What follows belongs to an exercise in optimizing a design on an open flow for small area; a production flow would make more cautious choices.
RTL that was checked went through simulation tests only; none was proved equivalent to the original.
Not every run is shown, and edits may drop behaviour that the tests do not exercise.
Only the layout flow was run in runs 4 to 7; the RTL was not checked for function there.
The clock cells of runs 6 to 9 come from the design's own scripts or RTL, not from TritonCTS.
No driver is modelled on the clock port, so clock power and skew are understated where the tree is cut down; a real chip needs a root buffer or a tree.

Fig. 1: run 1, M1 wires
Scale: 4 px per um. Supply wires on this layer in grey.
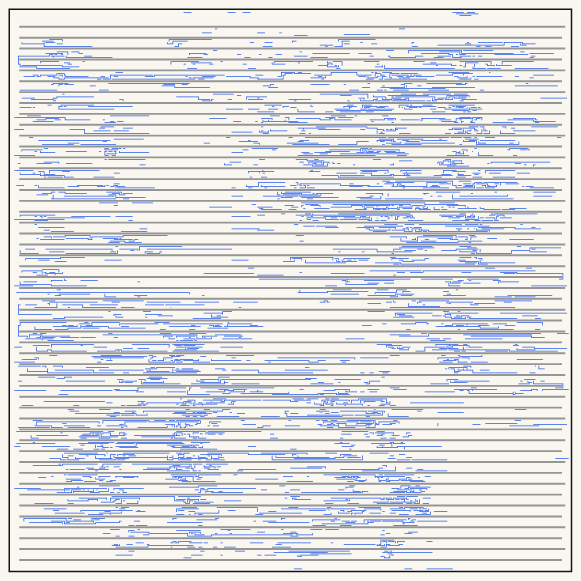
Fig. 2: run 1, the metal 2 layer
Scale: 4 px per um. Cells faint in the background.
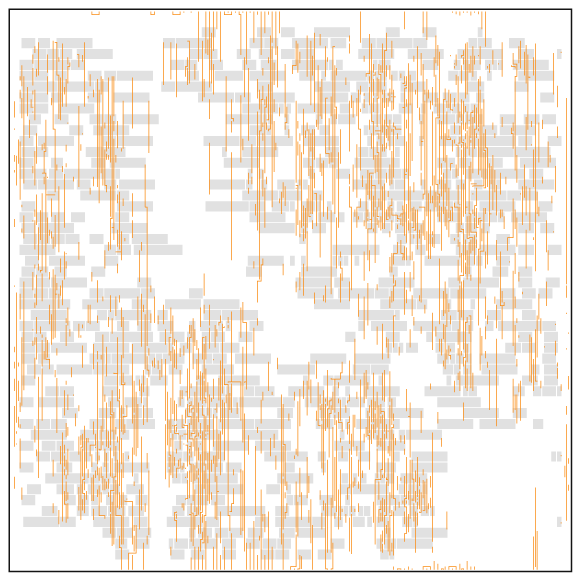
Fig. 3: run 1, the metal 3 layer
Scale: 4 px per um.
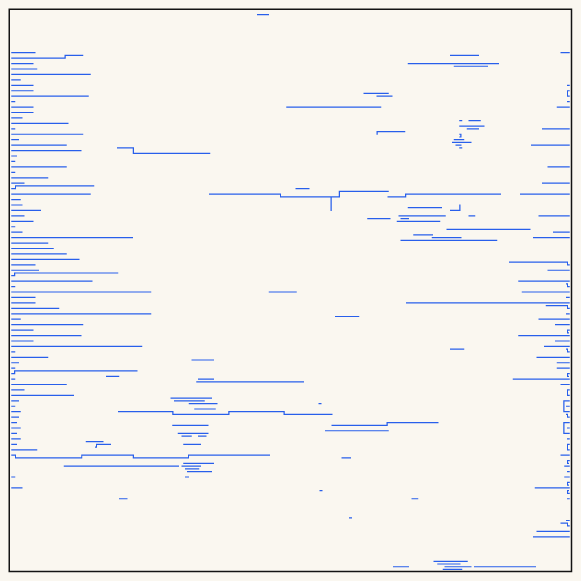
<file path="design/flow/design.v">
`timescale 1ns/1ps
module sync_fifo #(
  parameter integer                 DATA_WIDTH = 8,
  parameter integer                 DEPTH = 8,
  parameter bit                     FALL_THROUGH = 1'b0,
  parameter bit                     ZERO_IF_EMPTY = 1'b0,
  parameter bit                     EN_DATA_COUNT = 1'b0,
  parameter bit                     EN_FULL_PORT = 1'b0,
  parameter bit                     EN_EMPTY_PORT = 1'b0,
  parameter integer                 ADDR_WIDTH = $clog2(DEPTH+1)
) (
  input  logic                      clk,
  input  logic                      reset,
  input  logic                      flush,
  input  logic [DATA_WIDTH-1:0]     wdata,
  input  logic                      wvalid,
  output logic                      wready,
  output logic [DATA_WIDTH-1:0]     rdata,
  output logic                      rvalid,
  input  logic                      rready,
  output logic [ADDR_WIDTH-1:0]     data_count,
  output logic                      empty,
  output logic                      full
);
  if (DEPTH == 0) begin : g_degenerate
    assign data_count = '0;
    assign rvalid = wvalid;
    assign wready = rready;
    assign rdata  = wdata;
    assign full   = '0;
    assign empty  = '0;
  end : g_degenerate
  else begin : g_fifo
    localparam integer PTR_WIDTH = (DEPTH == 1) ? 2 : $clog2(DEPTH) + 1;
    localparam integer ROLL_OVER = DEPTH - 1;
    logic                             i_full;
    logic                             i_empty;
    logic                             incr_wptr;
    logic                             incr_rptr;
    logic [PTR_WIDTH-1:0]             wptr;
    logic [PTR_WIDTH-1:0]             rptr;
    logic [PTR_WIDTH-1:0]             next_wptr;
    logic [PTR_WIDTH-1:0]             next_rptr;
    logic [DATA_WIDTH-1:0]            i_rdata;
    logic [DATA_WIDTH-1:0]            mem_rdata;
    assign incr_rptr = rvalid & rready;
    assign incr_wptr = wvalid & wready;
    assign wready = ~i_full;
    assign full   = EN_FULL_PORT ? i_full : 1'b0;
    if (FALL_THROUGH) begin : g_ft
      logic ft_empty;
      assign i_rdata  = (i_empty & wvalid) ? wdata : mem_rdata;
      assign ft_empty = i_empty & ~wvalid;
      assign empty = EN_EMPTY_PORT ? ft_empty : 0;
      assign rvalid   = ~ft_empty;
    end : g_ft
    else begin : g_normal
      assign i_rdata = mem_rdata;
      assign empty = EN_EMPTY_PORT ? i_empty : 1'b0;
      assign rvalid  = ~i_empty;
    end : g_normal
    if (ZERO_IF_EMPTY) begin : g_o_zeros
      assign rdata = empty ? '0 : i_rdata;
    end : g_o_zeros
    else begin : g_normal_o
      assign rdata = i_rdata;
    end : g_normal_o
    if (EN_DATA_COUNT) begin : g_data_count_port
      always_comb begin : comb_data_count
        if (i_full) begin
          data_count = ADDR_WIDTH'(DEPTH);
        end
        else if (wptr[PTR_WIDTH-1] == rptr[PTR_WIDTH-1]) begin
          data_count = ADDR_WIDTH'(wptr[PTR_WIDTH-2:0]) - ADDR_WIDTH'(rptr[PTR_WIDTH-2:0]);
        end
        else begin
          data_count = ADDR_WIDTH'(DEPTH) + ADDR_WIDTH'(wptr[PTR_WIDTH-2:0]) - ADDR_WIDTH'(rptr[PTR_WIDTH-2:0]);
        end
      end : comb_data_count
    end : g_data_count_port
    else begin : g_dummy_data_count_port
      assign data_count = '0;
    end :g_dummy_data_count_port
    always_comb begin : comb_rptr
      next_rptr = rptr;
      if (incr_rptr) begin
        if (rptr[PTR_WIDTH-2:0] == ROLL_OVER[PTR_WIDTH-2:0]) begin
          next_rptr = {~rptr[PTR_WIDTH-1], {(PTR_WIDTH-1){1'b0}}};
        end
        else begin
          next_rptr = rptr + 1'b1;
        end
      end
    end : comb_rptr
    always_comb begin : comb_wptr
      next_wptr = wptr;
      if (incr_wptr) begin
        if (wptr[PTR_WIDTH-2:0] == ROLL_OVER[PTR_WIDTH-2:0]) begin
          next_wptr = {~wptr[PTR_WIDTH-1], {(PTR_WIDTH-1){1'b0}}};
        end
        else begin
          next_wptr = wptr + 1'b1;
        end
      end
    end : comb_wptr
    always_ff @(posedge clk or posedge reset) begin : ff_rptr
      if (reset) begin
        rptr <= '0;
      end
      else if (flush) begin
        rptr <= '0;
      end
      else if (incr_rptr) begin
        rptr <= next_rptr;
      end
    end : ff_rptr
    always_ff @(posedge clk or posedge reset) begin : ff_wptr
      if (reset) begin
        wptr <= '0;
      end
      else if (flush) begin
        wptr <= '0;
      end
      else if (incr_wptr) begin
        wptr <= next_wptr;
      end
    end : ff_wptr
    assign i_full = (wptr == {~rptr[PTR_WIDTH-1], rptr[PTR_WIDTH-2:0]});
    assign i_empty = (wptr == rptr);
    if (DEPTH == 1) begin : g_1_depth_buffer
      logic [DATA_WIDTH-1:0] mem;
      assign mem_rdata = mem;
      always_ff @(posedge clk or posedge reset) begin : ff_mem
        if (reset) begin
          mem <= '0;
        end
        else if (incr_wptr) begin
          mem <= wdata;
        end
      end : ff_mem
    end : g_1_depth_buffer
    else begin : g_depth_mem
      logic [DATA_WIDTH-1:0] mem [DEPTH];
      assign mem_rdata = mem[rptr[PTR_WIDTH-2:0]];
      always_ff @(posedge clk) begin : ff_mem
        if (incr_wptr) begin
          mem[wptr[PTR_WIDTH-2:0]] <= wdata;
        end
      end : ff_mem
    end : g_depth_mem
  end : g_fifo
endmodule
`timescale 1ns/1ps
module axi_addr #(
  parameter bit     ALIGN_ADDR = 1'b1,
  parameter         ADDR_WIDTH = 12,
  parameter         DATA_WIDTH = 32
)(
  input  logic [ADDR_WIDTH-1:0]     addr,
  input  logic [1:0]                burst,
  input  logic [2:0]                size,
  input  logic [7:0]                len,
  output logic [ADDR_WIDTH-1:0]     next_addr
);
  localparam        DATA_SIZE = $clog2(DATA_WIDTH) - 3;
  typedef enum bit [1:0] {
    FIXED = 0,
    INCR = 1,
    WRAP = 2,
    RESERVED = 3
  } burst_e;
  function automatic logic [6:0] gen_align_mask(input bit [2:0] sz);
    case (sz)
      3'b000: gen_align_mask = 7'h7f;
      3'b001: gen_align_mask = 7'h7e;
      3'b010: gen_align_mask = 7'h7c;
      3'b011: gen_align_mask = 7'h78;
      3'b100: gen_align_mask = 7'h70;
      3'b101: gen_align_mask = 7'h60;
      3'b110: gen_align_mask = 7'h40;
      3'b111: gen_align_mask = 7'h00;
    endcase
  endfunction
  logic [ADDR_WIDTH-1:0]    wrap_mask;
  logic [6:0]               align_mask;
  logic [ADDR_WIDTH-1:0]    n_bytes;
  burst_e                   i_burst;
  assign i_burst = burst_e'(burst);
  assign n_bytes = 'h1 << size;
  assign wrap_mask = {{(ADDR_WIDTH-4){1'b0}}, len[3:0]} << size;
  always_comb begin : comb_next_addr
    align_mask = '0;
    next_addr = (i_burst == FIXED) ? addr : addr + n_bytes;
    unique if (i_burst == INCR) begin
      if (ALIGN_ADDR) begin : g_align_addr
        align_mask = gen_align_mask(size);
        next_addr[DATA_SIZE-1:0] = next_addr[DATA_SIZE-1:0] & align_mask[DATA_SIZE-1:0];
      end : g_align_addr
    end
    else if (i_burst == WRAP) begin
      next_addr = (addr & ~wrap_mask) | (next_addr & wrap_mask);
    end
    else begin
      next_addr = next_addr;
    end
  end : comb_next_addr
endmodule
`timescale 1ns/1ps
module axi4_adapter #(
  parameter integer                     AXI_ID_WIDTH = 1,
  parameter integer                     AXI_ADDR_WIDTH = 12,
  parameter integer                     AXI_DATA_WIDTH = 32,
  parameter bit                         ALIGN_ADDR = 1'b1,
  parameter bit                         EN_SEC_MODE = 1'b1,
  parameter bit                         NO_SEC_FAIL = 0,
  parameter bit                         DECOUPLE_W = 1,
  parameter integer                     AXI_BYTE_COUNT  = AXI_DATA_WIDTH / 8
)(
  input  logic                          aclk,
  input  logic                          aresetn,
  input  logic [AXI_ID_WIDTH-1:0]       awid,
  input  logic [AXI_ADDR_WIDTH-1:0]     awaddr,
  input  logic [7:0]                    awlen,
  input  logic [2:0]                    awsize,
  input  logic [1:0]                    awburst,
  /*verilator lint_off UNUSED*/
  input  logic                          awlock,
  input  logic [3:0]                    awcache,
  /*verilator lint_on UNUSED*/
  input  logic [2:0]                    awprot,
  /*verilator lint_off UNUSED*/
  input  logic [3:0]                    awqos,
  input  logic [3:0]                    awregion,
  /*verilator lint_on UNUSED*/
  input  logic                          awvalid,
  output logic                          awready,
  input  logic [AXI_DATA_WIDTH-1:0]     wdata,
  input  logic [AXI_BYTE_COUNT-1:0]     wstrb,
  input  logic                          wlast,
  input  logic                          wvalid,
  output logic                          wready,
  output logic [AXI_ID_WIDTH-1:0]       bid,
  output logic [1:0]                    bresp,
  output logic                          bvalid,
  input  logic                          bready,
  input  logic [AXI_ID_WIDTH-1:0]       arid,
  input  logic [AXI_ADDR_WIDTH-1:0]     araddr,
  input  logic [7:0]                    arlen,
  input  logic [2:0]                    arsize,
  input  logic [1:0]                    arburst,
  /*verilator lint_off UNUSED*/
  input  logic                          arlock,
  input  logic [3:0]                    arcache,
  /*verilator lint_on UNUSED*/
  input  logic [2:0]                    arprot,
  /*verilator lint_off UNUSED*/
  input  logic [3:0]                    arqos,
  input  logic [3:0]                    arregion,
  /*verilator lint_on UNUSED*/
  input  logic                          arvalid,
  output logic                          arready,
  output logic [AXI_ID_WIDTH-1:0]       rid,
  output logic [AXI_DATA_WIDTH-1:0]     rdata,
  output logic [1:0]                    rresp,
  output logic                          rlast,
  output logic                          rvalid,
  input  logic                          rready,
  output logic [AXI_ADDR_WIDTH-1:0]     rif_waddr,
  input  logic                          rif_wvalid,
  output logic                          rif_wr_req,
  output logic [AXI_BYTE_COUNT-1:0]     rif_wstrb,
  output logic [AXI_DATA_WIDTH-1:0]     rif_wdata,
  output logic [AXI_ADDR_WIDTH-1:0]     rif_raddr,
  input  logic                          rif_rvalid,
  output logic                          rif_rd_req,
  input  logic [AXI_DATA_WIDTH-1:0]     rif_rdata
);
  localparam AW_DW = AXI_ID_WIDTH + AXI_ADDR_WIDTH + 13 + integer'(EN_SEC_MODE);
  localparam DSIZE = $clog2(AXI_DATA_WIDTH) - 3;
  if (($clog2(AXI_DATA_WIDTH) < 3) || (2 ** $clog2(AXI_DATA_WIDTH) != AXI_DATA_WIDTH)) begin
    $fatal(1, "AXI4 Adapter expected DATA_WIDTH >= 8-bit and be a power of 2, but got DATA_WIDTH = %d", AXI_DATA_WIDTH);
  end
  logic                         reset;
  logic [AXI_ID_WIDTH-1:0]      awid_q;
  logic [7:0]                   awlen_q;
  logic [2:0]                   awsize_q;
  logic [1:0]                   awburst_q;
  logic                         aw_sec;
  logic [AXI_ADDR_WIDTH-1:0]    waddr;
  logic [AXI_ADDR_WIDTH-1:0]    next_wr_addr;
  logic [AXI_ADDR_WIDTH-1:0]    next_waddr;
  logic                         wready_d;
  logic                         i_bvalid;
  logic [AXI_ID_WIDTH-1:0]      i_bid;
  logic                         w_beat_last;
  logic                         b_wait;
  logic [7:0]                   arlen_q;
  logic [2:0]                   arsize_q;
  logic [1:0]                   arburst_q;
  logic                         arport_0_q;
  logic                         ar_sec;
  logic [AXI_ADDR_WIDTH-1:0]    raddr;
  logic [AXI_ADDR_WIDTH-1:0]    next_raddr;
  logic [AXI_ID_WIDTH-1:0]      i_rid;
  logic [AXI_ADDR_WIDTH-1:0]    i_raddr;
  logic [7:0]                   i_rlen;
  logic [2:0]                   i_rsize;
  logic [1:0]                   i_rburst;
  logic [AXI_ID_WIDTH-1:0]      rid_d;
  logic [AXI_DATA_WIDTH-1:0]    rdata_d;
  logic                         rlast_d;
  logic                         rd_req;
  logic [AXI_ADDR_WIDTH-1:0]    i_rif_raddr;
  logic                         load_r_cnt;
  logic                         en_r_cnt_4_0;
  logic                         en_r_cnt_8_5;
  logic [8:0]                   r_cnt;
  logic [4:0]                   r_cnt_4_0;
  logic [3:0]                   r_cnt_8_5;
  logic [8:0]                   next_r_cnt;
  logic                         wr_err;
  logic                         rd_err;
  logic                         rif_w_err;
  logic                         rif_r_err;
  logic                         rresp_0;
  logic [AW_DW-1:0]             aw_buf_wdata;
  logic [AW_DW-1:0]             aw_buf_rdata;
  logic                         aw_buf_wready;
  logic                         aw_buf_wvalid;
  logic                         aw_buf_rready;
  logic                         aw_buf_rvalid;
  logic                         aw_buf_rready_d;
  logic                         i_aw_buf_rready;
  assign reset = ~aresetn;
  if (EN_SEC_MODE) begin : g_buf_data_with_sec
    assign aw_buf_wdata = {awaddr, awlen, awsize, awburst, awprot[1], awid};
    assign awid_q = aw_buf_rdata[0+:AXI_ID_WIDTH];
  end : g_buf_data_with_sec
  else begin : g_buf_data
    assign aw_buf_wdata = {awaddr, awlen, awsize, awburst, awid};
    assign awid_q = aw_buf_rdata[0+:AXI_ID_WIDTH];
  end : g_buf_data
  assign aw_buf_wvalid = awvalid;
  assign awready = aw_buf_wready;
  sync_fifo #(
    .FALL_THROUGH   (~DECOUPLE_W),
    .DATA_WIDTH     (AW_DW),
    .DEPTH          (1)
  ) u_aw_buf (
    .clk            (aclk),
    .reset          (reset),
    .flush          (1'b0),
    .wdata          (aw_buf_wdata),
    .wvalid         (aw_buf_wvalid),
    .wready         (aw_buf_wready),
    .rdata          (aw_buf_rdata),
    .rvalid         (aw_buf_rvalid),
    .rready         (aw_buf_rready),
    /*verilator lint_off PINCONNECTEMPTY*/
    .data_count     (),
    .empty          (),
    .full           ()
    /*verilator lint_on PINCONNECTEMPTY*/
  );
  always_comb begin : comb_aw_buf_rready
    aw_buf_rready = i_aw_buf_rready;
    if (wvalid && wready && wlast && (!bvalid || bready))
      aw_buf_rready = 1'b1;
  end : comb_aw_buf_rready
  always_comb begin : c_aw_buf_rready_d
    aw_buf_rready_d = i_aw_buf_rready;
    if (aw_buf_rready && aw_buf_rvalid) begin
      aw_buf_rready_d = 1'b0;
    end
    else if (wvalid & wready) begin
      aw_buf_rready_d = wlast & (~bvalid | bready);
    end
    else if (!awready) begin
      if (wready || (i_bvalid && !bready)) begin
        aw_buf_rready_d = 1'b0;
      end
      else begin
        aw_buf_rready_d = 1'b1;
      end
    end
  end : c_aw_buf_rready_d
  always_ff @(posedge aclk or negedge aresetn) begin : ff_i_aw_buf_rready
    if (!aresetn) begin
      i_aw_buf_rready <= 1'b1;
    end
    else if (aw_buf_rready_d ^ i_aw_buf_rready) begin
      i_aw_buf_rready <= aw_buf_rready_d;
    end
  end : ff_i_aw_buf_rready
  always_comb begin : comb_wready
    wready_d = wready;
    if (aw_buf_rready && aw_buf_rvalid) begin
      wready_d = 1'b1;
    end
    else if (wvalid & wready & wlast) begin
      wready_d = 1'b0;
    end
  end : comb_wready
  always_ff @(posedge aclk or negedge aresetn) begin : ff_wready
    if (!aresetn) begin
      wready <= 1'b0;
    end
    else if (wready ^ wready_d) begin
      wready <= wready_d;
    end
  end : ff_wready
  if (EN_SEC_MODE) begin : g_ff_sec_aw
    always_ff @(posedge aclk or negedge aresetn) begin : ff_aw
      if (!aresetn) begin
        awlen_q   <= '0;
        awsize_q  <= '0;
        awburst_q <= '0;
      end
      else if (aw_buf_rready) begin
        {awlen_q, awsize_q, awburst_q, aw_sec} <= aw_buf_rdata[AW_DW-AXI_ADDR_WIDTH-1:AXI_ID_WIDTH];
      end
    end : ff_aw
  end
  else begin : g_ff_aw
    always_ff @(posedge aclk or negedge aresetn) begin : ff_aw
      if (!aresetn) begin
        awlen_q   <= '0;
        awsize_q  <= '0;
        awburst_q <= '0;
      end
      else if (aw_buf_rready) begin
        {awlen_q, awsize_q, awburst_q} <= aw_buf_rdata[AW_DW-AXI_ADDR_WIDTH-1:AXI_ID_WIDTH];
      end
    end : ff_aw
  end : g_ff_aw
  always_comb begin : comb_waddr
    next_waddr = waddr;
    if (aw_buf_rready) begin
      next_waddr = aw_buf_rdata[AW_DW-1:AW_DW-AXI_ADDR_WIDTH];
    end
    else if (wvalid) begin
      next_waddr = next_wr_addr;
    end
  end : comb_waddr
  always_ff @(posedge aclk or negedge aresetn) begin : ff_waddr
    if (!aresetn) begin
      waddr <= '0;
    end
    else if (aw_buf_rready || wvalid) begin
      waddr <= next_waddr;
    end
  end : ff_waddr
  axi_addr #(
    .ALIGN_ADDR   (ALIGN_ADDR),
    .ADDR_WIDTH   (AXI_ADDR_WIDTH),
    .DATA_WIDTH   (AXI_DATA_WIDTH)
  ) u_axi_waddr (
  	.addr         (waddr),
    .burst        (awburst_q),
    .size         (awsize_q),
    .len          (awlen_q),
    .next_addr    (next_wr_addr)
  );
  assign rif_wr_req = (~EN_SEC_MODE | aw_sec) & wvalid & wready;
  assign rif_waddr  = (DSIZE > 0) ?
    {waddr[AXI_ADDR_WIDTH-1:DSIZE], {(DSIZE){1'b0}}} : waddr;
  assign rif_wdata  = wdata;
  assign rif_wstrb  = wstrb;
  if (NO_SEC_FAIL) begin : g_w_err
    assign rif_w_err = (EN_SEC_MODE) ? (aw_sec & ~rif_wvalid) : ~rif_wvalid;
  end : g_w_err
  else begin : g_sec_w_err
    assign rif_w_err  = EN_SEC_MODE ? (~aw_sec | ~rif_wvalid) : ~rif_wvalid;
  end : g_sec_w_err
  assign bresp[1] = (bvalid) ? wr_err : 1'b0;
  assign bresp[0] = 1'b0;
  always_ff @(posedge aclk or negedge aresetn) begin : ff_wr_err
    if (!aresetn) begin
      wr_err <= 1'b0;
    end
    else if (wvalid & wready) begin
      wr_err <= wr_err | rif_w_err;
    end
    else if (bready) begin
      wr_err <= 1'b0;
    end
  end : ff_wr_err
  assign b_wait = bvalid & ~bready;
  assign w_beat_last = wvalid & wready & wlast;
  always_ff @(posedge aclk or negedge aresetn) begin : ff_i_bvalid
    if (!aresetn) begin
      i_bvalid <= 1'b0;
    end
    else if (w_beat_last && b_wait) begin
      i_bvalid <= 1'b1;
    end
    else if (bready) begin
      i_bvalid <= 1'b0;
    end
  end : ff_i_bvalid
  always_ff @(posedge aclk or negedge aresetn) begin : ff_bvalid
    if (!aresetn) begin
      bvalid <= 1'b0;
    end
    else if (w_beat_last) begin
      bvalid <= 1'b1;
    end
    else if (bready) begin
      bvalid <= i_bvalid;
    end
  end : ff_bvalid
  always_ff @(posedge aclk or negedge aresetn) begin : ff_i_bid
    if (!aresetn) begin
      i_bid <= '0;
    end
    else if (aw_buf_rready) begin
      i_bid <= awid_q;
    end
  end: ff_i_bid
  always_ff @(posedge aclk or negedge aresetn) begin : ff_bid
    if (!aresetn) begin
      bid <= '0;
    end
    else if (!bvalid || bready) begin
      bid <= i_bid;
    end
  end: ff_bid
  always_ff @(posedge aclk or negedge aresetn) begin : ff_aready
    if (!aresetn) begin
      arready <= 1'b1;
    end
    else if (arready & arvalid) begin
      arready <= (arlen == 0) & rd_req;
    end
    else if (rready && rvalid && !arready) begin
      arready <= (r_cnt <= 2);
    end
  end : ff_aready
  assign r_cnt = {r_cnt_8_5, r_cnt_4_0};
  always_comb begin : comb_r_cnt
    next_r_cnt = r_cnt;
    if (load_r_cnt) begin
      next_r_cnt = (arlen + 1) + ((rvalid && !rready) ? 1 : 0);
    end
    else if (rready && rvalid) begin
      next_r_cnt = r_cnt - 1;
    end
  end : comb_r_cnt
  assign load_r_cnt = arvalid & arready;
  assign en_r_cnt_4_0 = load_r_cnt | (rready & rvalid);
  assign en_r_cnt_8_5 = en_r_cnt_4_0 & ~(|r_cnt_4_0);
  always_ff @(posedge aclk or negedge aresetn) begin : ff_r_cnt_4_0
    if (!aresetn) begin
      r_cnt_4_0 <= '0;
    end
    else if (en_r_cnt_4_0) begin
      r_cnt_4_0 <= next_r_cnt[4:0];
    end
  end : ff_r_cnt_4_0
  always_ff @(posedge aclk or negedge aresetn) begin : ff_r_cnt_8_5
    if (!aresetn) begin
      r_cnt_8_5 <= '0;
    end
    else if (en_r_cnt_8_5) begin
      r_cnt_8_5 <= next_r_cnt[8:5];
    end
  end : ff_r_cnt_8_5
  assign i_raddr  = arready ? araddr  : raddr;
  assign i_rlen   = arready ? arlen   : arlen_q;
  assign i_rsize  = arready ? arsize  : arsize_q;
  assign i_rburst = arready ? arburst : arburst_q;
  always_ff @(posedge aclk or negedge aresetn) begin : ff_raddr
    if (!aresetn) begin
      raddr <= '0;
    end
    else if (rd_req) begin
      raddr <= next_raddr;
    end
    else if (arready) begin
      raddr <= araddr;
    end
  end : ff_raddr
  always_ff @(posedge aclk or negedge aresetn) begin : ff_ar
    if (!aresetn) begin
      arburst_q   <= '0;
      arsize_q    <= '0;
      arlen_q     <= '0;
      arport_0_q  <= '0;
    end
    else if (arready) begin
      arburst_q   <= arburst;
      arsize_q    <= arsize;
      arlen_q     <= arlen;
      arport_0_q  <= arprot[1];
    end
  end : ff_ar
  axi_addr #(
    .ALIGN_ADDR   (ALIGN_ADDR),
    .ADDR_WIDTH   (AXI_ADDR_WIDTH),
    .DATA_WIDTH   (AXI_DATA_WIDTH)
  ) u_axi_raddr (
  	.addr         (i_raddr),
    .burst        (i_rburst),
    .size         (i_rsize),
    .len          (i_rlen),
    .next_addr    (next_raddr)
  );
  always_ff @(posedge aclk or negedge aresetn) begin : ff_i_rid
    if (!aresetn) begin
      i_rid <= '0;
    end
    else if (arready) begin
      i_rid <= arid;
    end
  end : ff_i_rid
  always_comb begin : comb_rid
    rid_d = rid;
    if (arvalid & arready) begin
      rid_d = arid;
    end
    else begin
      rid_d = i_rid;
    end
  end : comb_rid
  always_ff @(posedge aclk or negedge aresetn) begin : ff_rid
    if (!aresetn) begin
      rid <= '0;
    end
    else if (!arvalid || arready) begin
      rid <= rid_d;
    end
  end : ff_rid
  always_ff @(posedge aclk or negedge aresetn) begin : ff_rvalid
    if (!aresetn) begin
      rvalid <= 1'b0;
    end
    else if (rd_req) begin
      rvalid <= 1'b1;
    end
    else if (rready) begin
      rvalid <= 1'b0;
    end
  end : ff_rvalid
  always_ff @(posedge aclk or negedge aresetn) begin : ff_rdata
    if (!aresetn) begin
      rdata <= '0;
    end
    else if (rd_req) begin
      rdata <= rdata_d;
    end
  end : ff_rdata
  always_comb begin : comb_rlast
    rlast_d = rlast;
    if (!rvalid || rready) begin
      if (arvalid && arready) begin
        rlast_d = (arlen == 0);
      end
      else if (rvalid) begin
        rlast_d = (r_cnt == 2);
      end
      else begin
        rlast_d = (r_cnt == 1);
      end
    end
  end : comb_rlast
  always_ff @(posedge aclk or negedge aresetn) begin : ff_rlast
    if (!aresetn) begin
      rlast <= 1'b0;
    end
    else if (rlast_d ^ rlast) begin
      rlast <= rlast_d;
    end
  end : ff_rlast
  always_comb begin : comb_rd_req
    rd_req = arvalid | ~arready;
    if (rvalid && !rready) begin
      rd_req = 1'b0;
    end
  end : comb_rd_req
  assign i_rif_raddr = arready ? araddr : raddr;
  assign rif_raddr = (DSIZE > 0) ?
  {i_rif_raddr[AXI_ADDR_WIDTH-1:DSIZE], {(DSIZE){1'b0}}} : i_rif_raddr;
  assign ar_sec = arready ? arprot[1] : arport_0_q;
  assign rif_rd_req = (~EN_SEC_MODE | ar_sec) & rd_req;
  assign rdata_d = (EN_SEC_MODE) ? (ar_sec ? rif_rdata : '0) : rif_rdata;
  assign rresp_0 = 1'b0;
  assign rresp = {rd_err, rresp_0};
  if (NO_SEC_FAIL) begin : g_r_err
    assign rif_r_err = (EN_SEC_MODE) ? (ar_sec & ~rif_rvalid) : ~rif_rvalid;
  end : g_r_err
  else begin : g_sec_r_err
    assign rif_r_err = (EN_SEC_MODE) ? (~ar_sec | ~rif_rvalid) : ~rif_rvalid;
  end : g_sec_r_err
  always_ff @(posedge aclk or negedge aresetn) begin : ff_rd_err
    if (!aresetn) begin
      rd_err <= 1'b0;
    end
    else if (rd_req) begin
      rd_err <= rif_r_err;
    end
    else if (rd_err) begin
      rd_err <= 1'b0;
    end
  end : ff_rd_err
endmodule
</file>
<file path="design/flow/run.sh">
#!/bin/bash
# synth_recipe.tcl (not shown) runs the flow's synth.tcl, then flattens the netlist and writes it again
# the make line also repeats each setting of config.mk as NAME=value (left out here)
make -C /OpenROAD-flow-scripts/flow DESIGN_CONFIG=/design/flow/config.mk WORK_HOME=/design/flow/orfs CLKGATE_MAP_FILE= SYNTH_SCRIPT=/design/flow/synth_recipe.tcl finish
</file>
<file path="design/flow/config.mk">
export PLATFORM = sky130hd
export DESIGN_NAME = axi4_adapter
export DESIGN_NICKNAME = axi4_adapter
export VERILOG_FILES = /design/flow/design.v
export SDC_FILE = /design/flow/constraint.sdc
export NUM_CORES = 4
export LEC_CHECK = 0
export CAP_MARGIN = 20
export CORE_MARGIN = 2
export CORE_UTILIZATION = 40
export SLEW_MARGIN = 20
</file>
<file path="design/flow/constraint.sdc">
create_clock -name core_clock -period 4.0 [get_ports {aclk}]
set_input_delay 0.8000 -clock core_clock [delete_from_list [all_inputs] [get_ports {aclk}]]
set_output_delay 0.8000 -clock core_clock [all_outputs]
set_load 0.01 [all_outputs]
</file>
==> impl_metrics.toml, run 1 <==
[final_layout]
clock_cell_area_share_pct = 6.788
nets = 1040
final_layout_size_suffix_gt1_share_pct = 12.65
regMostFlops = "rdata"
register_area_um2 = 3085
filler_cell_count = 1600
buffers = 166
fin_util_pct = 52.29
layout_commonest_cell = "clkdlybuf4s50_1"
top_regs = "rdata: 32 flops, u_aw_buf.g_fifo.g_1_depth_buffer.mem: 23 flops"
fin_cells = 1091

[setup_path]
critPathLaunchType = "primary input"
slowest_delay_ns = 0.57
worst-setup-path-type = "primary input to output pin"
rr_worst_depth = 8
path_common_cell = "clkdlybuf4s50_1"
worst-path-stages = 5
endpoint_kind = "output pin"
critPathLaunch = "rready"

[route]
vias_per_cell = 5.564
drc = 0
wl_met3_mm = 1.646
dr.pass1.iters = 5
postRouteAntennaNets = 0
wl_per_cell_um = 17.23

[cts]
cts_setup_buffers = 0
ctsHoldBuffers = 0
clock-sinks = 123
htreeDepth = 4
cts_tree = "yes"
clk_pin_slew_worst_paths_ns = 0.05
cts_resized = 0

[run_status]
outcome = "finished clean"

[grt]
grt_pass1_vias = 6247
grt-ovfl-total = 0
grt_usage_pct = 19.84
grt_pass1_wl_mm = 31.53

[logic_synthesis]
yosysSeqAreaShare_pct = 41.58
yosys-top-cells-count = "120 x dfrtp_1, 61 x nand2_1, 53 x buf_4"
synth_seq_cells = 123
synth-compound-area-share_pct = 17.74
synth_most_common_cell = "dfrtp_1"
netlist_top_cells_area = "dfrtp_1 40%, mux2_2 6.7%, buf_4 5.4%, ha_1 4.6%, a22o_1 3.8%"
syn_area_um2 = 7421
synth_edf_count = 1
synth_adder_area_share_pct = 5.092
synthArstFlopShare_pct = 99.19
yosys.area.top_type_share_pct = 40.47

[place]
dp_slack_ns = 0.2542
post_dp_cell_area_um2 = 8812
dpl.cell_count = 1059

[floorplan]
die_height_um = 140.2
tap_cells = 229
die_x_um = 140.2
ios = 268

[run]
cap_violations = 0

[sta]
final-max-slew-violation-count = 0
hold_violations = 0
rsz0062_at_grt = "false"
tightest_slew_ns = 0.8340
timing.fmax_mhz = 287.3
skew_ns = 0.009512
About Fig. 1:
share of all routed wire	44%
longest straight run	43.2 um
vias: 6070
total wire length: 18.80 mm
met1 usage: 25.37%

About Fig. 2:
longest straight run	56.8 um
wire length on this layer	8730 um
main direction	vertical

About Fig. 3:
longest straight run	40.7 um
main direction	horizontal
nets with wire on the layer	177
wire length on this layer	1650 um
share of all routed wire	8.8%

==> run 2: a larger rewrite; changed files in full <==
removed: design/flow/run.sh
==> design/flow/design.v <==
`timescale 1ns/1ps
`timescale 1ns/1ps
module axi_addr (
  input  logic [11:0]   addr,
  input  logic          inc,
  input  logic          wrap,
  input  logic [1:0]    size,
  input  logic [3:1]    len,
  output logic [11:0]   next_addr
);
  logic [11:0] lo;       
  logic [11:0] m;        
  logic [5:0]  wm;       
  logic [12:0] c;
  assign lo = {10'h3ff, ~size[1], ~size[1] & ~size[0]};
  assign wm = {2'b00, len, 1'b1} << size;
  assign m  = wrap ? {6'h00, wm} : lo;
  always_comb begin : comb_carry
    c[0] = inc & ~size[1] & ~size[0];
    c[1] = m[1] & ((inc & ~size[1] & size[0]) | (c[0] & addr[0]));
    c[2] = m[2] & ((inc & size[1]) | (c[1] & addr[1]));
    for (int i = 3; i <= 12; i++) begin
      c[i] = ((i < 12) ? m[i] : 1'b1) & c[i-1] & addr[i-1];
    end
  end : comb_carry
  assign next_addr = lo & (addr ^ c[11:0]);
endmodule
`timescale 1ns/1ps
module axi4_adapter #(
  parameter integer                     AXI_ID_WIDTH = 1,
  parameter integer                     AXI_ADDR_WIDTH = 12,
  parameter integer                     AXI_DATA_WIDTH = 32,
  parameter bit                         ALIGN_ADDR = 1'b1,
  parameter bit                         EN_SEC_MODE = 1'b1,
  parameter bit                         NO_SEC_FAIL = 0,
  parameter bit                         DECOUPLE_W = 1,
  parameter integer                     AXI_BYTE_COUNT  = AXI_DATA_WIDTH / 8
)(
  input  logic                          aclk,
  input  logic                          aresetn,
  input  logic [AXI_ID_WIDTH-1:0]       awid,
  input  logic [AXI_ADDR_WIDTH-1:0]     awaddr,
  input  logic [7:0]                    awlen,
  input  logic [2:0]                    awsize,
  input  logic [1:0]                    awburst,
  /*verilator lint_off UNUSED*/
  input  logic                          awlock,
  input  logic [3:0]                    awcache,
  /*verilator lint_on UNUSED*/
  input  logic [2:0]                    awprot,
  /*verilator lint_off UNUSED*/
  input  logic [3:0]                    awqos,
  input  logic [3:0]                    awregion,
  /*verilator lint_on UNUSED*/
  input  logic                          awvalid,
  output logic                          awready,
  input  logic [AXI_DATA_WIDTH-1:0]     wdata,
  input  logic [AXI_BYTE_COUNT-1:0]     wstrb,
  input  logic                          wlast,
  input  logic                          wvalid,
  output logic                          wready,
  output logic [AXI_ID_WIDTH-1:0]       bid,
  output logic [1:0]                    bresp,
  output logic                          bvalid,
  input  logic                          bready,
  input  logic [AXI_ID_WIDTH-1:0]       arid,
  input  logic [AXI_ADDR_WIDTH-1:0]     araddr,
  input  logic [7:0]                    arlen,
  input  logic [2:0]                    arsize,
  input  logic [1:0]                    arburst,
  /*verilator lint_off UNUSED*/
  input  logic                          arlock,
  input  logic [3:0]                    arcache,
  /*verilator lint_on UNUSED*/
  input  logic [2:0]                    arprot,
  /*verilator lint_off UNUSED*/
  input  logic [3:0]                    arqos,
  input  logic [3:0]                    arregion,
  /*verilator lint_on UNUSED*/
  input  logic                          arvalid,
  output logic                          arready,
  output logic [AXI_ID_WIDTH-1:0]       rid,
  output logic [AXI_DATA_WIDTH-1:0]     rdata,
  output logic [1:0]                    rresp,
  output logic                          rlast,
  output logic                          rvalid,
  input  logic                          rready,
  output logic [AXI_ADDR_WIDTH-1:0]     rif_waddr,
  input  logic                          rif_wvalid,
  output logic                          rif_wr_req,
  output logic [AXI_BYTE_COUNT-1:0]     rif_wstrb,
  output logic [AXI_DATA_WIDTH-1:0]     rif_wdata,
  output logic [AXI_ADDR_WIDTH-1:0]     rif_raddr,
  input  logic                          rif_rvalid,
  output logic                          rif_rd_req,
  input  logic [AXI_DATA_WIDTH-1:0]     rif_rdata
);
  logic                         aw_full;
  logic [11:0]                  awb_addr;
  logic [1:0]                   awb_size;
  logic [1:0]                   awb_burst;
  logic [3:1]                   awb_len;
  logic                         awb_sec;
  logic                         awb_id;
  logic                         aw_pop_en;    
  logic [11:0]                  waddr;
  logic [1:0]                   aw_size_q;
  logic [1:0]                   aw_burst_q;
  logic [3:1]                   aw_len_q;
  logic                         aw_sec;
  logic                         i_bid;
  logic                         i_bvalid;
  logic                         wr_err;
  logic                         w_hs;
  logic                         w_last_hs;
  logic                         b_free;
  logic                         aw_pop;
  logic                         aw_take;
  logic                         aw_load;
  logic [11:0]                  next_waddr;
  assign awready   = ~aw_full;
  assign w_hs      = wvalid & wready;
  assign w_last_hs = w_hs & wlast;
  assign b_free    = ~bvalid | bready;
  assign aw_pop    = aw_pop_en | (w_last_hs & b_free);
  assign aw_take   = aw_pop & aw_full;
  always_ff @(posedge aclk or negedge aresetn) begin : ff_aw_full
    if (!aresetn) begin
      aw_full <= 1'b0;
    end
    else if (aw_full) begin
      aw_full <= ~aw_pop;
    end
    else begin
      aw_full <= awvalid;
    end
  end : ff_aw_full
  always_ff @(posedge aclk) begin : ff_awb
    if (awvalid && !aw_full) begin
      awb_addr  <= awaddr;
      awb_size  <= awsize[1:0];
      awb_burst <= awburst;
      awb_len   <= awlen[3:1];
      awb_sec   <= awprot[1];
      awb_id    <= awid;
    end
  end : ff_awb
  always_ff @(posedge aclk or negedge aresetn) begin : ff_aw_pop_en
    if (!aresetn) begin
      aw_pop_en <= 1'b1;
    end
    else if (aw_take) begin
      aw_pop_en <= 1'b0;
    end
    else if (w_hs) begin
      aw_pop_en <= wlast & b_free;
    end
    else if (aw_full) begin
      aw_pop_en <= ~(wready | (i_bvalid & ~bready));
    end
  end : ff_aw_pop_en
  always_ff @(posedge aclk or negedge aresetn) begin : ff_wready
    if (!aresetn) begin
      wready <= 1'b0;
    end
    else if (aw_take) begin
      wready <= 1'b1;
    end
    else if (w_last_hs) begin
      wready <= 1'b0;
    end
  end : ff_wready
  assign aw_load = ~wready | w_last_hs;
  always_ff @(posedge aclk) begin : ff_aw_q
    if (aw_load) begin
      aw_size_q  <= awb_size;
      aw_burst_q <= awb_burst;
      aw_len_q   <= awb_len;
      aw_sec     <= awb_sec;
    end
  end : ff_aw_q
  axi_addr u_axi_waddr (
    .addr       (waddr),
    .inc        (wvalid & (aw_burst_q != 2'd0)),
    .wrap       (aw_burst_q[1]),
    .size       (aw_size_q),
    .len        (aw_len_q),
    .next_addr  (next_waddr)
  );
  always_ff @(posedge aclk) begin : ff_waddr
    waddr <= aw_load ? awb_addr : next_waddr;
  end : ff_waddr
  assign rif_wr_req = aw_sec & w_hs;
  assign rif_waddr  = {waddr[11:2], 2'b00};
  assign rif_wdata  = wdata;
  assign rif_wstrb  = wstrb;
  assign bresp = {wr_err, 1'b0};
  always_ff @(posedge aclk or negedge aresetn) begin : ff_wr_err
    if (!aresetn) begin
      wr_err <= 1'b0;
    end
    else if (w_hs) begin
      wr_err <= wr_err | ~aw_sec | ~rif_wvalid;
    end
    else if (bready) begin
      wr_err <= 1'b0;
    end
  end : ff_wr_err
  always_ff @(posedge aclk or negedge aresetn) begin : ff_i_bvalid
    if (!aresetn) begin
      i_bvalid <= 1'b0;
    end
    else if (w_last_hs && bvalid && !bready) begin
      i_bvalid <= 1'b1;
    end
    else if (bready) begin
      i_bvalid <= 1'b0;
    end
  end : ff_i_bvalid
  always_ff @(posedge aclk or negedge aresetn) begin : ff_bvalid
    if (!aresetn) begin
      bvalid <= 1'b0;
    end
    else if (w_last_hs) begin
      bvalid <= 1'b1;
    end
    else if (bready) begin
      bvalid <= i_bvalid;
    end
  end : ff_bvalid
  always_ff @(posedge aclk) begin : ff_bid
    if (aw_pop) begin
      i_bid <= awb_id;
    end
    if (b_free) begin
      bid <= i_bid;
    end
  end : ff_bid
  logic                         rd_req;
  logic                         ar_hs;
  logic                         ar_sec;
  logic                         ar_sec_q;
  logic [11:0]                  raddr;
  logic [11:0]                  i_raddr;
  logic [11:0]                  next_raddr;
  logic [1:0]                   ar_size_q;
  logic [1:0]                   ar_burst_q;
  logic [3:1]                   ar_len_q;
  logic [1:0]                   i_rsize;
  logic [1:0]                   i_rburst;
  logic [3:1]                   i_rlen;
  logic                         i_rid;
  logic                         rd_err;
  logic                         en_r_cnt_4_0;
  logic                         en_r_cnt_8_5;
  logic [4:0]                   r_cnt_4_0;
  logic [3:0]                   r_cnt_8_5;
  logic [8:0]                   r_cnt;
  logic [8:0]                   next_r_cnt;
  logic                         rlast_d;
  assign ar_hs  = arvalid & arready;
  assign rd_req = (arvalid | ~arready) & ~(rvalid & ~rready);
  always_ff @(posedge aclk or negedge aresetn) begin : ff_arready
    if (!aresetn) begin
      arready <= 1'b1;
    end
    else if (ar_hs) begin
      arready <= (arlen == 8'd0) & rd_req;
    end
    else if (rready && rvalid && !arready) begin
      arready <= (r_cnt <= 9'd2);
    end
  end : ff_arready
  assign r_cnt = {r_cnt_8_5, r_cnt_4_0};
  assign next_r_cnt = ar_hs ? (9'(arlen) + 9'd1 + 9'(rvalid & ~rready)) : (r_cnt - 9'd1);
  assign en_r_cnt_4_0 = ar_hs | (rready & rvalid);
  assign en_r_cnt_8_5 = en_r_cnt_4_0 & ~(|r_cnt_4_0);
  always_ff @(posedge aclk or negedge aresetn) begin : ff_r_cnt
    if (!aresetn) begin
      r_cnt_4_0 <= '0;
      r_cnt_8_5 <= '0;
    end
    else begin
      if (en_r_cnt_4_0) begin
        r_cnt_4_0 <= next_r_cnt[4:0];
      end
      if (en_r_cnt_8_5) begin
        r_cnt_8_5 <= next_r_cnt[8:5];
      end
    end
  end : ff_r_cnt
  assign i_raddr  = arready ? araddr : raddr;
  assign i_rsize  = arready ? arsize[1:0] : ar_size_q;
  assign i_rburst = arready ? arburst : ar_burst_q;
  assign i_rlen   = arready ? arlen[3:1] : ar_len_q;
  assign ar_sec   = arready ? arprot[1] : ar_sec_q;
  axi_addr u_axi_raddr (
    .addr       (i_raddr),
    .inc        (rd_req & (i_rburst != 2'd0)),
    .wrap       (i_rburst[1]),
    .size       (i_rsize),
    .len        (i_rlen),
    .next_addr  (next_raddr)
  );
  always_ff @(posedge aclk) begin : ff_raddr
    raddr      <= next_raddr;
    ar_size_q  <= i_rsize;
    ar_burst_q <= i_rburst;
    ar_len_q   <= i_rlen;
    ar_sec_q   <= ar_sec;
  end : ff_raddr
  always_ff @(posedge aclk) begin : ff_rid
    if (arready) begin
      i_rid <= arid;
    end
    if (!arvalid || arready) begin
      rid <= ar_hs ? arid : i_rid;
    end
  end : ff_rid
  always_ff @(posedge aclk or negedge aresetn) begin : ff_rvalid
    if (!aresetn) begin
      rvalid <= 1'b0;
    end
    else begin
      rvalid <= rd_req | (rvalid & ~rready);
    end
  end : ff_rvalid
  always_ff @(posedge aclk) begin : ff_rdata
    if (rd_req) begin
      rdata <= ar_sec ? rif_rdata : '0;
    end
    rd_err <= rd_req & (~ar_sec | ~rif_rvalid);
  end : ff_rdata
  assign rresp = {rd_err, 1'b0};
  always_comb begin : comb_rlast
    rlast_d = rlast;
    if (!rvalid || rready) begin
      if (ar_hs) begin
        rlast_d = (arlen == 8'd0);
      end
      else if (rvalid) begin
        rlast_d = (r_cnt == 9'd2);
      end
      else begin
        rlast_d = (r_cnt == 9'd1);
      end
    end
  end : comb_rlast
  always_ff @(posedge aclk) begin : ff_rlast
    rlast <= rlast_d;
  end : ff_rlast
  assign rif_rd_req = ar_sec & rd_req;
  assign rif_raddr  = {i_raddr[11:2], 2'b00};
endmodule
==> design/flow/flow/run.sh <==
#!/bin/bash
# Standard ORFS layout, with 1x port buffers and a clock tree of small
# buffers without dummy loads. Each tool's output is logged in this folder.
set -euo pipefail
export BUFFER_PORTS_ARGS="-buffer_cell sky130_fd_sc_hd__buf_1"
export CTS_ARGS="-sink_clustering_enable -repair_clock_nets -dont_use_dummy_load -buf_list {sky130_fd_sc_hd__clkbuf_4 sky130_fd_sc_hd__clkbuf_8}"
bash standard.sh > standard.log 2>&1
==> design/flow/standard.sh <==
#!/bin/bash
# synth_recipe.tcl (not shown) runs the flow's synth.tcl, then flattens the netlist and writes it again
# the make line also repeats each setting of config.mk as NAME=value (left out here)
make -C /OpenROAD-flow-scripts/flow DESIGN_CONFIG=/design/flow/config.mk WORK_HOME=/design/flow/orfs CLKGATE_MAP_FILE= SYNTH_SCRIPT=/design/flow/synth_recipe.tcl "${@:-finish}"
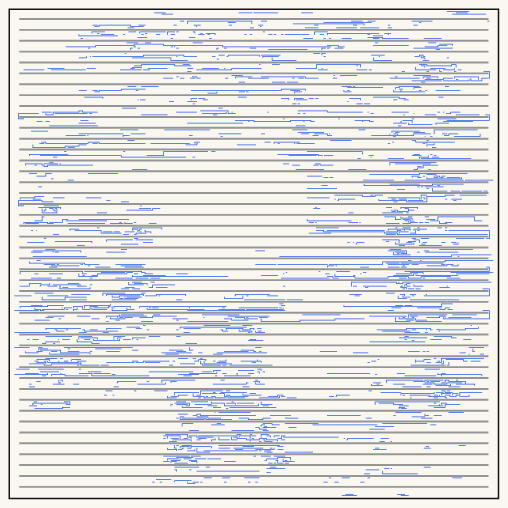
Fig. 4. M1 wires (run 2).
Scale: 4 px per um. Supply wires on this layer in grey.
longest straight run	43.0 um
share of all routed wire	43%
total wire length: 11.49 mm
met1 usage: 18.65%
vias: 3800

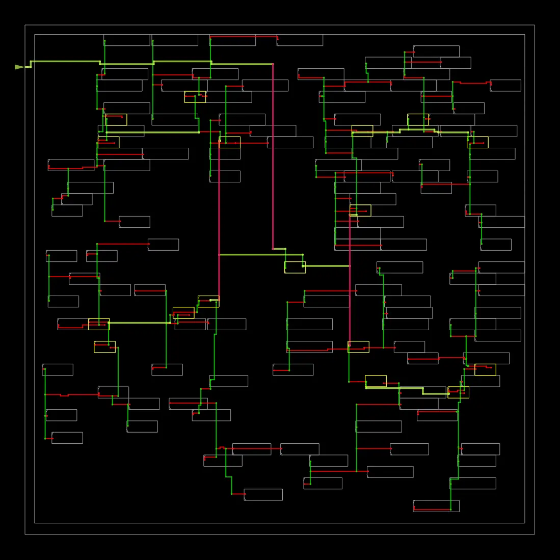
Fig. 5. Clock routing (run 2).
Skew-Pair Late Insertion Delay: 0.41 ns

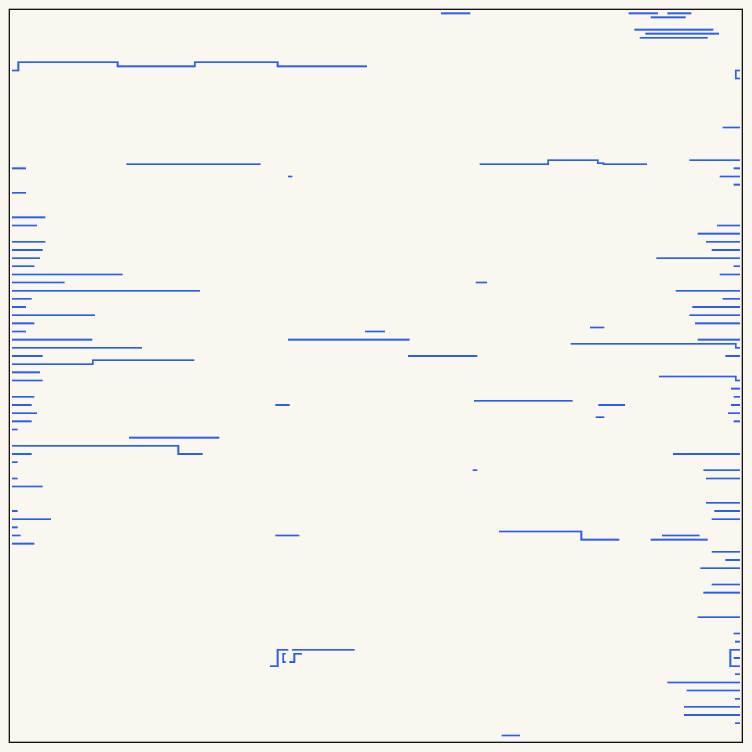
Fig. 6. The metal 3 layer (run 2).
Scale: 6 px per um.
grt met3 use: 5.758%

==> run 2 against run 1 <==
  * Still clean
  * Global-route usage down 4.2 points
  * Sequential share of layout area increased by 17 points
  * Synthesized cell count shrank 35%
  * Hold slack worse by 0.12 ns
  * Critical path depth is 5 higher
  * Clock-buffer cell count fell by 4
  * Routed wire length shrank 39%
  * Critical endpoint is now raddr[9]
==> impl_metrics.toml, run 2 <==
[run_status]
outcome = "finished clean"

[final_layout]
filler_cell_count = 1360
clockBufferCount = 17
regMostFlops = "rdata"
flops_and_latches = 116
area_delta_synth_final_pct = 11.34
largest_cell_class = "sequential cells"
fin_util_pct = 45.14
final_layout_size_suffix_gt1_share_pct = 8.514
diodes = 0
layout_commonest_cell = "buf_1"
buffers = 157
nets = 772
multi_input_area_share_pct = 31.13
clock_cell_area_share_pct = 3.778
largest_reg_flops = 32
nonClkBufAreaFrac_pct = 9.960
multiInputGateArea_um2 = 1928
nMultiInputCombCells = 278
inverters = 31
final_cell_mix = "151 x buf_1, 66 x edfxtp_1, 40 x nand2_1"
fin_cells = 779
seqAreaFraction_pct = 49.58
final_area_um2 = 6193
register_area_um2 = 3070

[floorplan]
tap_cells = 180
std_cell_rows = 43
die_area_um2 = 14870
core_area_um2 = 13720
ios = 268
die_height_um = 121.9
die_x_um = 121.9
start_util_pct = 40.55

[sta]
setup_viol = 0
tightest_slew_ns = 0.8587
timing.slew.headroom_pct = 42.69
hold_violations = 0
skew_ns = 0.02275
final.setup.tns_ns = 0
period_share_pct = 82.49
final-max-slew-violation-count = 0
holdWs_ns = 0.3228
timing.fmax_mhz = 303.1
period_minus_slack_ns = 3.300
fin_ws_ns = 0.7003
rsz0062_at_grt = "false"

[place]
io_buffers = 152
dpl.cell_count = 762
gp_congestion = 0.8362
dpl.hpwl_mm = 8.612
dp_slack_ns = 0.4440
post_dp_cell_area_um2 = 5958

[route]
top_layer_used = "met4"
wl_per_cell_um = 14.75
drt_iter0_markers = 195
met1_length_mm = 4.924
drc = 0
vias_per_cell = 4.878
postRouteAntennaNets = 0
wl_met3_um = 831
met2_length_mm = 5.599
dr.pass1.iters = 4

[setup_path]
critPathCapture = "raddr[9]"
crit_fanout = 10
critPathLaunch = "arready"
r2r-start = "arready"
worst-path-buf-inv = 1
rr_worst_depth = 10
cpMaxStageDelayCell = "dfstp_2"
worst-setup-path-type = "flop to flop"
rrSetupSlack_ns = 0.70
endpoint_kind = "flop"
path_cells = "mux2i_4 > inv_2 > a2111oi_0 > ha_1 > o31ai_1 > a21oi_1 > ha_1 > o22ai_1 > nor3_2 > mux2_2"
regToRegEndpoint = "raddr[9]"
worst-endpoint-required_ns = 4.30
worst-path-stages = 10
path_common_cell = "ha_1"
slowest_delay_ns = 0.76
critPathLaunchType = "flop"
critical_path_arrival_ns = 3.60
crit_family = "compound AO/OA/AOI/OAI gates"

[cts]
ctsHoldBuffers = 0
cts_tree = "yes"
cts_made_buffers = 17
cts_setup_buffers = 0
cts_resized = 0
clk_pin_slew_worst_paths_ns = 0.07
root_buffer = "clkbuf_8"
ctsLongestPathBuffers = 2
clock-sinks = 116
htreeDepth = 4

[worst_hold_path]
min_path_type = "primary input to async pin"

[logic_synthesis]
synth-simple-area-share_pct = 13.45
yosys.area.top_type_share_pct = 35.63
syn_area_um2 = 5563
synth_edf_count = 66
synth_most_common_cell = "edfxtp_1"
syn_inst = 487
synthArstFlopShare_pct = 14.66
yosysSeqAreaShare_pct = 55.20
ys_warn_count = 2
synth-compound-area-share_pct = 8.547
netlist_top_cells_area = "edfxtp_1 36%, dfxtp_1 12%, buf_4 7.3%, dfrtp_1 6.7%, nor2b_1 4.4%"
synth_top_family_by_area = "simple AND/OR/NAND/NOR gates"
synth_seq_cells = 116
netlist.top_cell.by_area = "edfxtp_1"
yosys-top-cells-count = "66 x edfxtp_1, 54 x buf_4, 40 x nand2_1"
synth_mux_area_share_pct = 5.556
ys_types = 56
synth_adder_area_share_pct = 2.024
ys.flop_type = "edfxtp_1"
synth_xor_area_share_pct = 4.408
synth.avg_cell_area_um2 = 11.42

[grt]
busiest_layer = "met2"
antenna_found_initial = 0
grt_use_met2_pct = 25.52
grt-ovfl-total = 0
grt_pass1_wl_mm = 17.86
grt_usage_pct = 15.62
grt_max_degree = 34
grt_pass1_vias = 3794

[run]
cap_violations = 0
==> run 3: changes to the inputs <==
==> design/flow/run.sh (new file) <==
#!/bin/bash
# synth_recipe.tcl (not shown) runs the flow's synth.tcl, then flattens the netlist and writes it again
# the make line also repeats each setting of config.mk as NAME=value (left out here)
make -C /OpenROAD-flow-scripts/flow DESIGN_CONFIG=/design/flow/config.mk WORK_HOME=/design/flow/orfs CLKGATE_MAP_FILE= SYNTH_SCRIPT=/design/flow/synth_recipe.tcl finish
removed: design/flow/flow/run.sh
removed: design/flow/standard.sh
==> run 3 against run 2 <==
  * Global-route usage up 1.1 points
  * Setup slack got worse by 0.062 ns
  * Sequential share of layout area is 8.8 points lower
  * Sequential cell count unchanged
  * Critical endpoint is now rif_rd_req
  * Largest cell class unchanged
  * Highest routed layer unchanged
==> impl_metrics.toml, run 3 <==
[final_layout]
multi_input_area_share_pct = 25.60
multiInputGateArea_um2 = 1928
buffers = 160
area_delta_synth_final_pct = 35.38
flops_and_latches = 116
final_area_um2 = 7531
fin_cells = 797
clock_cell_area_share_pct = 8.058
final_cell_mix = "152 x clkdlybuf4s50_1, 66 x edfxtp_1, 40 x nand2_1"
nonClkBufAreaFrac_pct = 21.00
diodes = 0
filler_cell_count = 1191
largest_cell_class = "sequential cells"
largest_reg_flops = 32
nets = 775
register_area_um2 = 3070
final_layout_size_suffix_gt1_share_pct = 9.562
layout_commonest_cell = "clkdlybuf4s50_1"
regMostFlops = "rdata"
seqAreaFraction_pct = 40.77
fin_util_pct = 54.89
inverters = 31
nMultiInputCombCells = 278

[logic_synthesis]
synth.avg_cell_area_um2 = 11.42
synthArstFlopShare_pct = 14.66
synth_top_family_by_area = "simple AND/OR/NAND/NOR gates"
yosysSeqAreaShare_pct = 55.20
ys_types = 56
synth_most_common_cell = "edfxtp_1"
synth_xor_area_share_pct = 4.408
yosys.area.top_type_share_pct = 35.63
synth_seq_cells = 116
synth_mux_area_share_pct = 5.556
synth_adder_area_share_pct = 2.024
yosys-top-cells-count = "66 x edfxtp_1, 54 x buf_4, 40 x nand2_1"
synth-simple-area-share_pct = 13.45
syn_area_um2 = 5563
synth_edf_count = 66
netlist.top_cell.by_area = "edfxtp_1"
ys.flop_type = "edfxtp_1"
netlist_top_cells_area = "edfxtp_1 36%, dfxtp_1 12%, buf_4 7.3%, dfrtp_1 6.7%, nor2b_1 4.4%"
ys_warn_count = 2
synth-compound-area-share_pct = 8.547
syn_inst = 487

[sta]
tightest_slew_ns = 0.8913
holdWs_ns = 0.4172
period_share_pct = 84.03
final-max-slew-violation-count = 0
period_minus_slack_ns = 3.361
setup_viol = 0
timing.slew.headroom_pct = 40.51
rsz0062_at_grt = "false"
fin_ws_ns = 0.6387
final.setup.tns_ns = 0
hold_violations = 0
timing.fmax_mhz = 297.5

[route]
wl_met3_um = 899
met2_length_mm = 5.951
dr.pass1.iters = 5
wl_per_cell_um = 15.38
drc = 0
vias_per_cell = 4.896
top_layer_used = "met4"
postRouteAntennaNets = 0
met1_length_mm = 5.163
drt_iter0_markers = 300

[grt]
grt_max_degree = 34
busiest_layer = "met2"
grt_use_met2_pct = 26.82
grt-ovfl-total = 0
grtUsageMet3_pct = 5.946
grt_pass1_wl_mm = 19.08
antenna_found_initial = 0
grt_pass1_vias = 3885
grt_usage_pct = 16.74

[setup_path]
critPathLaunchType = "primary input"
worst-setup-path-type = "primary input to output pin"
rrSetupSlack_ns = 0.77
critPathCapture = "rif_rd_req"
path_cells = "clkdlybuf4s50_1 > nor2b_1 > inv_1 > o21ai_0 > nor2_1 > clkdlybuf4s50_1"
path_common_cell = "clkdlybuf4s50_1"
crit_fanout = 4
critical_path_arrival_ns = 2.56
rr_worst_depth = 10
r2r-start = "arready"
worst-path-buf-inv = 3
critPathLaunch = "rready"
worst-path-stages = 6
worst-endpoint-required_ns = 3.20
cpMaxStageDelayCell = "clkdlybuf4s50_1"
slowest_delay_ns = 0.52
crit_family = "buffers and inverters"
endpoint_kind = "output pin"
regToRegEndpoint = "raddr[9]"

[cts]
clk_pin_slew_worst_paths_ns = 0.05
htreeDepth = 4
ctsHoldBuffers = 0
root_buffer = "clkbuf_16"
ctsLongestPathBuffers = 2
cts_tree = "yes"
cts_resized = 0
cts_setup_buffers = 0
clkLatencyLatePin_ns = 0.40

[floorplan]
core_area_um2 = 13720
start_util_pct = 40.55
tap_cells = 180
ios = 268
std_cell_rows = 43
die_height_um = 121.9
die_area_um2 = 14870
die_x_um = 121.9

[place]
post_dp_cell_area_um2 = 6924
dpl.cell_count = 765
dpl.hpwl_mm = 8.977
dp_slack_ns = 0.2742
gp_congestion = 0.7824
io_buffers = 152

[worst_hold_path]
min_path_type = "flop to flop"
min_to = "aw_sec"
holdCritStartpoint = "awb_sec"

[run]
cap_violations = 0

[run_status]
outcome = "finished clean"
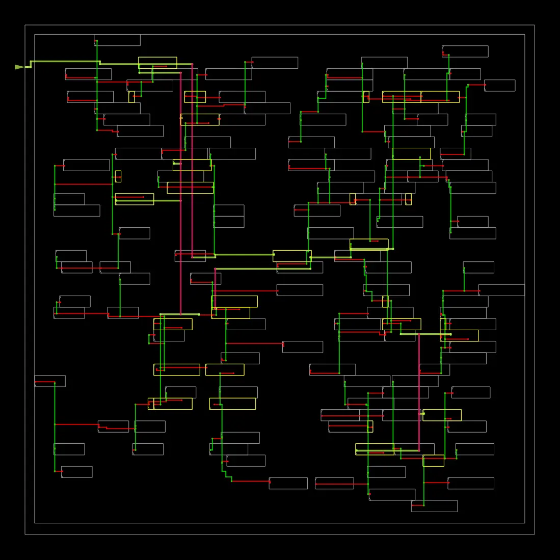
Fig. 7. Clock routing (run 3).
total clock buffers created by CTS: 17
clkbuf count: 27
Clock Sinks: 116
Final Skew: 0.006497 ns

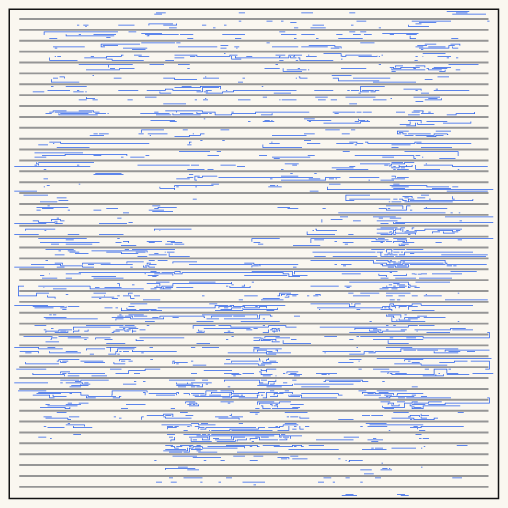
Fig. 8. M1 wires (run 3).
Scale: 4 px per um. Supply wires on this layer in grey.
vias: 3902
met1 usage: 19.97%
total wire length: 12.26 mm

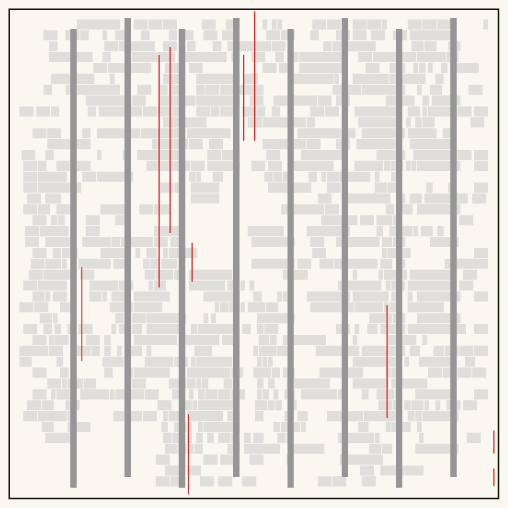
Fig. 9. Signal wires on met4 (run 3).
Scale: 4 px per um. Supply wires on this layer in grey. Cells faint in the background.
share of all routed wire	2.0%
longest straight run	57.8 um
main direction	vertical
wire length on this layer	247 um

==> run 4: changes to the inputs <==
--- a/design/flow/design.v
+++ b/design/flow/design.v
@@ -135,15 +135,12 @@
       aw_full <= awvalid;
     end
   end : ff_aw_full
+  logic aw_push;
+  assign aw_push = awvalid & ~aw_full;
   always_ff @(posedge aclk) begin : ff_awb
-    if (awvalid && !aw_full) begin
-      awb_addr  <= awaddr;
-      awb_size  <= awsize[1:0];
-      awb_burst <= awburst;
-      awb_len   <= awlen[3:1];
-      awb_sec   <= awprot[1];
-      awb_id    <= awid;
-    end
+    {awb_addr, awb_size, awb_burst, awb_len, awb_sec, awb_id} <=
+        ({awb_addr, awb_size, awb_burst, awb_len, awb_sec, awb_id} & {21{aw_full | ~awvalid}}) |
+        ({awaddr, awsize[1:0], awburst, awlen[3:1], awprot[1], awid} & {21{aw_push}});
   end : ff_awb
   always_ff @(posedge aclk or negedge aresetn) begin : ff_aw_pop_en
     if (!aresetn) begin
@@ -170,14 +167,13 @@
       wready <= 1'b0;
     end
   end : ff_wready
+  logic aw_keep;
   assign aw_load = ~wready | w_last_hs;
+  assign aw_keep = wready & ~(wvalid & wlast);
   always_ff @(posedge aclk) begin : ff_aw_q
-    if (aw_load) begin
-      aw_size_q  <= awb_size;
-      aw_burst_q <= awb_burst;
-      aw_len_q   <= awb_len;
-      aw_sec     <= awb_sec;
-    end
+    {aw_size_q, aw_burst_q, aw_len_q, aw_sec} <=
+        ({aw_size_q, aw_burst_q, aw_len_q, aw_sec} & {8{aw_keep}}) |
+        ({awb_size, awb_burst, awb_len, awb_sec} & {8{aw_load}});
   end : ff_aw_q
   axi_addr u_axi_waddr (
     .addr       (waddr),
@@ -326,9 +322,7 @@
     end
   end : ff_rvalid
   always_ff @(posedge aclk) begin : ff_rdata
-    if (rd_req) begin
-      rdata <= ar_sec ? rif_rdata : '0;
-    end
+    rdata <= (rdata & {32{~rd_req}}) | (rif_rdata & {32{rd_req & ar_sec}});
     rd_err <= rd_req & (~ar_sec | ~rif_rvalid);
   end : ff_rdata
   assign rresp = {rd_err, 1'b0};
==> design/flow/flow/run.sh (new file) <==
#!/bin/bash
set -euo pipefail
export BUFFER_PORTS_ARGS="-buffer_cell sky130_fd_sc_hd__buf_1"
export CTS_ARGS="-sink_clustering_enable -repair_clock_nets -dont_use_dummy_load -sink_clustering_size 20 -sink_clustering_max_diameter 60 -buf_list {sky130_fd_sc_hd__clkbuf_4 sky130_fd_sc_hd__clkbuf_8}"
bash standard.sh > standard.log 2>&1
==> design/flow/standard.sh (new file) <==
#!/bin/bash
# synth_recipe.tcl (not shown) runs the flow's synth.tcl, then flattens the netlist and writes it again
# the make line also repeats each setting of config.mk as NAME=value (left out here)
make -C /OpenROAD-flow-scripts/flow DESIGN_CONFIG=/design/flow/config.mk WORK_HOME=/design/flow/orfs CLKGATE_MAP_FILE= SYNTH_SCRIPT=/design/flow/synth_recipe.tcl "${@:-finish}"
removed: design/flow/run.sh
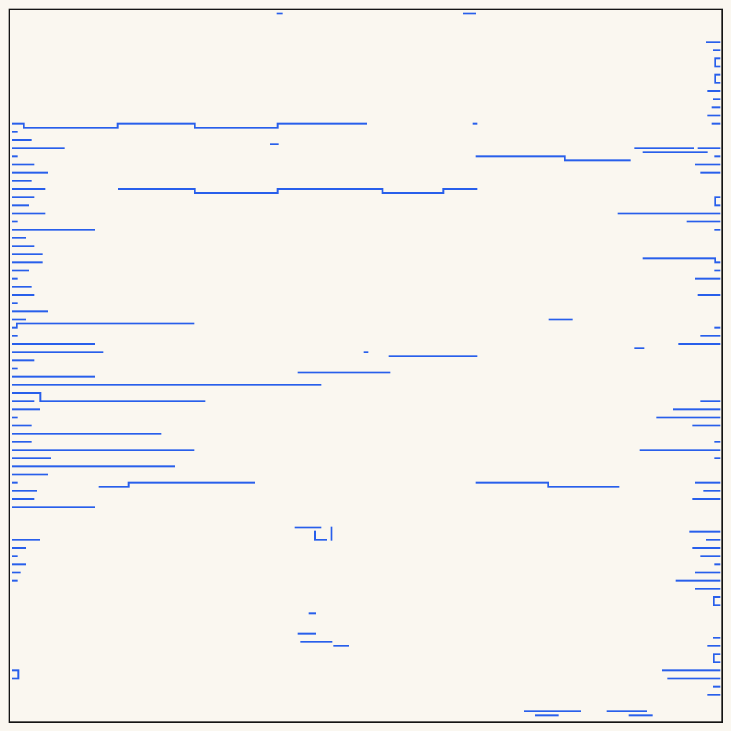
Fig. 10. The metal 3 layer (run 4).
Scale: 6 px per um.
nets with wire on the layer	118
wire length on this layer	893 um
share of all routed wire	8.2%
total wire length: 10.93 mm
vias: 3826
grt met3 use: 8.349%

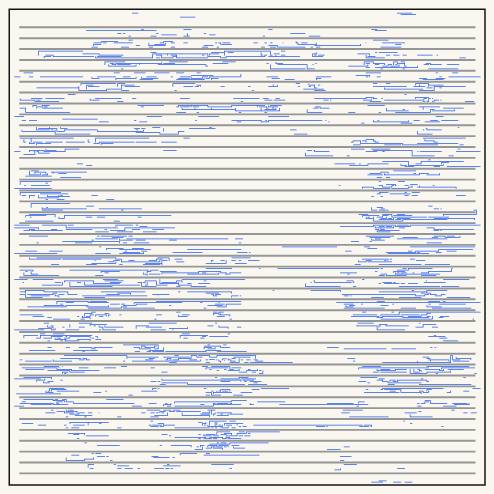
Fig. 11. M1 wires (run 4).
Scale: 4 px per um. Supply wires on this layer in grey.
met1 usage: 17.87%

==> run 4 against run 3 <==
  * Highest routed layer unchanged
  * Design area shrank 22%
  * Largest cell class unchanged
  * Critical path type is now flop to flop
  * Sequential cell count is the same
  * Critical endpoint is now raddr[9]
  * Clock skew grew 0.013 ns
  * Global-route usage shrank 0.93 points
==> impl_metrics.toml, run 4 <==
[logic_synthesis]
synth_edf_count = 26
yosysSeqAreaShare_pct = 50.86
netlist.top_cell.by_area = "dfxtp_1"
syn_inst = 495
synth_most_common_cell = "dfxtp_1"
synth_seq_cells = 116
synth_mux_area_share_pct = 7.197
yosys.area.top_type_share_pct = 27.84
synth-compound-area-share_pct = 14.37
synth_top_family_by_area = "compound AO/OA/AOI/OAI gates"
netlist_top_cells_area = "dfxtp_1 28%, edfxtp_1 15%, buf_4 7.7%, dfrtp_1 7.1%, a22o_1 5.7%"
yosys-top-cells-count = "73 x dfxtp_1, 54 x buf_4, 34 x a22o_1"
synth_adder_area_share_pct = 2.145
synth-simple-area-share_pct = 10.08
ys.flop_type = "dfxtp_1"
syn_area_um2 = 5250
synth.avg_cell_area_um2 = 10.61

[floorplan]
die_area_um2 = 14060
std_cell_rows = 41
core_area_um2 = 12720
die_height_um = 118.6
die_x_um = 118.6
start_util_pct = 41.27
tap_cells = 172
ios = 268

[final_layout]
buffers = 157
clock_cell_area_share_pct = 4.003
inverters = 23
layout_commonest_cell = "buf_1"
nets = 774
flops_and_latches = 116
final_cell_mix = "152 x buf_1, 73 x dfxtp_1, 34 x a22o_1"
clockBufferCount = 17
fin_util_pct = 45.94
nMultiInputCombCells = 288
nonClkBufAreaFrac_pct = 10.47
register_area_um2 = 2670
multiInputGateArea_um2 = 2027
diodes = 0
final_area_um2 = 5844
final_layout_size_suffix_gt1_share_pct = 9.817
multi_input_area_share_pct = 34.68
fin_cells = 773
largest_cell_class = "sequential cells"

[grt]
grt_pass1_vias = 3783
grt_max_degree = 35
grt_pass1_wl_mm = 17.62
busiest_layer = "met2"
grt_usage_pct = 15.80
antenna_found_initial = 0

[setup_path]
worst-endpoint-required_ns = 4.31
path_cells = "mux2i_1 > inv_2 > nor4_1 > ha_1 > o31ai_1 > a21oi_1 > ha_1 > inv_1 > a221oi_4 > and2_4 > nand2_1 > mux2_4"
critPathCapture = "raddr[9]"
r2r-start = "arready"
cpMaxStageDelayCell = "dfstp_2"
critical_path_arrival_ns = 3.57
regToRegEndpoint = "raddr[9]"
critPathLaunch = "arready"
path_common_cell = "ha_1"
rr_worst_depth = 12
endpoint_kind = "flop"
crit_fanout = 8
worst-setup-path-type = "flop to flop"
slowest_delay_ns = 0.66
crit_family = "multiplexers"
worst-path-buf-inv = 2
worst-path-stages = 12

[place]
dp_slack_ns = 0.5241
gp_congestion = 0.7962
dpl.cell_count = 755
io_buffers = 152
dpl.hpwl_mm = 8.043

[run_status]
outcome = "finished clean"

[cts]
ctsHoldBuffers = 0
clock-sinks = 116
root_buffer = "clkbuf_8"
htreeDepth = 4
clkLatencyLatePin_ns = 0.42
cts_resized = 0
cts_tree = "yes"
ctsLongestPathBuffers = 2
cts_setup_buffers = 0
clk_pin_slew_worst_paths_ns = 0.07

[route]
drc = 0
met1_length_mm = 4.660
wl_per_cell_um = 14.13
top_layer_used = "met4"
vias_per_cell = 4.950
dr.pass1.iters = 5
drt_iter0_markers = 176
postRouteAntennaNets = 0

[worst_hold_path]
min_path_type = "primary input to async pin"

[sta]
rsz0062_at_grt = "false"
period_share_pct = 81.51
skew_ns = 0.01945
tightest_slew_ns = 0.9992
setup_viol = 0
hold_violations = 0
timing.slew.headroom_pct = 33.00
holdWs_ns = 0.2511
timing.fmax_mhz = 306.7

[run]
cap_violations = 0
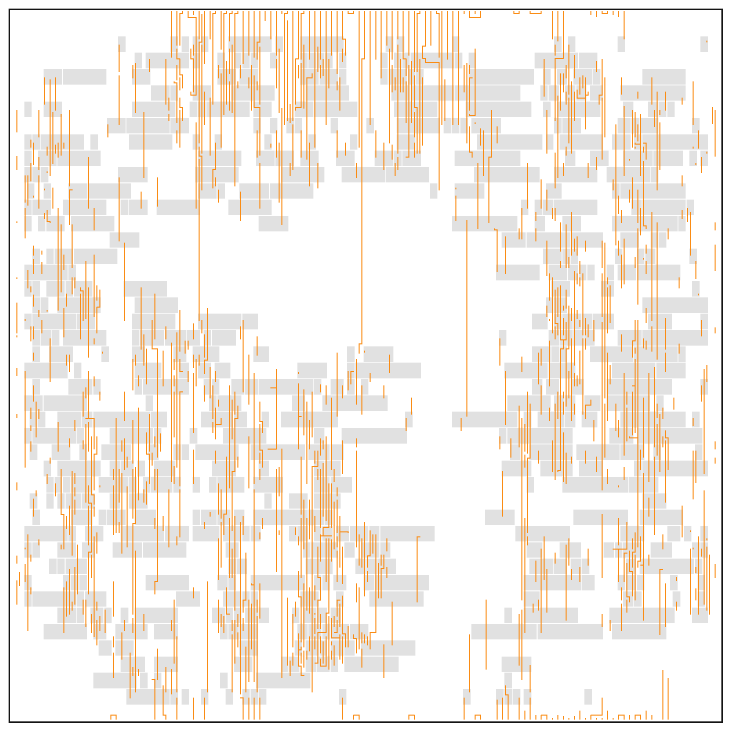
Fig. 12. The metal 2 layer (run 4).
Scale: 6 px per um. Cells faint in the background.
met2 usage: 25.61%

==> run 5: changes to the inputs <==
==> design/flow/flow/run.sh (replaced) <==
#!/bin/bash
set -euo pipefail
export BUFFER_PORTS_ARGS="-buffer_cell sky130_fd_sc_hd__buf_1"
export CTS_ARGS="-sink_clustering_enable -repair_clock_nets -dont_use_dummy_load -sink_clustering_size 30 -sink_clustering_max_diameter 100 -buf_list {sky130_fd_sc_hd__clkbuf_8 sky130_fd_sc_hd__clkbuf_16}"
bash standard.sh > standard.log 2>&1
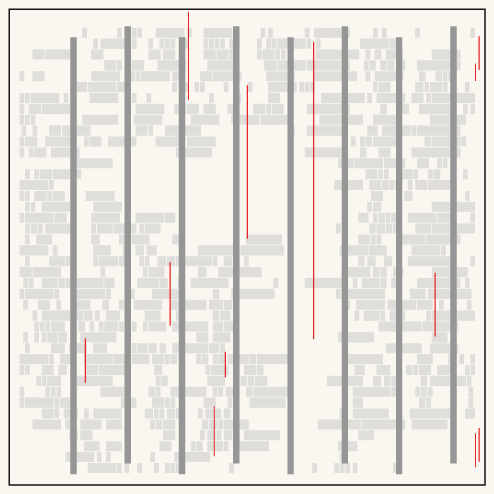
Fig. 13. Signal wires on met4 (run 5).
Scale: 4 px per um. Supply wires on this layer in grey. Cells faint in the background.
main direction	vertical
wire length on this layer	223 um
longest straight run	74.1 um
nets with wire on the layer	9

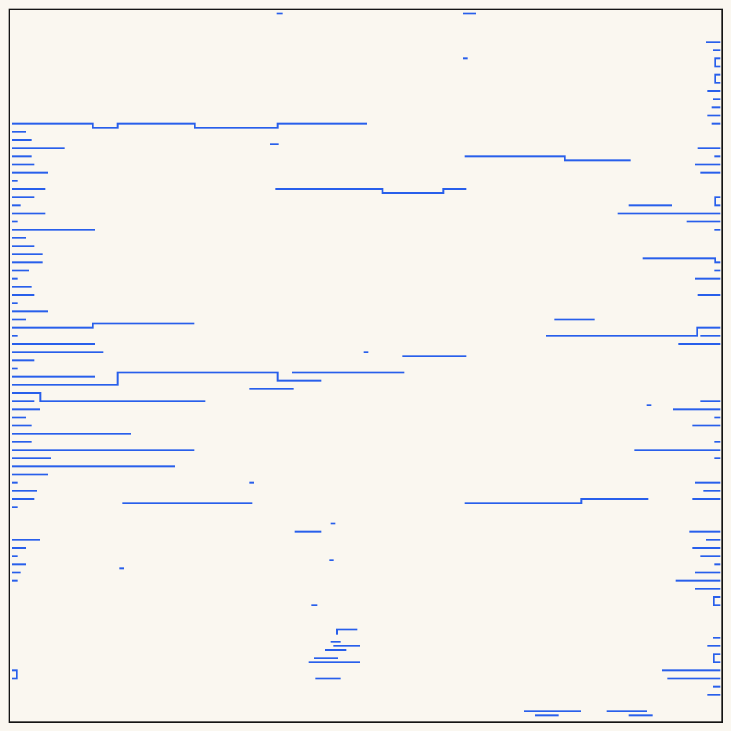
Fig. 14. The metal 3 layer (run 5).
Scale: 6 px per um.
share of all routed wire	7.9%
main direction	horizontal
vias: 3847
total wire length: 11.14 mm
grt met3 use: 6.998%

==> run 5 against run 4 <==
  * Global-route usage is 0.30 points higher
  * Critical path depth stayed put
  * Design area is 3.3% higher
  * Register-to-register slack hardly changed
  * Critical path type unchanged
  * Sequential share of layout area is 1.4 points lower
  * Sequential cell count stayed put
==> impl_metrics.toml, run 5 <==
[run_status]
outcome = "finished clean"

[setup_path]
worst-setup-path-type = "flop to flop"
worst-path-buf-inv = 2
critical_path_arrival_ns = 3.56
regToRegEndpoint = "raddr[9]"
rr_worst_depth = 12
crit_fanout = 8
critPathLaunch = "arready"
endpoint_kind = "flop"
r2r-start = "arready"
worst-path-stages = 12
cpMaxStageDelayCell = "dfstp_2"
slowest_delay_ns = 0.65
path_cells = "mux2i_1 > inv_2 > nor4_1 > ha_1 > o31ai_1 > a21oi_1 > ha_1 > inv_1 > a221oi_4 > and2_4 > nand2_1 > mux2_4"
path_common_cell = "ha_1"
worst-endpoint-required_ns = 4.29

[grt]
grt_pass1_wl_mm = 17.94
grt_use_met2_pct = 26.36
grt_max_degree = 35
grt_pass1_vias = 3814
busiest_layer = "met2"
use_met1_pct = 18.15
grt_usage_pct = 16.10

[final_layout]
register_area_um2 = 2670
clock_cell_area_share_pct = 7.048
final_area_um2 = 6036
diodes = 0
nets = 774
nonClkBufAreaFrac_pct = 10.14
multiInputGateArea_um2 = 2027
inverters = 23
largest_cell_class = "sequential cells"
final_layout_size_suffix_gt1_share_pct = 9.817
final_cell_mix = "152 x buf_1, 73 x dfxtp_1, 34 x a22o_1"
fin_util_pct = 47.44
multi_input_area_share_pct = 33.58
fin_cells = 773

[cts]
cts_tree = "yes"
cts_setup_buffers = 0
ctsHoldBuffers = 0
root_buffer = "clkbuf_16"
htreeDepth = 4
ctsLongestPathBuffers = 2
cts_resized = 0

[route]
dr.pass1.iters = 4
wl_per_cell_um = 14.41
drc = 0
top_layer_used = "met4"
met1_length_mm = 4.724
postRouteAntennaNets = 0
vias_per_cell = 4.977
drt_iter0_markers = 186

[logic_synthesis]
syn_area_um2 = 5250
netlist.top_cell.by_area = "dfxtp_1"
yosysSeqAreaShare_pct = 50.86
syn_inst = 495
yosys-top-cells-count = "73 x dfxtp_1, 54 x buf_4, 34 x a22o_1"
synth-simple-area-share_pct = 10.08
synth-compound-area-share_pct = 14.37
ys.flop_type = "dfxtp_1"
synth_most_common_cell = "dfxtp_1"
synth_top_family_by_area = "compound AO/OA/AOI/OAI gates"
netlist_top_cells_area = "dfxtp_1 28%, edfxtp_1 15%, buf_4 7.7%, dfrtp_1 7.1%, a22o_1 5.7%"
synth_adder_area_share_pct = 2.145
yosys.area.top_type_share_pct = 27.84
synth.avg_cell_area_um2 = 10.61
synth_edf_count = 26
synth_seq_cells = 116

[place]
gp_congestion = 0.7962
dpl.cell_count = 755
post_dp_cell_area_um2 = 5594
dp_slack_ns = 0.5241
dpl.hpwl_mm = 8.043

[sta]
timing.slew.headroom_pct = 33.21
holdWs_ns = 0.2822
hold_violations = 0
timing.fmax_mhz = 306.3
tightest_slew_ns = 0.9960
setup_viol = 0
rsz0062_at_grt = "false"
period_share_pct = 81.63

[floorplan]
tap_cells = 172
die_x_um = 118.6
std_cell_rows = 41
die_area_um2 = 14060
die_height_um = 118.6
core_area_um2 = 12720
ios = 268

[worst_hold_path]
min_path_type = "primary input to async pin"
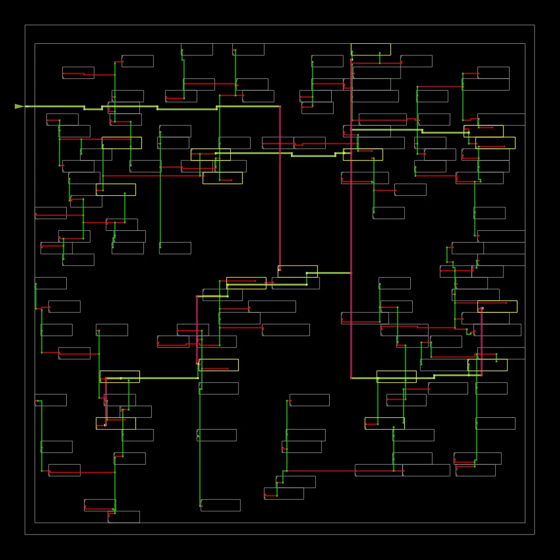
Fig. 15. Clock routing (run 5).
Final Skew: 0.01331 ns
Seq cells: 116
Skew-Pair Late Insertion Delay: 0.40 ns
clkbuf count: 17

==> run 6: changes to the inputs <==
--- a/design/flow/design.v
+++ b/design/flow/design.v
@@ -97,16 +97,15 @@
 );
   logic                         aw_full;
   logic [11:0]                  awb_addr;
-  logic [1:0]                   awb_size;
-  logic [1:0]                   awb_burst;
-  logic [3:1]                   awb_len;
+  logic [3:0]                   awb_mode;
   logic                         awb_sec;
   logic                         awb_id;
   logic                         aw_pop_en;    
   logic [11:0]                  waddr;
-  logic [1:0]                   aw_size_q;
-  logic [1:0]                   aw_burst_q;
-  logic [3:1]                   aw_len_q;
+  logic [3:0]                   aw_mode_q;
+  logic [3:0]                   aw_mode;
+  logic                         aw_wrap;
+  logic [1:0]                   aw_size;
   logic                         aw_sec;
   logic                         i_bid;
   logic                         i_bvalid;
@@ -138,9 +137,9 @@
   logic aw_push;
   assign aw_push = awvalid & ~aw_full;
   always_ff @(posedge aclk) begin : ff_awb
-    {awb_addr, awb_size, awb_burst, awb_len, awb_sec, awb_id} <=
-        ({awb_addr, awb_size, awb_burst, awb_len, awb_sec, awb_id} & {21{aw_full | ~awvalid}}) |
-        ({awaddr, awsize[1:0], awburst, awlen[3:1], awprot[1], awid} & {21{aw_push}});
+    {awb_addr, awb_mode, awb_sec, awb_id} <=
+        ({awb_addr, awb_mode, awb_sec, awb_id} & {18{aw_full | ~awvalid}}) |
+        ({awaddr, aw_mode, awprot[1], awid} & {18{aw_push}});
   end : ff_awb
   always_ff @(posedge aclk or negedge aresetn) begin : ff_aw_pop_en
     if (!aresetn) begin
@@ -171,16 +170,21 @@
   assign aw_load = ~wready | w_last_hs;
   assign aw_keep = wready & ~(wvalid & wlast);
   always_ff @(posedge aclk) begin : ff_aw_q
-    {aw_size_q, aw_burst_q, aw_len_q, aw_sec} <=
-        ({aw_size_q, aw_burst_q, aw_len_q, aw_sec} & {8{aw_keep}}) |
-        ({awb_size, awb_burst, awb_len, awb_sec} & {8{aw_load}});
+    {aw_mode_q, aw_sec} <=
+        ({aw_mode_q, aw_sec} & {5{aw_keep}}) |
+        ({awb_mode, awb_sec} & {5{aw_load}});
   end : ff_aw_q
+  assign aw_mode[3:2] = awburst[1] ? awsize[1:0] : 2'b11;
+  assign aw_mode[1:0] = awburst[1] ? {awlen[2], awlen[3] | (awlen[1] & ~awlen[2])} :
+                        awburst[0] ? awsize[1:0] : 2'b11;
+  assign aw_wrap = ~(aw_mode_q[3] & aw_mode_q[2]);
+  assign aw_size = aw_wrap ? aw_mode_q[3:2] : aw_mode_q[1:0];
   axi_addr u_axi_waddr (
     .addr       (waddr),
-    .inc        (wvalid & (aw_burst_q != 2'd0)),
-    .wrap       (aw_burst_q[1]),
-    .size       (aw_size_q),
-    .len        (aw_len_q),
+    .inc        (wvalid & ~(&aw_mode_q)),
+    .wrap       (aw_wrap),
+    .size       (aw_size),
+    .len        ({aw_mode_q[1] & aw_mode_q[0], aw_mode_q[1], aw_mode_q[1] | aw_mode_q[0]}),
     .next_addr  (next_waddr)
   );
   always_ff @(posedge aclk) begin : ff_waddr
==> design/flow/flow/run.sh (replaced) <==
#!/bin/bash
# Standard ORFS layout with 1x port buffers and a clock tree made by hand
# (flow/cts_manual.tcl). Each tool's output is logged in this folder.
set -euo pipefail
here=$(pwd)
export BUFFER_PORTS_ARGS="-buffer_cell sky130_fd_sc_hd__buf_1"
export PRE_CTS_TCL="$here/flow/cts_manual.tcl"
export MANUAL_CTS_BUF=sky130_fd_sc_hd__clkbuf_16
export MANUAL_CTS_N=4
bash standard.sh > standard.log 2>&1
==> design/flow/flow/cts_manual.tcl (new file) <==
# Clock tree made by hand: the clock port drives a few clock buffers, each of
# which drives one cluster of flip-flops. Sourced before ORFS's CTS step; it
# replaces clock_tree_synthesis for that step.
proc manual_cts { buf_master nclusters } {
  set block [ord::get_db_block]
  set master [[ord::get_db] findMaster $buf_master]
  set clk_net [$block findNet aclk]
  set sinks {}
  foreach it [$clk_net getITerms] {
    set loc [[$it getInst] getLocation]
    lappend sinks [list [lindex $loc 0] [lindex $loc 1] $it]
  }
  # split into balanced clusters: halves by x, then each half by y
  set groups [list $sinks]
  set axis 0
  while { [llength $groups] < $nclusters } {
    set next {}
    foreach g $groups {
      set s [lsort -integer -index $axis $g]
      set h [expr {[llength $s] / 2}]
      lappend next [lrange $s 0 [expr {$h - 1}]] [lrange $s $h end]
    }
    set groups $next
    set axis [expr {1 - $axis}]
  }
  set i 0
  foreach g $groups {
    set sx 0; set sy 0
    foreach s $g { incr sx [lindex $s 0]; incr sy [lindex $s 1] }
    set n [llength $g]
    set inst [odb::dbInst_create $block $master "clkbuf_m_$i"]
    set net [odb::dbNet_create $block "clknet_m_$i"]
    $net setSigType CLOCK
    foreach s $g {
      set it [lindex $s 2]
      $it disconnect
      $it connect $net
    }
    [$inst findITerm A] connect $clk_net
    [$inst findITerm X] connect $net
    $inst setLocation [expr {$sx / $n}] [expr {$sy / $n}]
    $inst setPlacementStatus PLACED
    puts "manual_cts: $buf_master clkbuf_m_$i drives $n sinks"
    incr i
  }
}

rename clock_tree_synthesis orfs_clock_tree_synthesis
proc clock_tree_synthesis { args } {
  manual_cts $::env(MANUAL_CTS_BUF) $::env(MANUAL_CTS_N)
  set_propagated_clock [all_clocks]
}
==> run 6 against run 5 <==
  * Clock skew down 0.0023 ns
  * Synthesized cell count up 2.0%
  * Cell count down 0.52%
  * Hold slack better by 0.16 ns
  * Register-to-register slack about the same
  * Utilization down 2.9 points
  * First-iteration DRC count down 9.7%
  * Critical path depth up 2
  * Routed wire length down 3.3%
==> impl_metrics.toml, run 6 <==
[run_status]
outcome = "finished clean"

[logic_synthesis]
synth_adder_area_share_pct = 2.183
yosys.area.top_type_share_pct = 27.17
syn_inst = 505
netlist_top_cells_area = "dfxtp_1 27%, edfxtp_1 13%, buf_4 7.9%, dfrtp_1 7.3%, a22o_1 5.6%"
synth_edf_count = 23
synth.avg_cell_area_um2 = 10.21
ys.flop_type = "dfxtp_1"
synth_most_common_cell = "dfxtp_1"
ys_warn_count = 2
yosys-top-cells-count = "70 x dfxtp_1, 54 x buf_4, 34 x nand2_1"
yosysSeqAreaShare_pct = 48.86
synthArstFlopShare_pct = 15.45
synth-simple-area-share_pct = 12.03
synth_top_family_by_area = "compound AO/OA/AOI/OAI gates"
netlist.top_cell.by_area = "dfxtp_1"
synth_mux_area_share_pct = 5.944
syn_area_um2 = 5157
synth-compound-area-share_pct = 14.73
synth_seq_cells = 110

[worst_hold_path]
min_path_type = "flop to flop"
min_to = "i_bid"
min_path_cells = 0

[final_layout]
register_area_um2 = 2520
filler_cell_count = 1290
multiInputGateArea_um2 = 2064
fin_util_pct = 44.58
fin_cells = 769
nets = 770
layout_commonest_cell = "buf_1"
inverters = 27
final_cell_mix = "151 x buf_1, 70 x dfxtp_1, 34 x nand2_1"
multi_input_area_share_pct = 36.70
diodes = 0
seqAreaFraction_pct = 44.80
largest_cell_class = "sequential cells"
final_layout_size_suffix_gt1_share_pct = 7.035
final_area_um2 = 5625
area_delta_synth_final_pct = 9.073

[floorplan]
std_cell_rows = 41
core_area_um2 = 12620
die_height_um = 117.6
die_x_um = 117.6
ios = 268
die_area_um2 = 13820
tap_cells = 172
start_util_pct = 40.87

[setup_path]
endpoint_kind = "flop"
crit_fanout = 10
worst-path-buf-inv = 2
critPathCapture = "raddr[11]"
worst-endpoint-required_ns = 4.07
rrSetupSlack_ns = 0.74
slowest_delay_ns = 0.63
rr_worst_depth = 11
critPathLaunch = "rready"
critical_path_arrival_ns = 3.35
crit_family = "simple AND/OR/NAND/NOR gates"
critPathLaunchType = "primary input"
path_cells = "buf_1 > nor2b_1 > inv_1 > o21ai_2 > a21oi_1 > and3_1 > ha_1 > o21ai_0 > a21oi_1 > ha_1 > o221ai_2 > nor4_4 > nand4_1 > xnor2_1"
regToRegEndpoint = "raddr[11]"
r2r-start = "arready"
worst-path-stages = 14
worst-setup-path-type = "primary input to flop"
cpMaxStageDelayCell = "nor4_4"

[route]
top_layer_used = "met5"
drt_iter0_markers = 168
drc = 0
wl_per_cell_um = 14.00
met1_length_mm = 4.683
vias_per_cell = 5.014
dr.pass1.iters = 4
met2_length_mm = 4.960
postRouteAntennaNets = 0

[sta]
holdWs_ns = 0.4409
rsz0062_at_grt = "false"
tightest_slew_ns = 0.7589
period_minus_slack_ns = 3.287
final.setup.tns_ns = 0
timing.slew.headroom_pct = 49.30
fin_ws_ns = 0.7126
hold_violations = 0
setup_viol = 0
timing.fmax_mhz = 304.2
period_share_pct = 82.18

[place]
dpl.hpwl_mm = 8.129
post_dp_cell_area_um2 = 5524
dp_slack_ns = 0.5245
dpl.cell_count = 765
gp_congestion = 0.8043

[cts]
cts_setup_buffers = 0
ctsHoldBuffers = 0
clk_pin_slew_worst_paths_ns = 0.11
clkLatencyLatePin_ns = 0.17
cts_resized = 0

[run]
cap_violations = 0

[grt]
grt_usage_pct = 14.64
busiest_layer = "met2"
grt_pass1_vias = 3651
grt_max_degree = 34
grt_use_met2_pct = 24.96
grt_pass1_wl_mm = 17.58
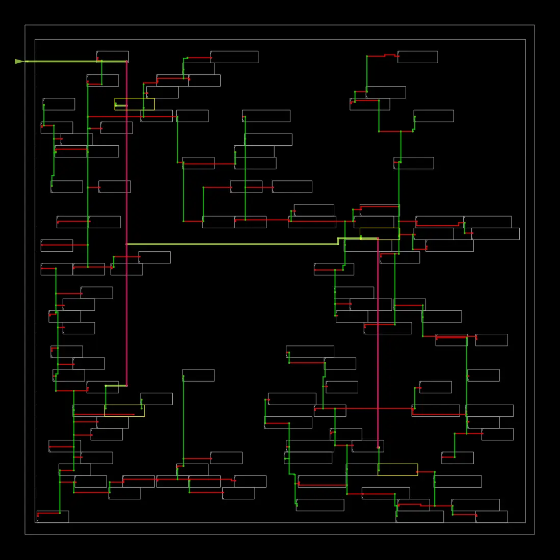
Fig. 16. Clock routing (run 6).
Final Skew: 0.01102 ns
Seq cells: 110

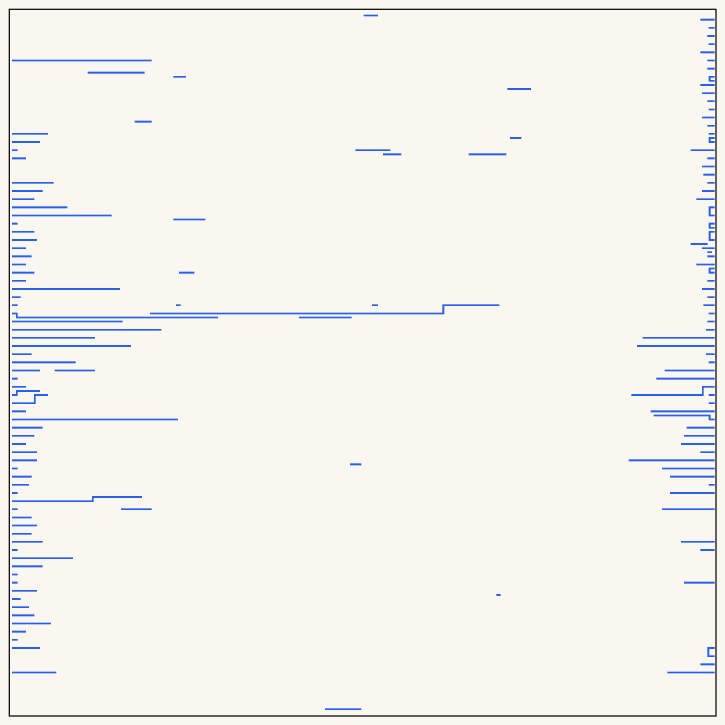
Fig. 17. The metal 3 layer (run 6).
Scale: 6 px per um.
main direction	horizontal
wire length on this layer	760 um
nets with wire on the layer	123
longest straight run	48.8 um
vias: 3856
total wire length: 10.77 mm
grt met3 use: 3.198%

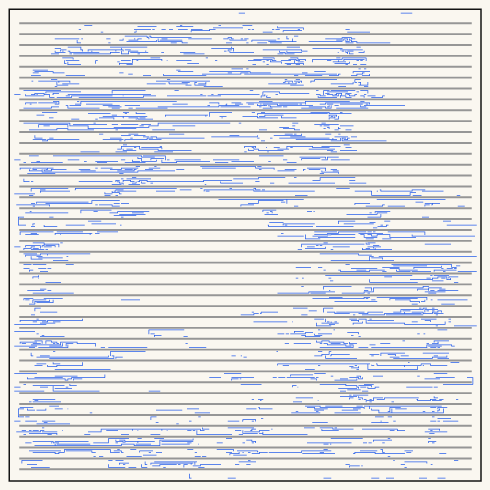
Fig. 18. M1 wires (run 6).
Scale: 4 px per um. Supply wires on this layer in grey.
met1 usage: 18.59%

==> run 7: changes to the inputs <==
--- a/design/flow/config.mk
+++ b/design/flow/config.mk
@@ -7,5 +7,5 @@
 export LEC_CHECK = 0
 export CAP_MARGIN = 20
 export CORE_MARGIN = 2
-export CORE_UTILIZATION = 40
+export CORE_UTILIZATION = 65
 export SLEW_MARGIN = 20
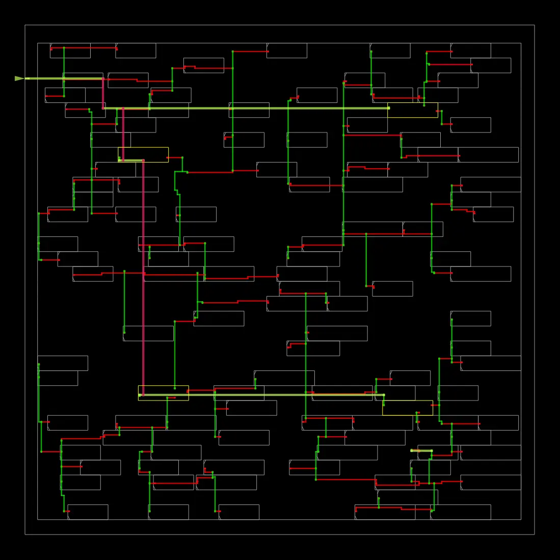
Fig. 19. Clock routing (run 7).
Final Skew: 0.008405 ns

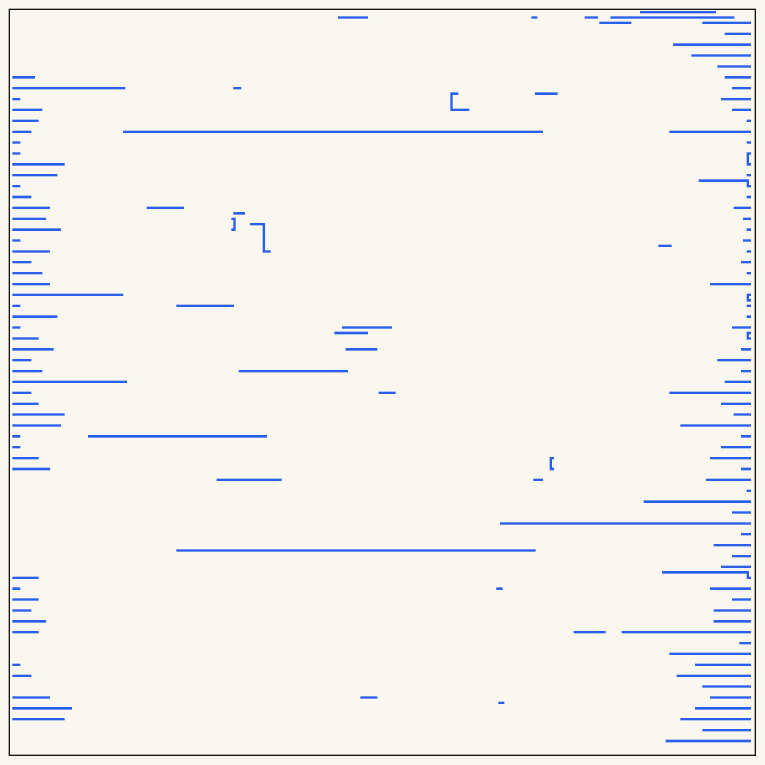
Fig. 20. The metal 3 layer (run 7).
Scale: 8 px per um.
vias: 3940
total wire length: 11.08 mm
grt met3 use: 3.384%

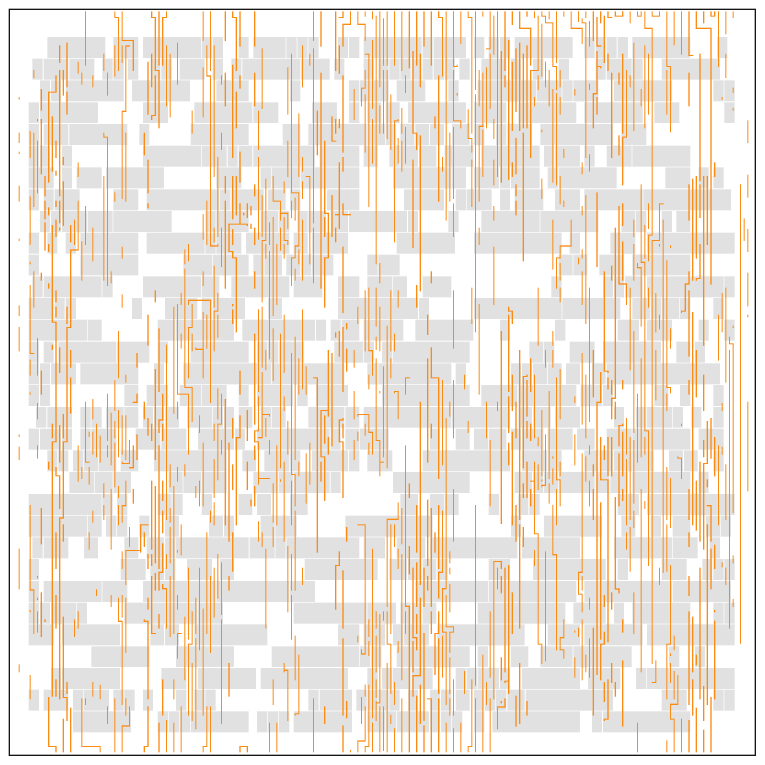
Fig. 21. The metal 2 layer (run 7).
Scale: 8 px per um. Cells faint in the background.
longest straight run	57.3 um
share of all routed wire	51%
nets with wire on the layer	649

==> run 7 against run 6 <==
  * Still clean
  * Hold slack got worse by 0.0099 ns
  * Critical path depth unchanged
  * Die area decreased by 37%
  * Setup slack got worse by 0.073 ns
  * Routed wire length increased by 2.9%
  * Clock skew decreased by 0.0026 ns
  * Sequential cell count unchanged
  * Critical path type unchanged
==> impl_metrics.toml, run 7 <==
[route]
top_layer_used = "met4"
drt_iter0_markers = 117
dr.pass1.iters = 4
wl_per_cell_um = 15.81
vias_per_cell = 5.621

[setup_path]
rr_worst_depth = 11
rrSetupSlack_ns = 0.75
cpMaxStageDelayCell = "nor4_4"
slowest_delay_ns = 0.57
r2r-start = "arready"
critPathCapture = "raddr[11]"
critPathLaunchType = "primary input"
worst-setup-path-type = "primary input to flop"
regToRegEndpoint = "raddr[11]"
worst-path-buf-inv = 2
worst-endpoint-required_ns = 4.07
critical_path_arrival_ns = 3.43
crit_family = "simple AND/OR/NAND/NOR gates"
crit_fanout = 10
critPathLaunch = "rready"

[sta]
final.setup.tns_ns = 0
setup_viol = 0
rsz0062_at_grt = "false"
timing.slew.headroom_pct = 44.41
tightest_slew_ns = 0.8290
hold_violations = 0
timing.fmax_mhz = 297.6

[worst_hold_path]
min_to = "bid"
min_path_cells = 0
min_path_type = "flop to flop"

[final_layout]
flops_and_latches = 110
filler_cell_count = 614
diodes = 0
layout_commonest_cell = "buf_1"
multiInputGateArea_um2 = 2059
seqAreaFraction_pct = 45.40
final_cell_mix = "152 x buf_1, 70 x dfxtp_1, 34 x nand2_1"
inverters = 27
final_layout_size_suffix_gt1_share_pct = 7.179
final_area_um2 = 5550
register_area_um2 = 2520
fin_cells = 701
fin_util_pct = 72.20

[logic_synthesis]
synth_adder_area_share_pct = 2.183
yosys.area.top_type_share_pct = 27.17
synth.avg_cell_area_um2 = 10.21
ys_warn_count = 2
synth_top_family_by_area = "compound AO/OA/AOI/OAI gates"
synthArstFlopShare_pct = 15.45
synth_seq_cells = 110
synth-compound-area-share_pct = 14.73
ys.flop_type = "dfxtp_1"
yosys-top-cells-count = "70 x dfxtp_1, 54 x buf_4, 34 x nand2_1"
yosysSeqAreaShare_pct = 48.86

[floorplan]
start_util_pct = 67.09
core_area_um2 = 7687
std_cell_rows = 32
die_area_um2 = 8663
ios = 268

[run_status]
outcome = "finished clean"

[cts]
clk_pin_slew_worst_paths_ns = 0.10
ctsHoldBuffers = 0
cts_resized = 0
cts_setup_buffers = 0
clkLatencyLatePin_ns = 0.16

[grt]
grt_use_met2_pct = 44.93
grt_usage_pct = 23.44
busiest_layer = "met2"
use_met1_pct = 28.07

[place]
dpl.cell_count = 696
Fig. 22: run 7, signal wires on met4
Scale: 4 px per um. Supply wires on this layer in grey. Cells faint in the background.
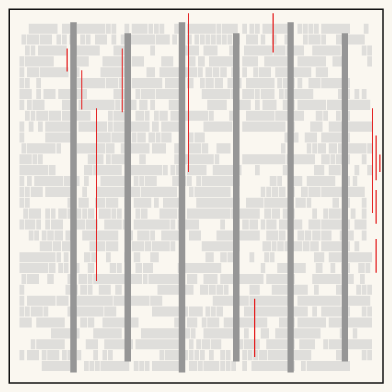

==> run 8: changes to the inputs <==
--- a/design/flow/design.v
+++ b/design/flow/design.v
@@ -8,22 +8,27 @@
   input  logic [3:1]    len,
   output logic [11:0]   next_addr
 );
-  logic [11:0] lo;       
-  logic [11:0] m;        
-  logic [5:0]  wm;       
+  logic [11:0] t;        
+  logic [6:1]  m;        
   logic [12:0] c;
-  assign lo = {10'h3ff, ~size[1], ~size[1] & ~size[0]};
-  assign wm = {2'b00, len, 1'b1} << size;
-  assign m  = wrap ? {6'h00, wm} : lo;
+  logic        s0, s1, s2;
+  assign s0 = ~size[1] & ~size[0];
+  assign s1 = ~size[1] & size[0];
+  assign s2 = size[1];
+  assign t  = addr | {10'h000, size[1], size[1] | size[0]};
+  assign m[1] = ~wrap | ~s0 | len[1];
+  assign m[2] = ~wrap | s2 | (s1 & len[1]) | (s0 & len[2]);
+  assign m[3] = ~wrap | (s2 & len[1]) | (s1 & len[2]) | (s0 & len[3]);
+  assign m[4] = ~wrap | (s2 & len[2]) | (s1 & len[3]);
+  assign m[5] = ~wrap | (s2 & len[3]);
+  assign m[6] = ~wrap;
   always_comb begin : comb_carry
-    c[0] = inc & ~size[1] & ~size[0];
-    c[1] = m[1] & ((inc & ~size[1] & size[0]) | (c[0] & addr[0]));
-    c[2] = m[2] & ((inc & size[1]) | (c[1] & addr[1]));
-    for (int i = 3; i <= 12; i++) begin
-      c[i] = ((i < 12) ? m[i] : 1'b1) & c[i-1] & addr[i-1];
+    c[0] = inc;
+    for (int i = 1; i <= 12; i++) begin
+      c[i] = c[i-1] & t[i-1] & ((i <= 6) ? m[i] : 1'b1);
     end
   end : comb_carry
-  assign next_addr = lo & (addr ^ c[11:0]);
+  assign next_addr = t ^ c[11:0];
 endmodule
 `timescale 1ns/1ps
 module axi4_adapter #(
@@ -123,7 +128,7 @@
   assign b_free    = ~bvalid | bready;
   assign aw_pop    = aw_pop_en | (w_last_hs & b_free);
   assign aw_take   = aw_pop & aw_full;
-  always_ff @(posedge aclk or negedge aresetn) begin : ff_aw_full
+  always_ff @(posedge aclk) begin : ff_aw_full
     if (!aresetn) begin
       aw_full <= 1'b0;
     end
@@ -137,11 +142,14 @@
   logic aw_push;
   assign aw_push = awvalid & ~aw_full;
   always_ff @(posedge aclk) begin : ff_awb
-    {awb_addr, awb_mode, awb_sec, awb_id} <=
-        ({awb_addr, awb_mode, awb_sec, awb_id} & {18{aw_full | ~awvalid}}) |
-        ({awaddr, aw_mode, awprot[1], awid} & {18{aw_push}});
+    if (aw_push) begin
+      awb_addr <= awaddr;
+      awb_mode <= aw_mode;
+      awb_sec  <= awprot[1];
+      awb_id   <= awid;
+    end
   end : ff_awb
-  always_ff @(posedge aclk or negedge aresetn) begin : ff_aw_pop_en
+  always_ff @(posedge aclk) begin : ff_aw_pop_en
     if (!aresetn) begin
       aw_pop_en <= 1'b1;
     end
@@ -155,7 +163,7 @@
       aw_pop_en <= ~(wready | (i_bvalid & ~bready));
     end
   end : ff_aw_pop_en
-  always_ff @(posedge aclk or negedge aresetn) begin : ff_wready
+  always_ff @(posedge aclk) begin : ff_wready
     if (!aresetn) begin
       wready <= 1'b0;
     end
@@ -170,9 +178,8 @@
   assign aw_load = ~wready | w_last_hs;
   assign aw_keep = wready & ~(wvalid & wlast);
   always_ff @(posedge aclk) begin : ff_aw_q
-    {aw_mode_q, aw_sec} <=
-        ({aw_mode_q, aw_sec} & {5{aw_keep}}) |
-        ({awb_mode, awb_sec} & {5{aw_load}});
+    aw_mode_q <= (aw_mode_q & {4{aw_keep}}) | (awb_mode & {4{aw_load}});
+    aw_sec    <= (aw_sec & aw_keep) | (awb_sec & aw_load);
   end : ff_aw_q
   assign aw_mode[3:2] = awburst[1] ? awsize[1:0] : 2'b11;
   assign aw_mode[1:0] = awburst[1] ? {awlen[2], awlen[3] | (awlen[1] & ~awlen[2])} :
@@ -195,7 +202,7 @@
   assign rif_wdata  = wdata;
   assign rif_wstrb  = wstrb;
   assign bresp = {wr_err, 1'b0};
-  always_ff @(posedge aclk or negedge aresetn) begin : ff_wr_err
+  always_ff @(posedge aclk) begin : ff_wr_err
     if (!aresetn) begin
       wr_err <= 1'b0;
     end
@@ -206,7 +213,7 @@
       wr_err <= 1'b0;
     end
   end : ff_wr_err
-  always_ff @(posedge aclk or negedge aresetn) begin : ff_i_bvalid
+  always_ff @(posedge aclk) begin : ff_i_bvalid
     if (!aresetn) begin
       i_bvalid <= 1'b0;
     end
@@ -217,7 +224,7 @@
       i_bvalid <= 1'b0;
     end
   end : ff_i_bvalid
-  always_ff @(posedge aclk or negedge aresetn) begin : ff_bvalid
+  always_ff @(posedge aclk) begin : ff_bvalid
     if (!aresetn) begin
       bvalid <= 1'b0;
     end
@@ -260,7 +267,7 @@
   logic                         rlast_d;
   assign ar_hs  = arvalid & arready;
   assign rd_req = (arvalid | ~arready) & ~(rvalid & ~rready);
-  always_ff @(posedge aclk or negedge aresetn) begin : ff_arready
+  always_ff @(posedge aclk) begin : ff_arready
     if (!aresetn) begin
       arready <= 1'b1;
     end
@@ -268,14 +275,37 @@
       arready <= (arlen == 8'd0) & rd_req;
     end
     else if (rready && rvalid && !arready) begin
-      arready <= (r_cnt <= 9'd2);
+      arready <= ~(|r_cnt[8:2]) & ~(r_cnt[1] & r_cnt[0]);    
     end
   end : ff_arready
   assign r_cnt = {r_cnt_8_5, r_cnt_4_0};
-  assign next_r_cnt = ar_hs ? (9'(arlen) + 9'd1 + 9'(rvalid & ~rready)) : (r_cnt - 9'd1);
+  logic       r_ext;
+  logic [8:0] r_ld;
+  logic [8:0] r_dec;
+  logic [8:0] r_cy;
+  logic [9:0] r_bw;
+  assign r_ext = rvalid & ~rready;
+  always_comb begin : comb_r_cnt_arith
+    r_cy[0] = 1'b0;
+    r_ld[0] = arlen[0] ^ ~r_ext;
+    r_cy[1] = arlen[0] & ~r_ext;
+    r_ld[1] = arlen[1] ^ (r_ext | r_cy[1]);
+    r_cy[2] = arlen[1] & (r_ext | r_cy[1]);
+    for (int i = 2; i < 8; i++) begin
+      r_ld[i]   = arlen[i] ^ r_cy[i];
+      r_cy[i+1] = arlen[i] & r_cy[i];
+    end
+    r_ld[8] = r_cy[8];
+    r_bw[0] = 1'b1;
+    for (int i = 0; i < 9; i++) begin
+      r_dec[i]  = r_cnt[i] ^ r_bw[i];
+      r_bw[i+1] = r_bw[i] & ~r_cnt[i];
+    end
+  end : comb_r_cnt_arith
+  assign next_r_cnt = ar_hs ? r_ld : r_dec;
   assign en_r_cnt_4_0 = ar_hs | (rready & rvalid);
   assign en_r_cnt_8_5 = en_r_cnt_4_0 & ~(|r_cnt_4_0);
-  always_ff @(posedge aclk or negedge aresetn) begin : ff_r_cnt
+  always_ff @(posedge aclk) begin : ff_r_cnt
     if (!aresetn) begin
       r_cnt_4_0 <= '0;
       r_cnt_8_5 <= '0;
@@ -317,7 +347,7 @@
       rid <= ar_hs ? arid : i_rid;
     end
   end : ff_rid
-  always_ff @(posedge aclk or negedge aresetn) begin : ff_rvalid
+  always_ff @(posedge aclk) begin : ff_rvalid
     if (!aresetn) begin
       rvalid <= 1'b0;
     end
==> design/flow/flow/run.sh (replaced) <==
#!/bin/bash
# The standard ORFS layout (standard.sh) with:
#  - an area-oriented ABC script for the combinational mapping (flow/my_synth.tcl),
#  - 1x buffers on the ports,
#  - a clock tree made by hand: the clock port drives four clock buffers, each
#    driving one quarter of the flip-flops (flow/cts_manual.tcl).
# Each tool's output is logged in this folder.
set -euo pipefail
here=$(pwd)
orig=$(grep -o 'SYNTH_SCRIPT=[^ ]*' standard.sh | head -1 | cut -d= -f2-)
export ORIG_SYNTH_SCRIPT="$orig"
export MY_ABC_SCRIPT="$here/flow/abc_area.script"
sed "s#SYNTH_SCRIPT=[^ ]*#SYNTH_SCRIPT=$here/flow/my_synth.tcl#" standard.sh > my_standard.sh
export ADDER_MAP_FILE=
export BUFFER_PORTS_ARGS="-buffer_cell sky130_fd_sc_hd__buf_1"
export PRE_CTS_TCL="$here/flow/cts_manual.tcl"
export MANUAL_CTS_BUF=sky130_fd_sc_hd__clkbuf_16
export MANUAL_CTS_N=4
bash my_standard.sh > standard.log 2>&1
==> design/flow/flow/abc_area.script (new file) <==
&get -n
&st
&deepsyn -T 60
&st
&dch
&nf -R 1000 -p
&st
&syn2
&if -g -K 6
&synch2
&nf -R 1000 -p
&put
topo
==> design/flow/flow/my_synth.tcl (new file) <==
# The standard flow's synthesis script (ORIG_SYNTH_SCRIPT) with its final ABC mapping run
# on flow/abc_area.script (area-oriented) instead of ORFS's speed script.
# Only the combinational mapping changes; the registers are the same.
proc abc { args } {
  set i [lsearch -exact $args -script]
  if { $i >= 0 } {
    set args [lreplace $args [expr {$i + 1}] [expr {$i + 1}] $::env(MY_ABC_SCRIPT)]
  }
  yosys abc {*}$args
}
source $::env(ORIG_SYNTH_SCRIPT)
--- a/design/flow/config.mk
+++ b/design/flow/config.mk
@@ -7,5 +7,5 @@
 export LEC_CHECK = 0
 export CAP_MARGIN = 20
 export CORE_MARGIN = 2
-export CORE_UTILIZATION = 65
+export CORE_UTILIZATION = 40
 export SLEW_MARGIN = 20
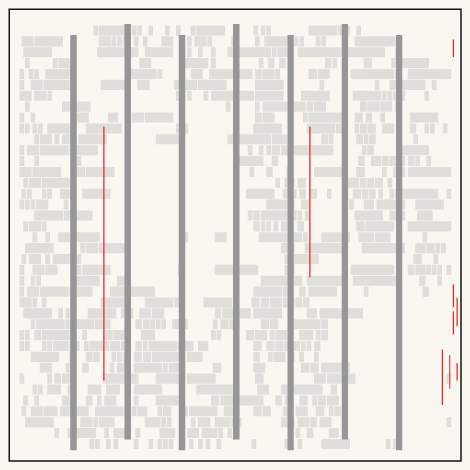
Fig. 23. Signal wires on met4 (run 8).
Scale: 4 px per um. Supply wires on this layer in grey. Cells faint in the background.
main direction	vertical
wire length on this layer	148 um
nets with wire on the layer	8
total wire length: 9.969 mm
vias: 3544

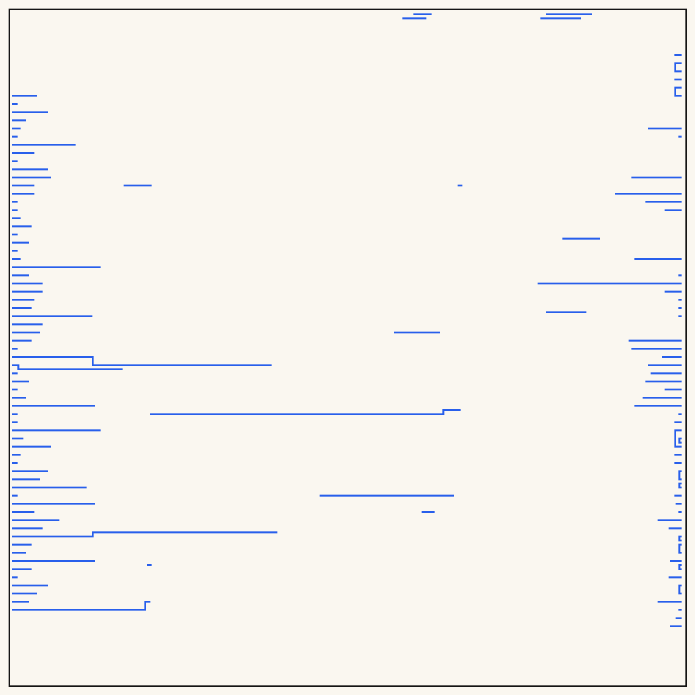
Fig. 24. The metal 3 layer (run 8).
Scale: 6 px per um.
main direction	horizontal
nets with wire on the layer	112
grt met3 use: 2.538%

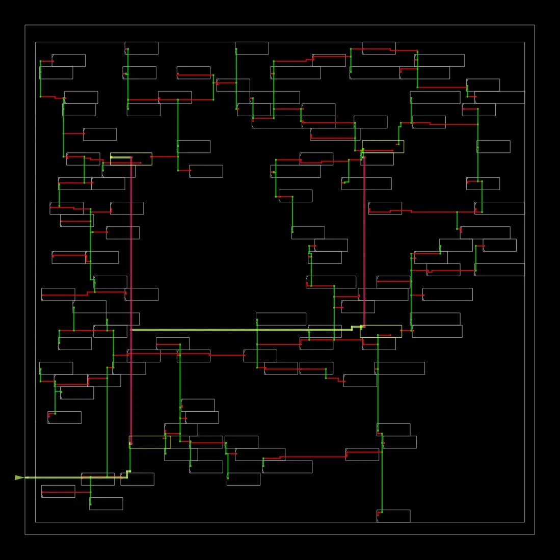
Fig. 25. Clock routing (run 8).
Final Skew: 0.008893 ns
Skew-Pair Late Insertion Delay: 0.17 ns

==> run 8 against run 7 <==
  * Critical endpoint unchanged
  * First-iteration DRC count is 54% higher
  * Register-to-register slack better by 0.09 ns
  * Critical path depth is 3 lower
  * Still clean on timing, DRC and antenna
  * Highest routed layer unchanged
==> impl_metrics.toml, run 8 <==
[setup_path]
regToRegEndpoint = "raddr[11]"
worst-endpoint-required_ns = 4.09
crit_family = "simple AND/OR/NAND/NOR gates"
worst-path-buf-inv = 1
critPathLaunch = "arready"
critPathCapture = "raddr[11]"
crit_fanout = 17
slowest_delay_ns = 0.77
cpMaxStageDelayCell = "dfxtp_1"
critPathLaunchType = "flop"
worst-setup-path-type = "flop to flop"
worst-path-stages = 11
critical_path_arrival_ns = 3.25
rr_worst_depth = 11
endpoint_kind = "flop"
rrSetupSlack_ns = 0.84
path_common_cell = "nand2_1"
r2r-start = "arready"

[route]
wl_per_cell_um = 13.98
vias_per_cell = 4.971
top_layer_used = "met4"
met1_length_mm = 4.686
wl_met3_um = 664
met2_length_mm = 4.471
drc = 0
dr.pass1.iters = 4
drt_iter0_markers = 180
postRouteAntennaNets = 0

[logic_synthesis]
syn_inst = 459
yosys-top-cells-count = "87 x dfxtp_1, 54 x buf_4, 43 x nand2_1"
synth.avg_cell_area_um2 = 10.27
synth_adder_area_share_pct = 0
syn_area_um2 = 4715
synth_top_family_by_area = "compound AO/OA/AOI/OAI gates"
synth_most_common_cell = "dfxtp_1"
yosys.area.top_type_share_pct = 36.94
synth_mux_area_share_pct = 5.998
ys_types = 34
synth_xor_area_share_pct = 6.316
synth_edf_count = 23
netlist.top_cell.by_area = "dfxtp_1"
synth-compound-area-share_pct = 13.72
yosysSeqAreaShare_pct = 51.59
ys.flop_type = "dfxtp_1"
synth-simple-area-share_pct = 12.66
synth_seq_cells = 110
synthArstFlopShare_pct = 0
ys_warn_count = 2
netlist_top_cells_area = "dfxtp_1 37%, edfxtp_1 15%, buf_4 8.6%, a22o_1 5.9%, mux2_1 4.3%"

[place]
io_buffers = 152
gp_congestion = 0.7797
dpl.cell_count = 709
post_dp_cell_area_um2 = 5110
dp_slack_ns = 0.7304
dpl.hpwl_mm = 7.431

[final_layout]
multiInputGateArea_um2 = 1849
diodes = 0
multi_input_area_share_pct = 35.49
final_area_um2 = 5210
final_cell_mix = "152 x buf_1, 87 x dfxtp_1, 43 x nand2_1"
regMostFlops = "rdata"
layout_commonest_cell = "buf_1"
flops_and_latches = 110
nets = 734
filler_cell_count = 1131
largest_cell_class = "sequential cells"
register_area_um2 = 2432
largest_reg_flops = 32
fin_cells = 713
area_delta_synth_final_pct = 10.51
inverters = 13
final_layout_size_suffix_gt1_share_pct = 1.579
nMultiInputCombCells = 287
fin_util_pct = 45.43
seqAreaFraction_pct = 46.69

[sta]
final.setup.tns_ns = 0
timing.slew.headroom_pct = 32.84
rsz0062_at_grt = "false"
holdWs_ns = 0.4330
final-max-slew-violation-count = 0
period_share_pct = 79.05
period_minus_slack_ns = 3.162
hold_violations = 0
setup_viol = 0
tightest_slew_ns = 1.003
timing.fmax_mhz = 316.3

[floorplan]
ios = 268
core_area_um2 = 11470
tap_cells = 143
die_height_um = 112.6
die_area_um2 = 12670
die_x_um = 112.6
std_cell_rows = 39
start_util_pct = 41.11

[worst_hold_path]
holdCritStartpoint = "i_bid"
min_to = "bid"
min_path_type = "flop to flop"
min_path_cells = 0

[grt]
grt_usage_pct = 15.10
busiest_layer = "met2"
use_met1_pct = 21.10
grt_pass1_vias = 3521
grt_max_degree = 34
antenna_found_initial = 0
grt-ovfl-total = 0
grt_use_met2_pct = 24.91
grt_pass1_wl_mm = 16.42

[cts]
clk_pin_slew_worst_paths_ns = 0.10
cts_resized = 0
cts_setup_buffers = 0
ctsHoldBuffers = 0

[run]
cap_violations = 0

[run_status]
outcome = "finished clean"
==> run 9: changes to the inputs <==
--- a/design/flow/flow/run.sh
+++ b/design/flow/flow/run.sh
@@ -11,7 +11,6 @@
 export ORIG_SYNTH_SCRIPT="$orig"
 export MY_ABC_SCRIPT="$here/flow/abc_area.script"
 sed "s#SYNTH_SCRIPT=[^ ]*#SYNTH_SCRIPT=$here/flow/my_synth.tcl#" standard.sh > my_standard.sh
-export ADDER_MAP_FILE=
 export BUFFER_PORTS_ARGS="-buffer_cell sky130_fd_sc_hd__buf_1"
 export PRE_CTS_TCL="$here/flow/cts_manual.tcl"
 export MANUAL_CTS_BUF=sky130_fd_sc_hd__clkbuf_16
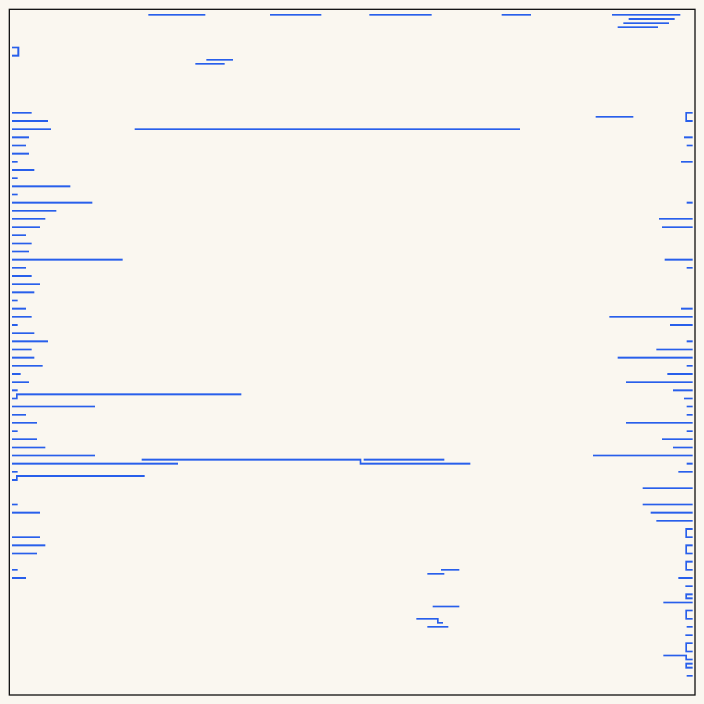
Fig. 26. The metal 3 layer (run 9).
Scale: 6 px per um.
longest straight run	63.9 um
share of all routed wire	7.2%
nets with wire on the layer	113
main direction	horizontal
wire length on this layer	706 um
grt met3 use: 3.029%
vias: 3505
total wire length: 9.796 mm

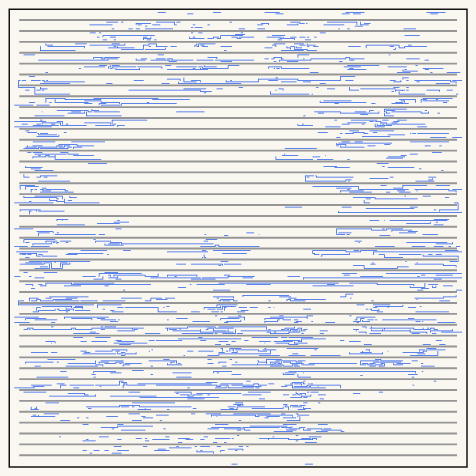
Fig. 27. M1 wires (run 9).
Scale: 4 px per um. Supply wires on this layer in grey.
share of all routed wire	43%
main direction	horizontal
wire length on this layer	4220 um
nets with wire on the layer	613
longest straight run	39.6 um
met1 usage: 17.69%

==> run 9 against run 8 <==
  * Via count is 1.1% lower
  * Largest cell class unchanged
  * Synthesized cell count is 7.2% lower
  * Setup slack worse by 0.69 ns
  * Still clean
  * First-iteration DRC count is 18% lower
  * Maximum frequency is 18% lower
  * Hold slack hardly changed
  * Cell count is 1.4% lower
  * Clock skew is 0.0022 ns lower
  * Routed wire length is 1.7% lower
==> impl_metrics.toml, run 9 <==
[run_status]
outcome = "finished clean"

[grt]
grt_usage_pct = 14.15
antenna_found_initial = 0
busiest_layer = "met2"
grt_max_degree = 34
grt-ovfl-total = 0
grt_use_met2_pct = 25.75
grt_pass1_vias = 3410
grt_pass1_wl_mm = 15.71

[cts]
cts_setup_buffers = 0
clk_pin_slew_worst_paths_ns = 0.10
cts_resized = 17
ctsHoldBuffers = 0

[place]
dpl.hpwl_mm = 7.495
dp_slack_ns = -0.3549
gp_congestion = 0.7818
post_dp_cell_area_um2 = 5445
io_buffers = 152
dpl.cell_count = 699

[worst_hold_path]
min_path_type = "flop to flop"
min_path_cells = 0
min_to = "i_bid"
holdCritStartpoint = "awb_id"

[setup_path]
path_common_cell = "ha_4"
crit_family = "adder cells"
worst-path-stages = 23
regToRegEndpoint = "waddr[10]"
crit_fanout = 2
critPathLaunchType = "primary input"
slowest_delay_ns = 0.17
endpoint_kind = "flop"
critPathCapture = "raddr[11]"
cpMaxStageDelayCell = "ha_2"
worst-setup-path-type = "primary input to flop"
critPathLaunch = "arburst[1]"
worst-endpoint-required_ns = 4.06
rrSetupSlack_ns = 0.21
worst-path-buf-inv = 2
rr_worst_depth = 22
r2r-start = "aw_mode_q[1]"
critical_path_arrival_ns = 3.91
path_cells = "buf_2 > mux2i_4 > clkinv_2 > nor2_1 > nor2_1 > ha_2 > o31a_1 > ha_2 > o21a_1 > ha_2 > o21a_1 > ha_1 > a21boi_1 > ha_2 > and2_1 > ha_1 > and2_4 > ha_4 > ha_4 > ha_4 > ha_4 > ha_4 > xor2_1"

[route]
met1_length_mm = 4.216
met2_length_mm = 4.771
drt_iter0_markers = 148
postRouteAntennaNets = 0
wl_met3_um = 706
top_layer_used = "met4"
vias_per_cell = 4.986
drc = 0
dr.pass1.iters = 4
wl_per_cell_um = 13.93

[final_layout]
multiInputGateArea_um2 = 2190
regMostFlops = "rdata"
final_area_um2 = 5733
area_delta_synth_final_pct = 18.37
largest_reg_flops = 32
diodes = 0
register_area_um2 = 2437
multi_input_area_share_pct = 38.19
fin_util_pct = 48.13
flops_and_latches = 110
largest_cell_class = "sequential cells"
inverters = 20
final_cell_mix = "150 x buf_1, 85 x dfxtp_1, 32 x a22o_1"
seqAreaFraction_pct = 42.51
nets = 758
nMultiInputCombCells = 247
fin_cells = 703
filler_cell_count = 1137
layout_commonest_cell = "buf_1"
final_layout_size_suffix_gt1_share_pct = 12.05

[logic_synthesis]
synth_most_common_cell = "dfxtp_1"
netlist_top_cells_area = "dfxtp_1 36%, edfxtp_1 14%, ha_1 9.8%, buf_4 8.4%, mux2_1 7.0%"
synth-compound-area-share_pct = 14.00
ys.flop_type = "dfxtp_1"
synth_top_family_by_area = "compound AO/OA/AOI/OAI gates"
yosys-top-cells-count = "87 x dfxtp_1, 54 x buf_4, 38 x ha_1"
synth-simple-area-share_pct = 7.207
ys_warn_count = 2
syn_inst = 426
syn_area_um2 = 4843
synth.avg_cell_area_um2 = 11.37
yosysSeqAreaShare_pct = 50.22
synth_adder_area_share_pct = 9.817
ys_types = 40
yosys.area.top_type_share_pct = 35.96
synth_edf_count = 23
synth_mux_area_share_pct = 8.215
netlist.top_cell.by_area = "dfxtp_1"
synth_xor_area_share_pct = 0.5425
synthArstFlopShare_pct = 0
synth_seq_cells = 110

[sta]
rsz0062_at_grt = "false"
hold_violations = 0
timing.fmax_mhz = 259.7
final-max-slew-violation-count = 0
period_minus_slack_ns = 3.851
holdWs_ns = 0.4328
setup_viol = 0
tightest_slew_ns = 0.6557
fin_ws_ns = 0.1491
period_share_pct = 96.27
timing.slew.headroom_pct = 56.26
final.setup.tns_ns = 0

[floorplan]
die_height_um = 114.0
std_cell_rows = 40
die_area_um2 = 13010
core_area_um2 = 11910
die_x_um = 114.0
ios = 268
start_util_pct = 40.66
tap_cells = 147

[run]
cap_violations = 0
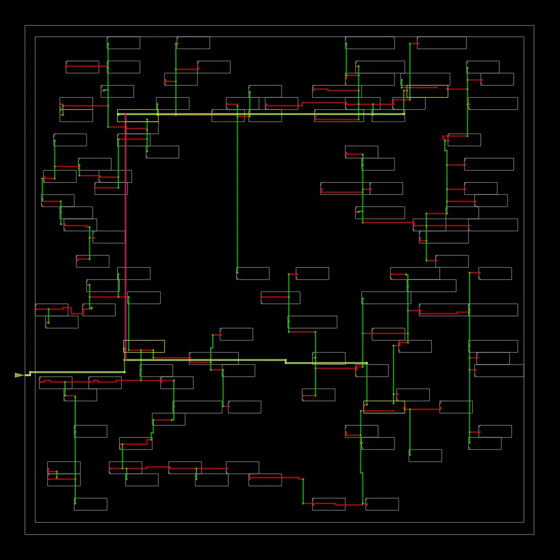
Fig. 28. Clock routing (run 9).
Final Skew: 0.006710 ns
Skew-Pair Late Insertion Delay: 0.16 ns

[what the ideal ports hide]
The flow's constraints put no driver on any port. The routed layouts listed below were extracted and timed again, unchanged, in two steps. Step 1: set_driving_cell puts a clkbuf_16 on aclk and a buf_2 on each other input, an assumption about the parent block. Step 2 adds t to the input delays and takes it off the output delays; t is the mean of the earliest and latest rising clock arrival at the registers after step 1. Input paths then give back, and output paths get back, about the clock's delay inside the block. a / b / c = no drivers / after step 1 / after step 2; a / b = the first two.
run | t, ns | setup WS [ns] | clock arrival spread, ns
run 1 | 0.451 | 0.520 / 0.495 / 0.195 | 0.010 / 0.010
run 2 | 0.436 | 0.700 / 0.700 / 0.484 | 0.024 / 0.023
run 3 | 0.439 | 0.639 / 0.615 / 0.259 | 0.007 / 0.007
run 4 | 0.446 | 0.740 / 0.740 / 0.537 | 0.020 / 0.020
run 5 | 0.438 | 0.735 / 0.735 / 0.519 | 0.016 / 0.015
run 6 | 0.245 | 0.713 / 0.743 / 0.517 | 0.012 / 0.011
run 7 | 0.241 | 0.639 / 0.694 / 0.453 | 0.013 / 0.012
run 8 | 0.240 | 0.838 / 0.838 / 0.690 | 0.015 / 0.015
run 9 | 0.247 | 0.149 / 0.210 / -0.037 | 0.008 / 0.008
Met with ideal ports but missed after step 2: setup timing in run 9. The setup slack of run 3, which loses most, moves by -0.024 ns with the drivers and by -0.380 ns with both steps.
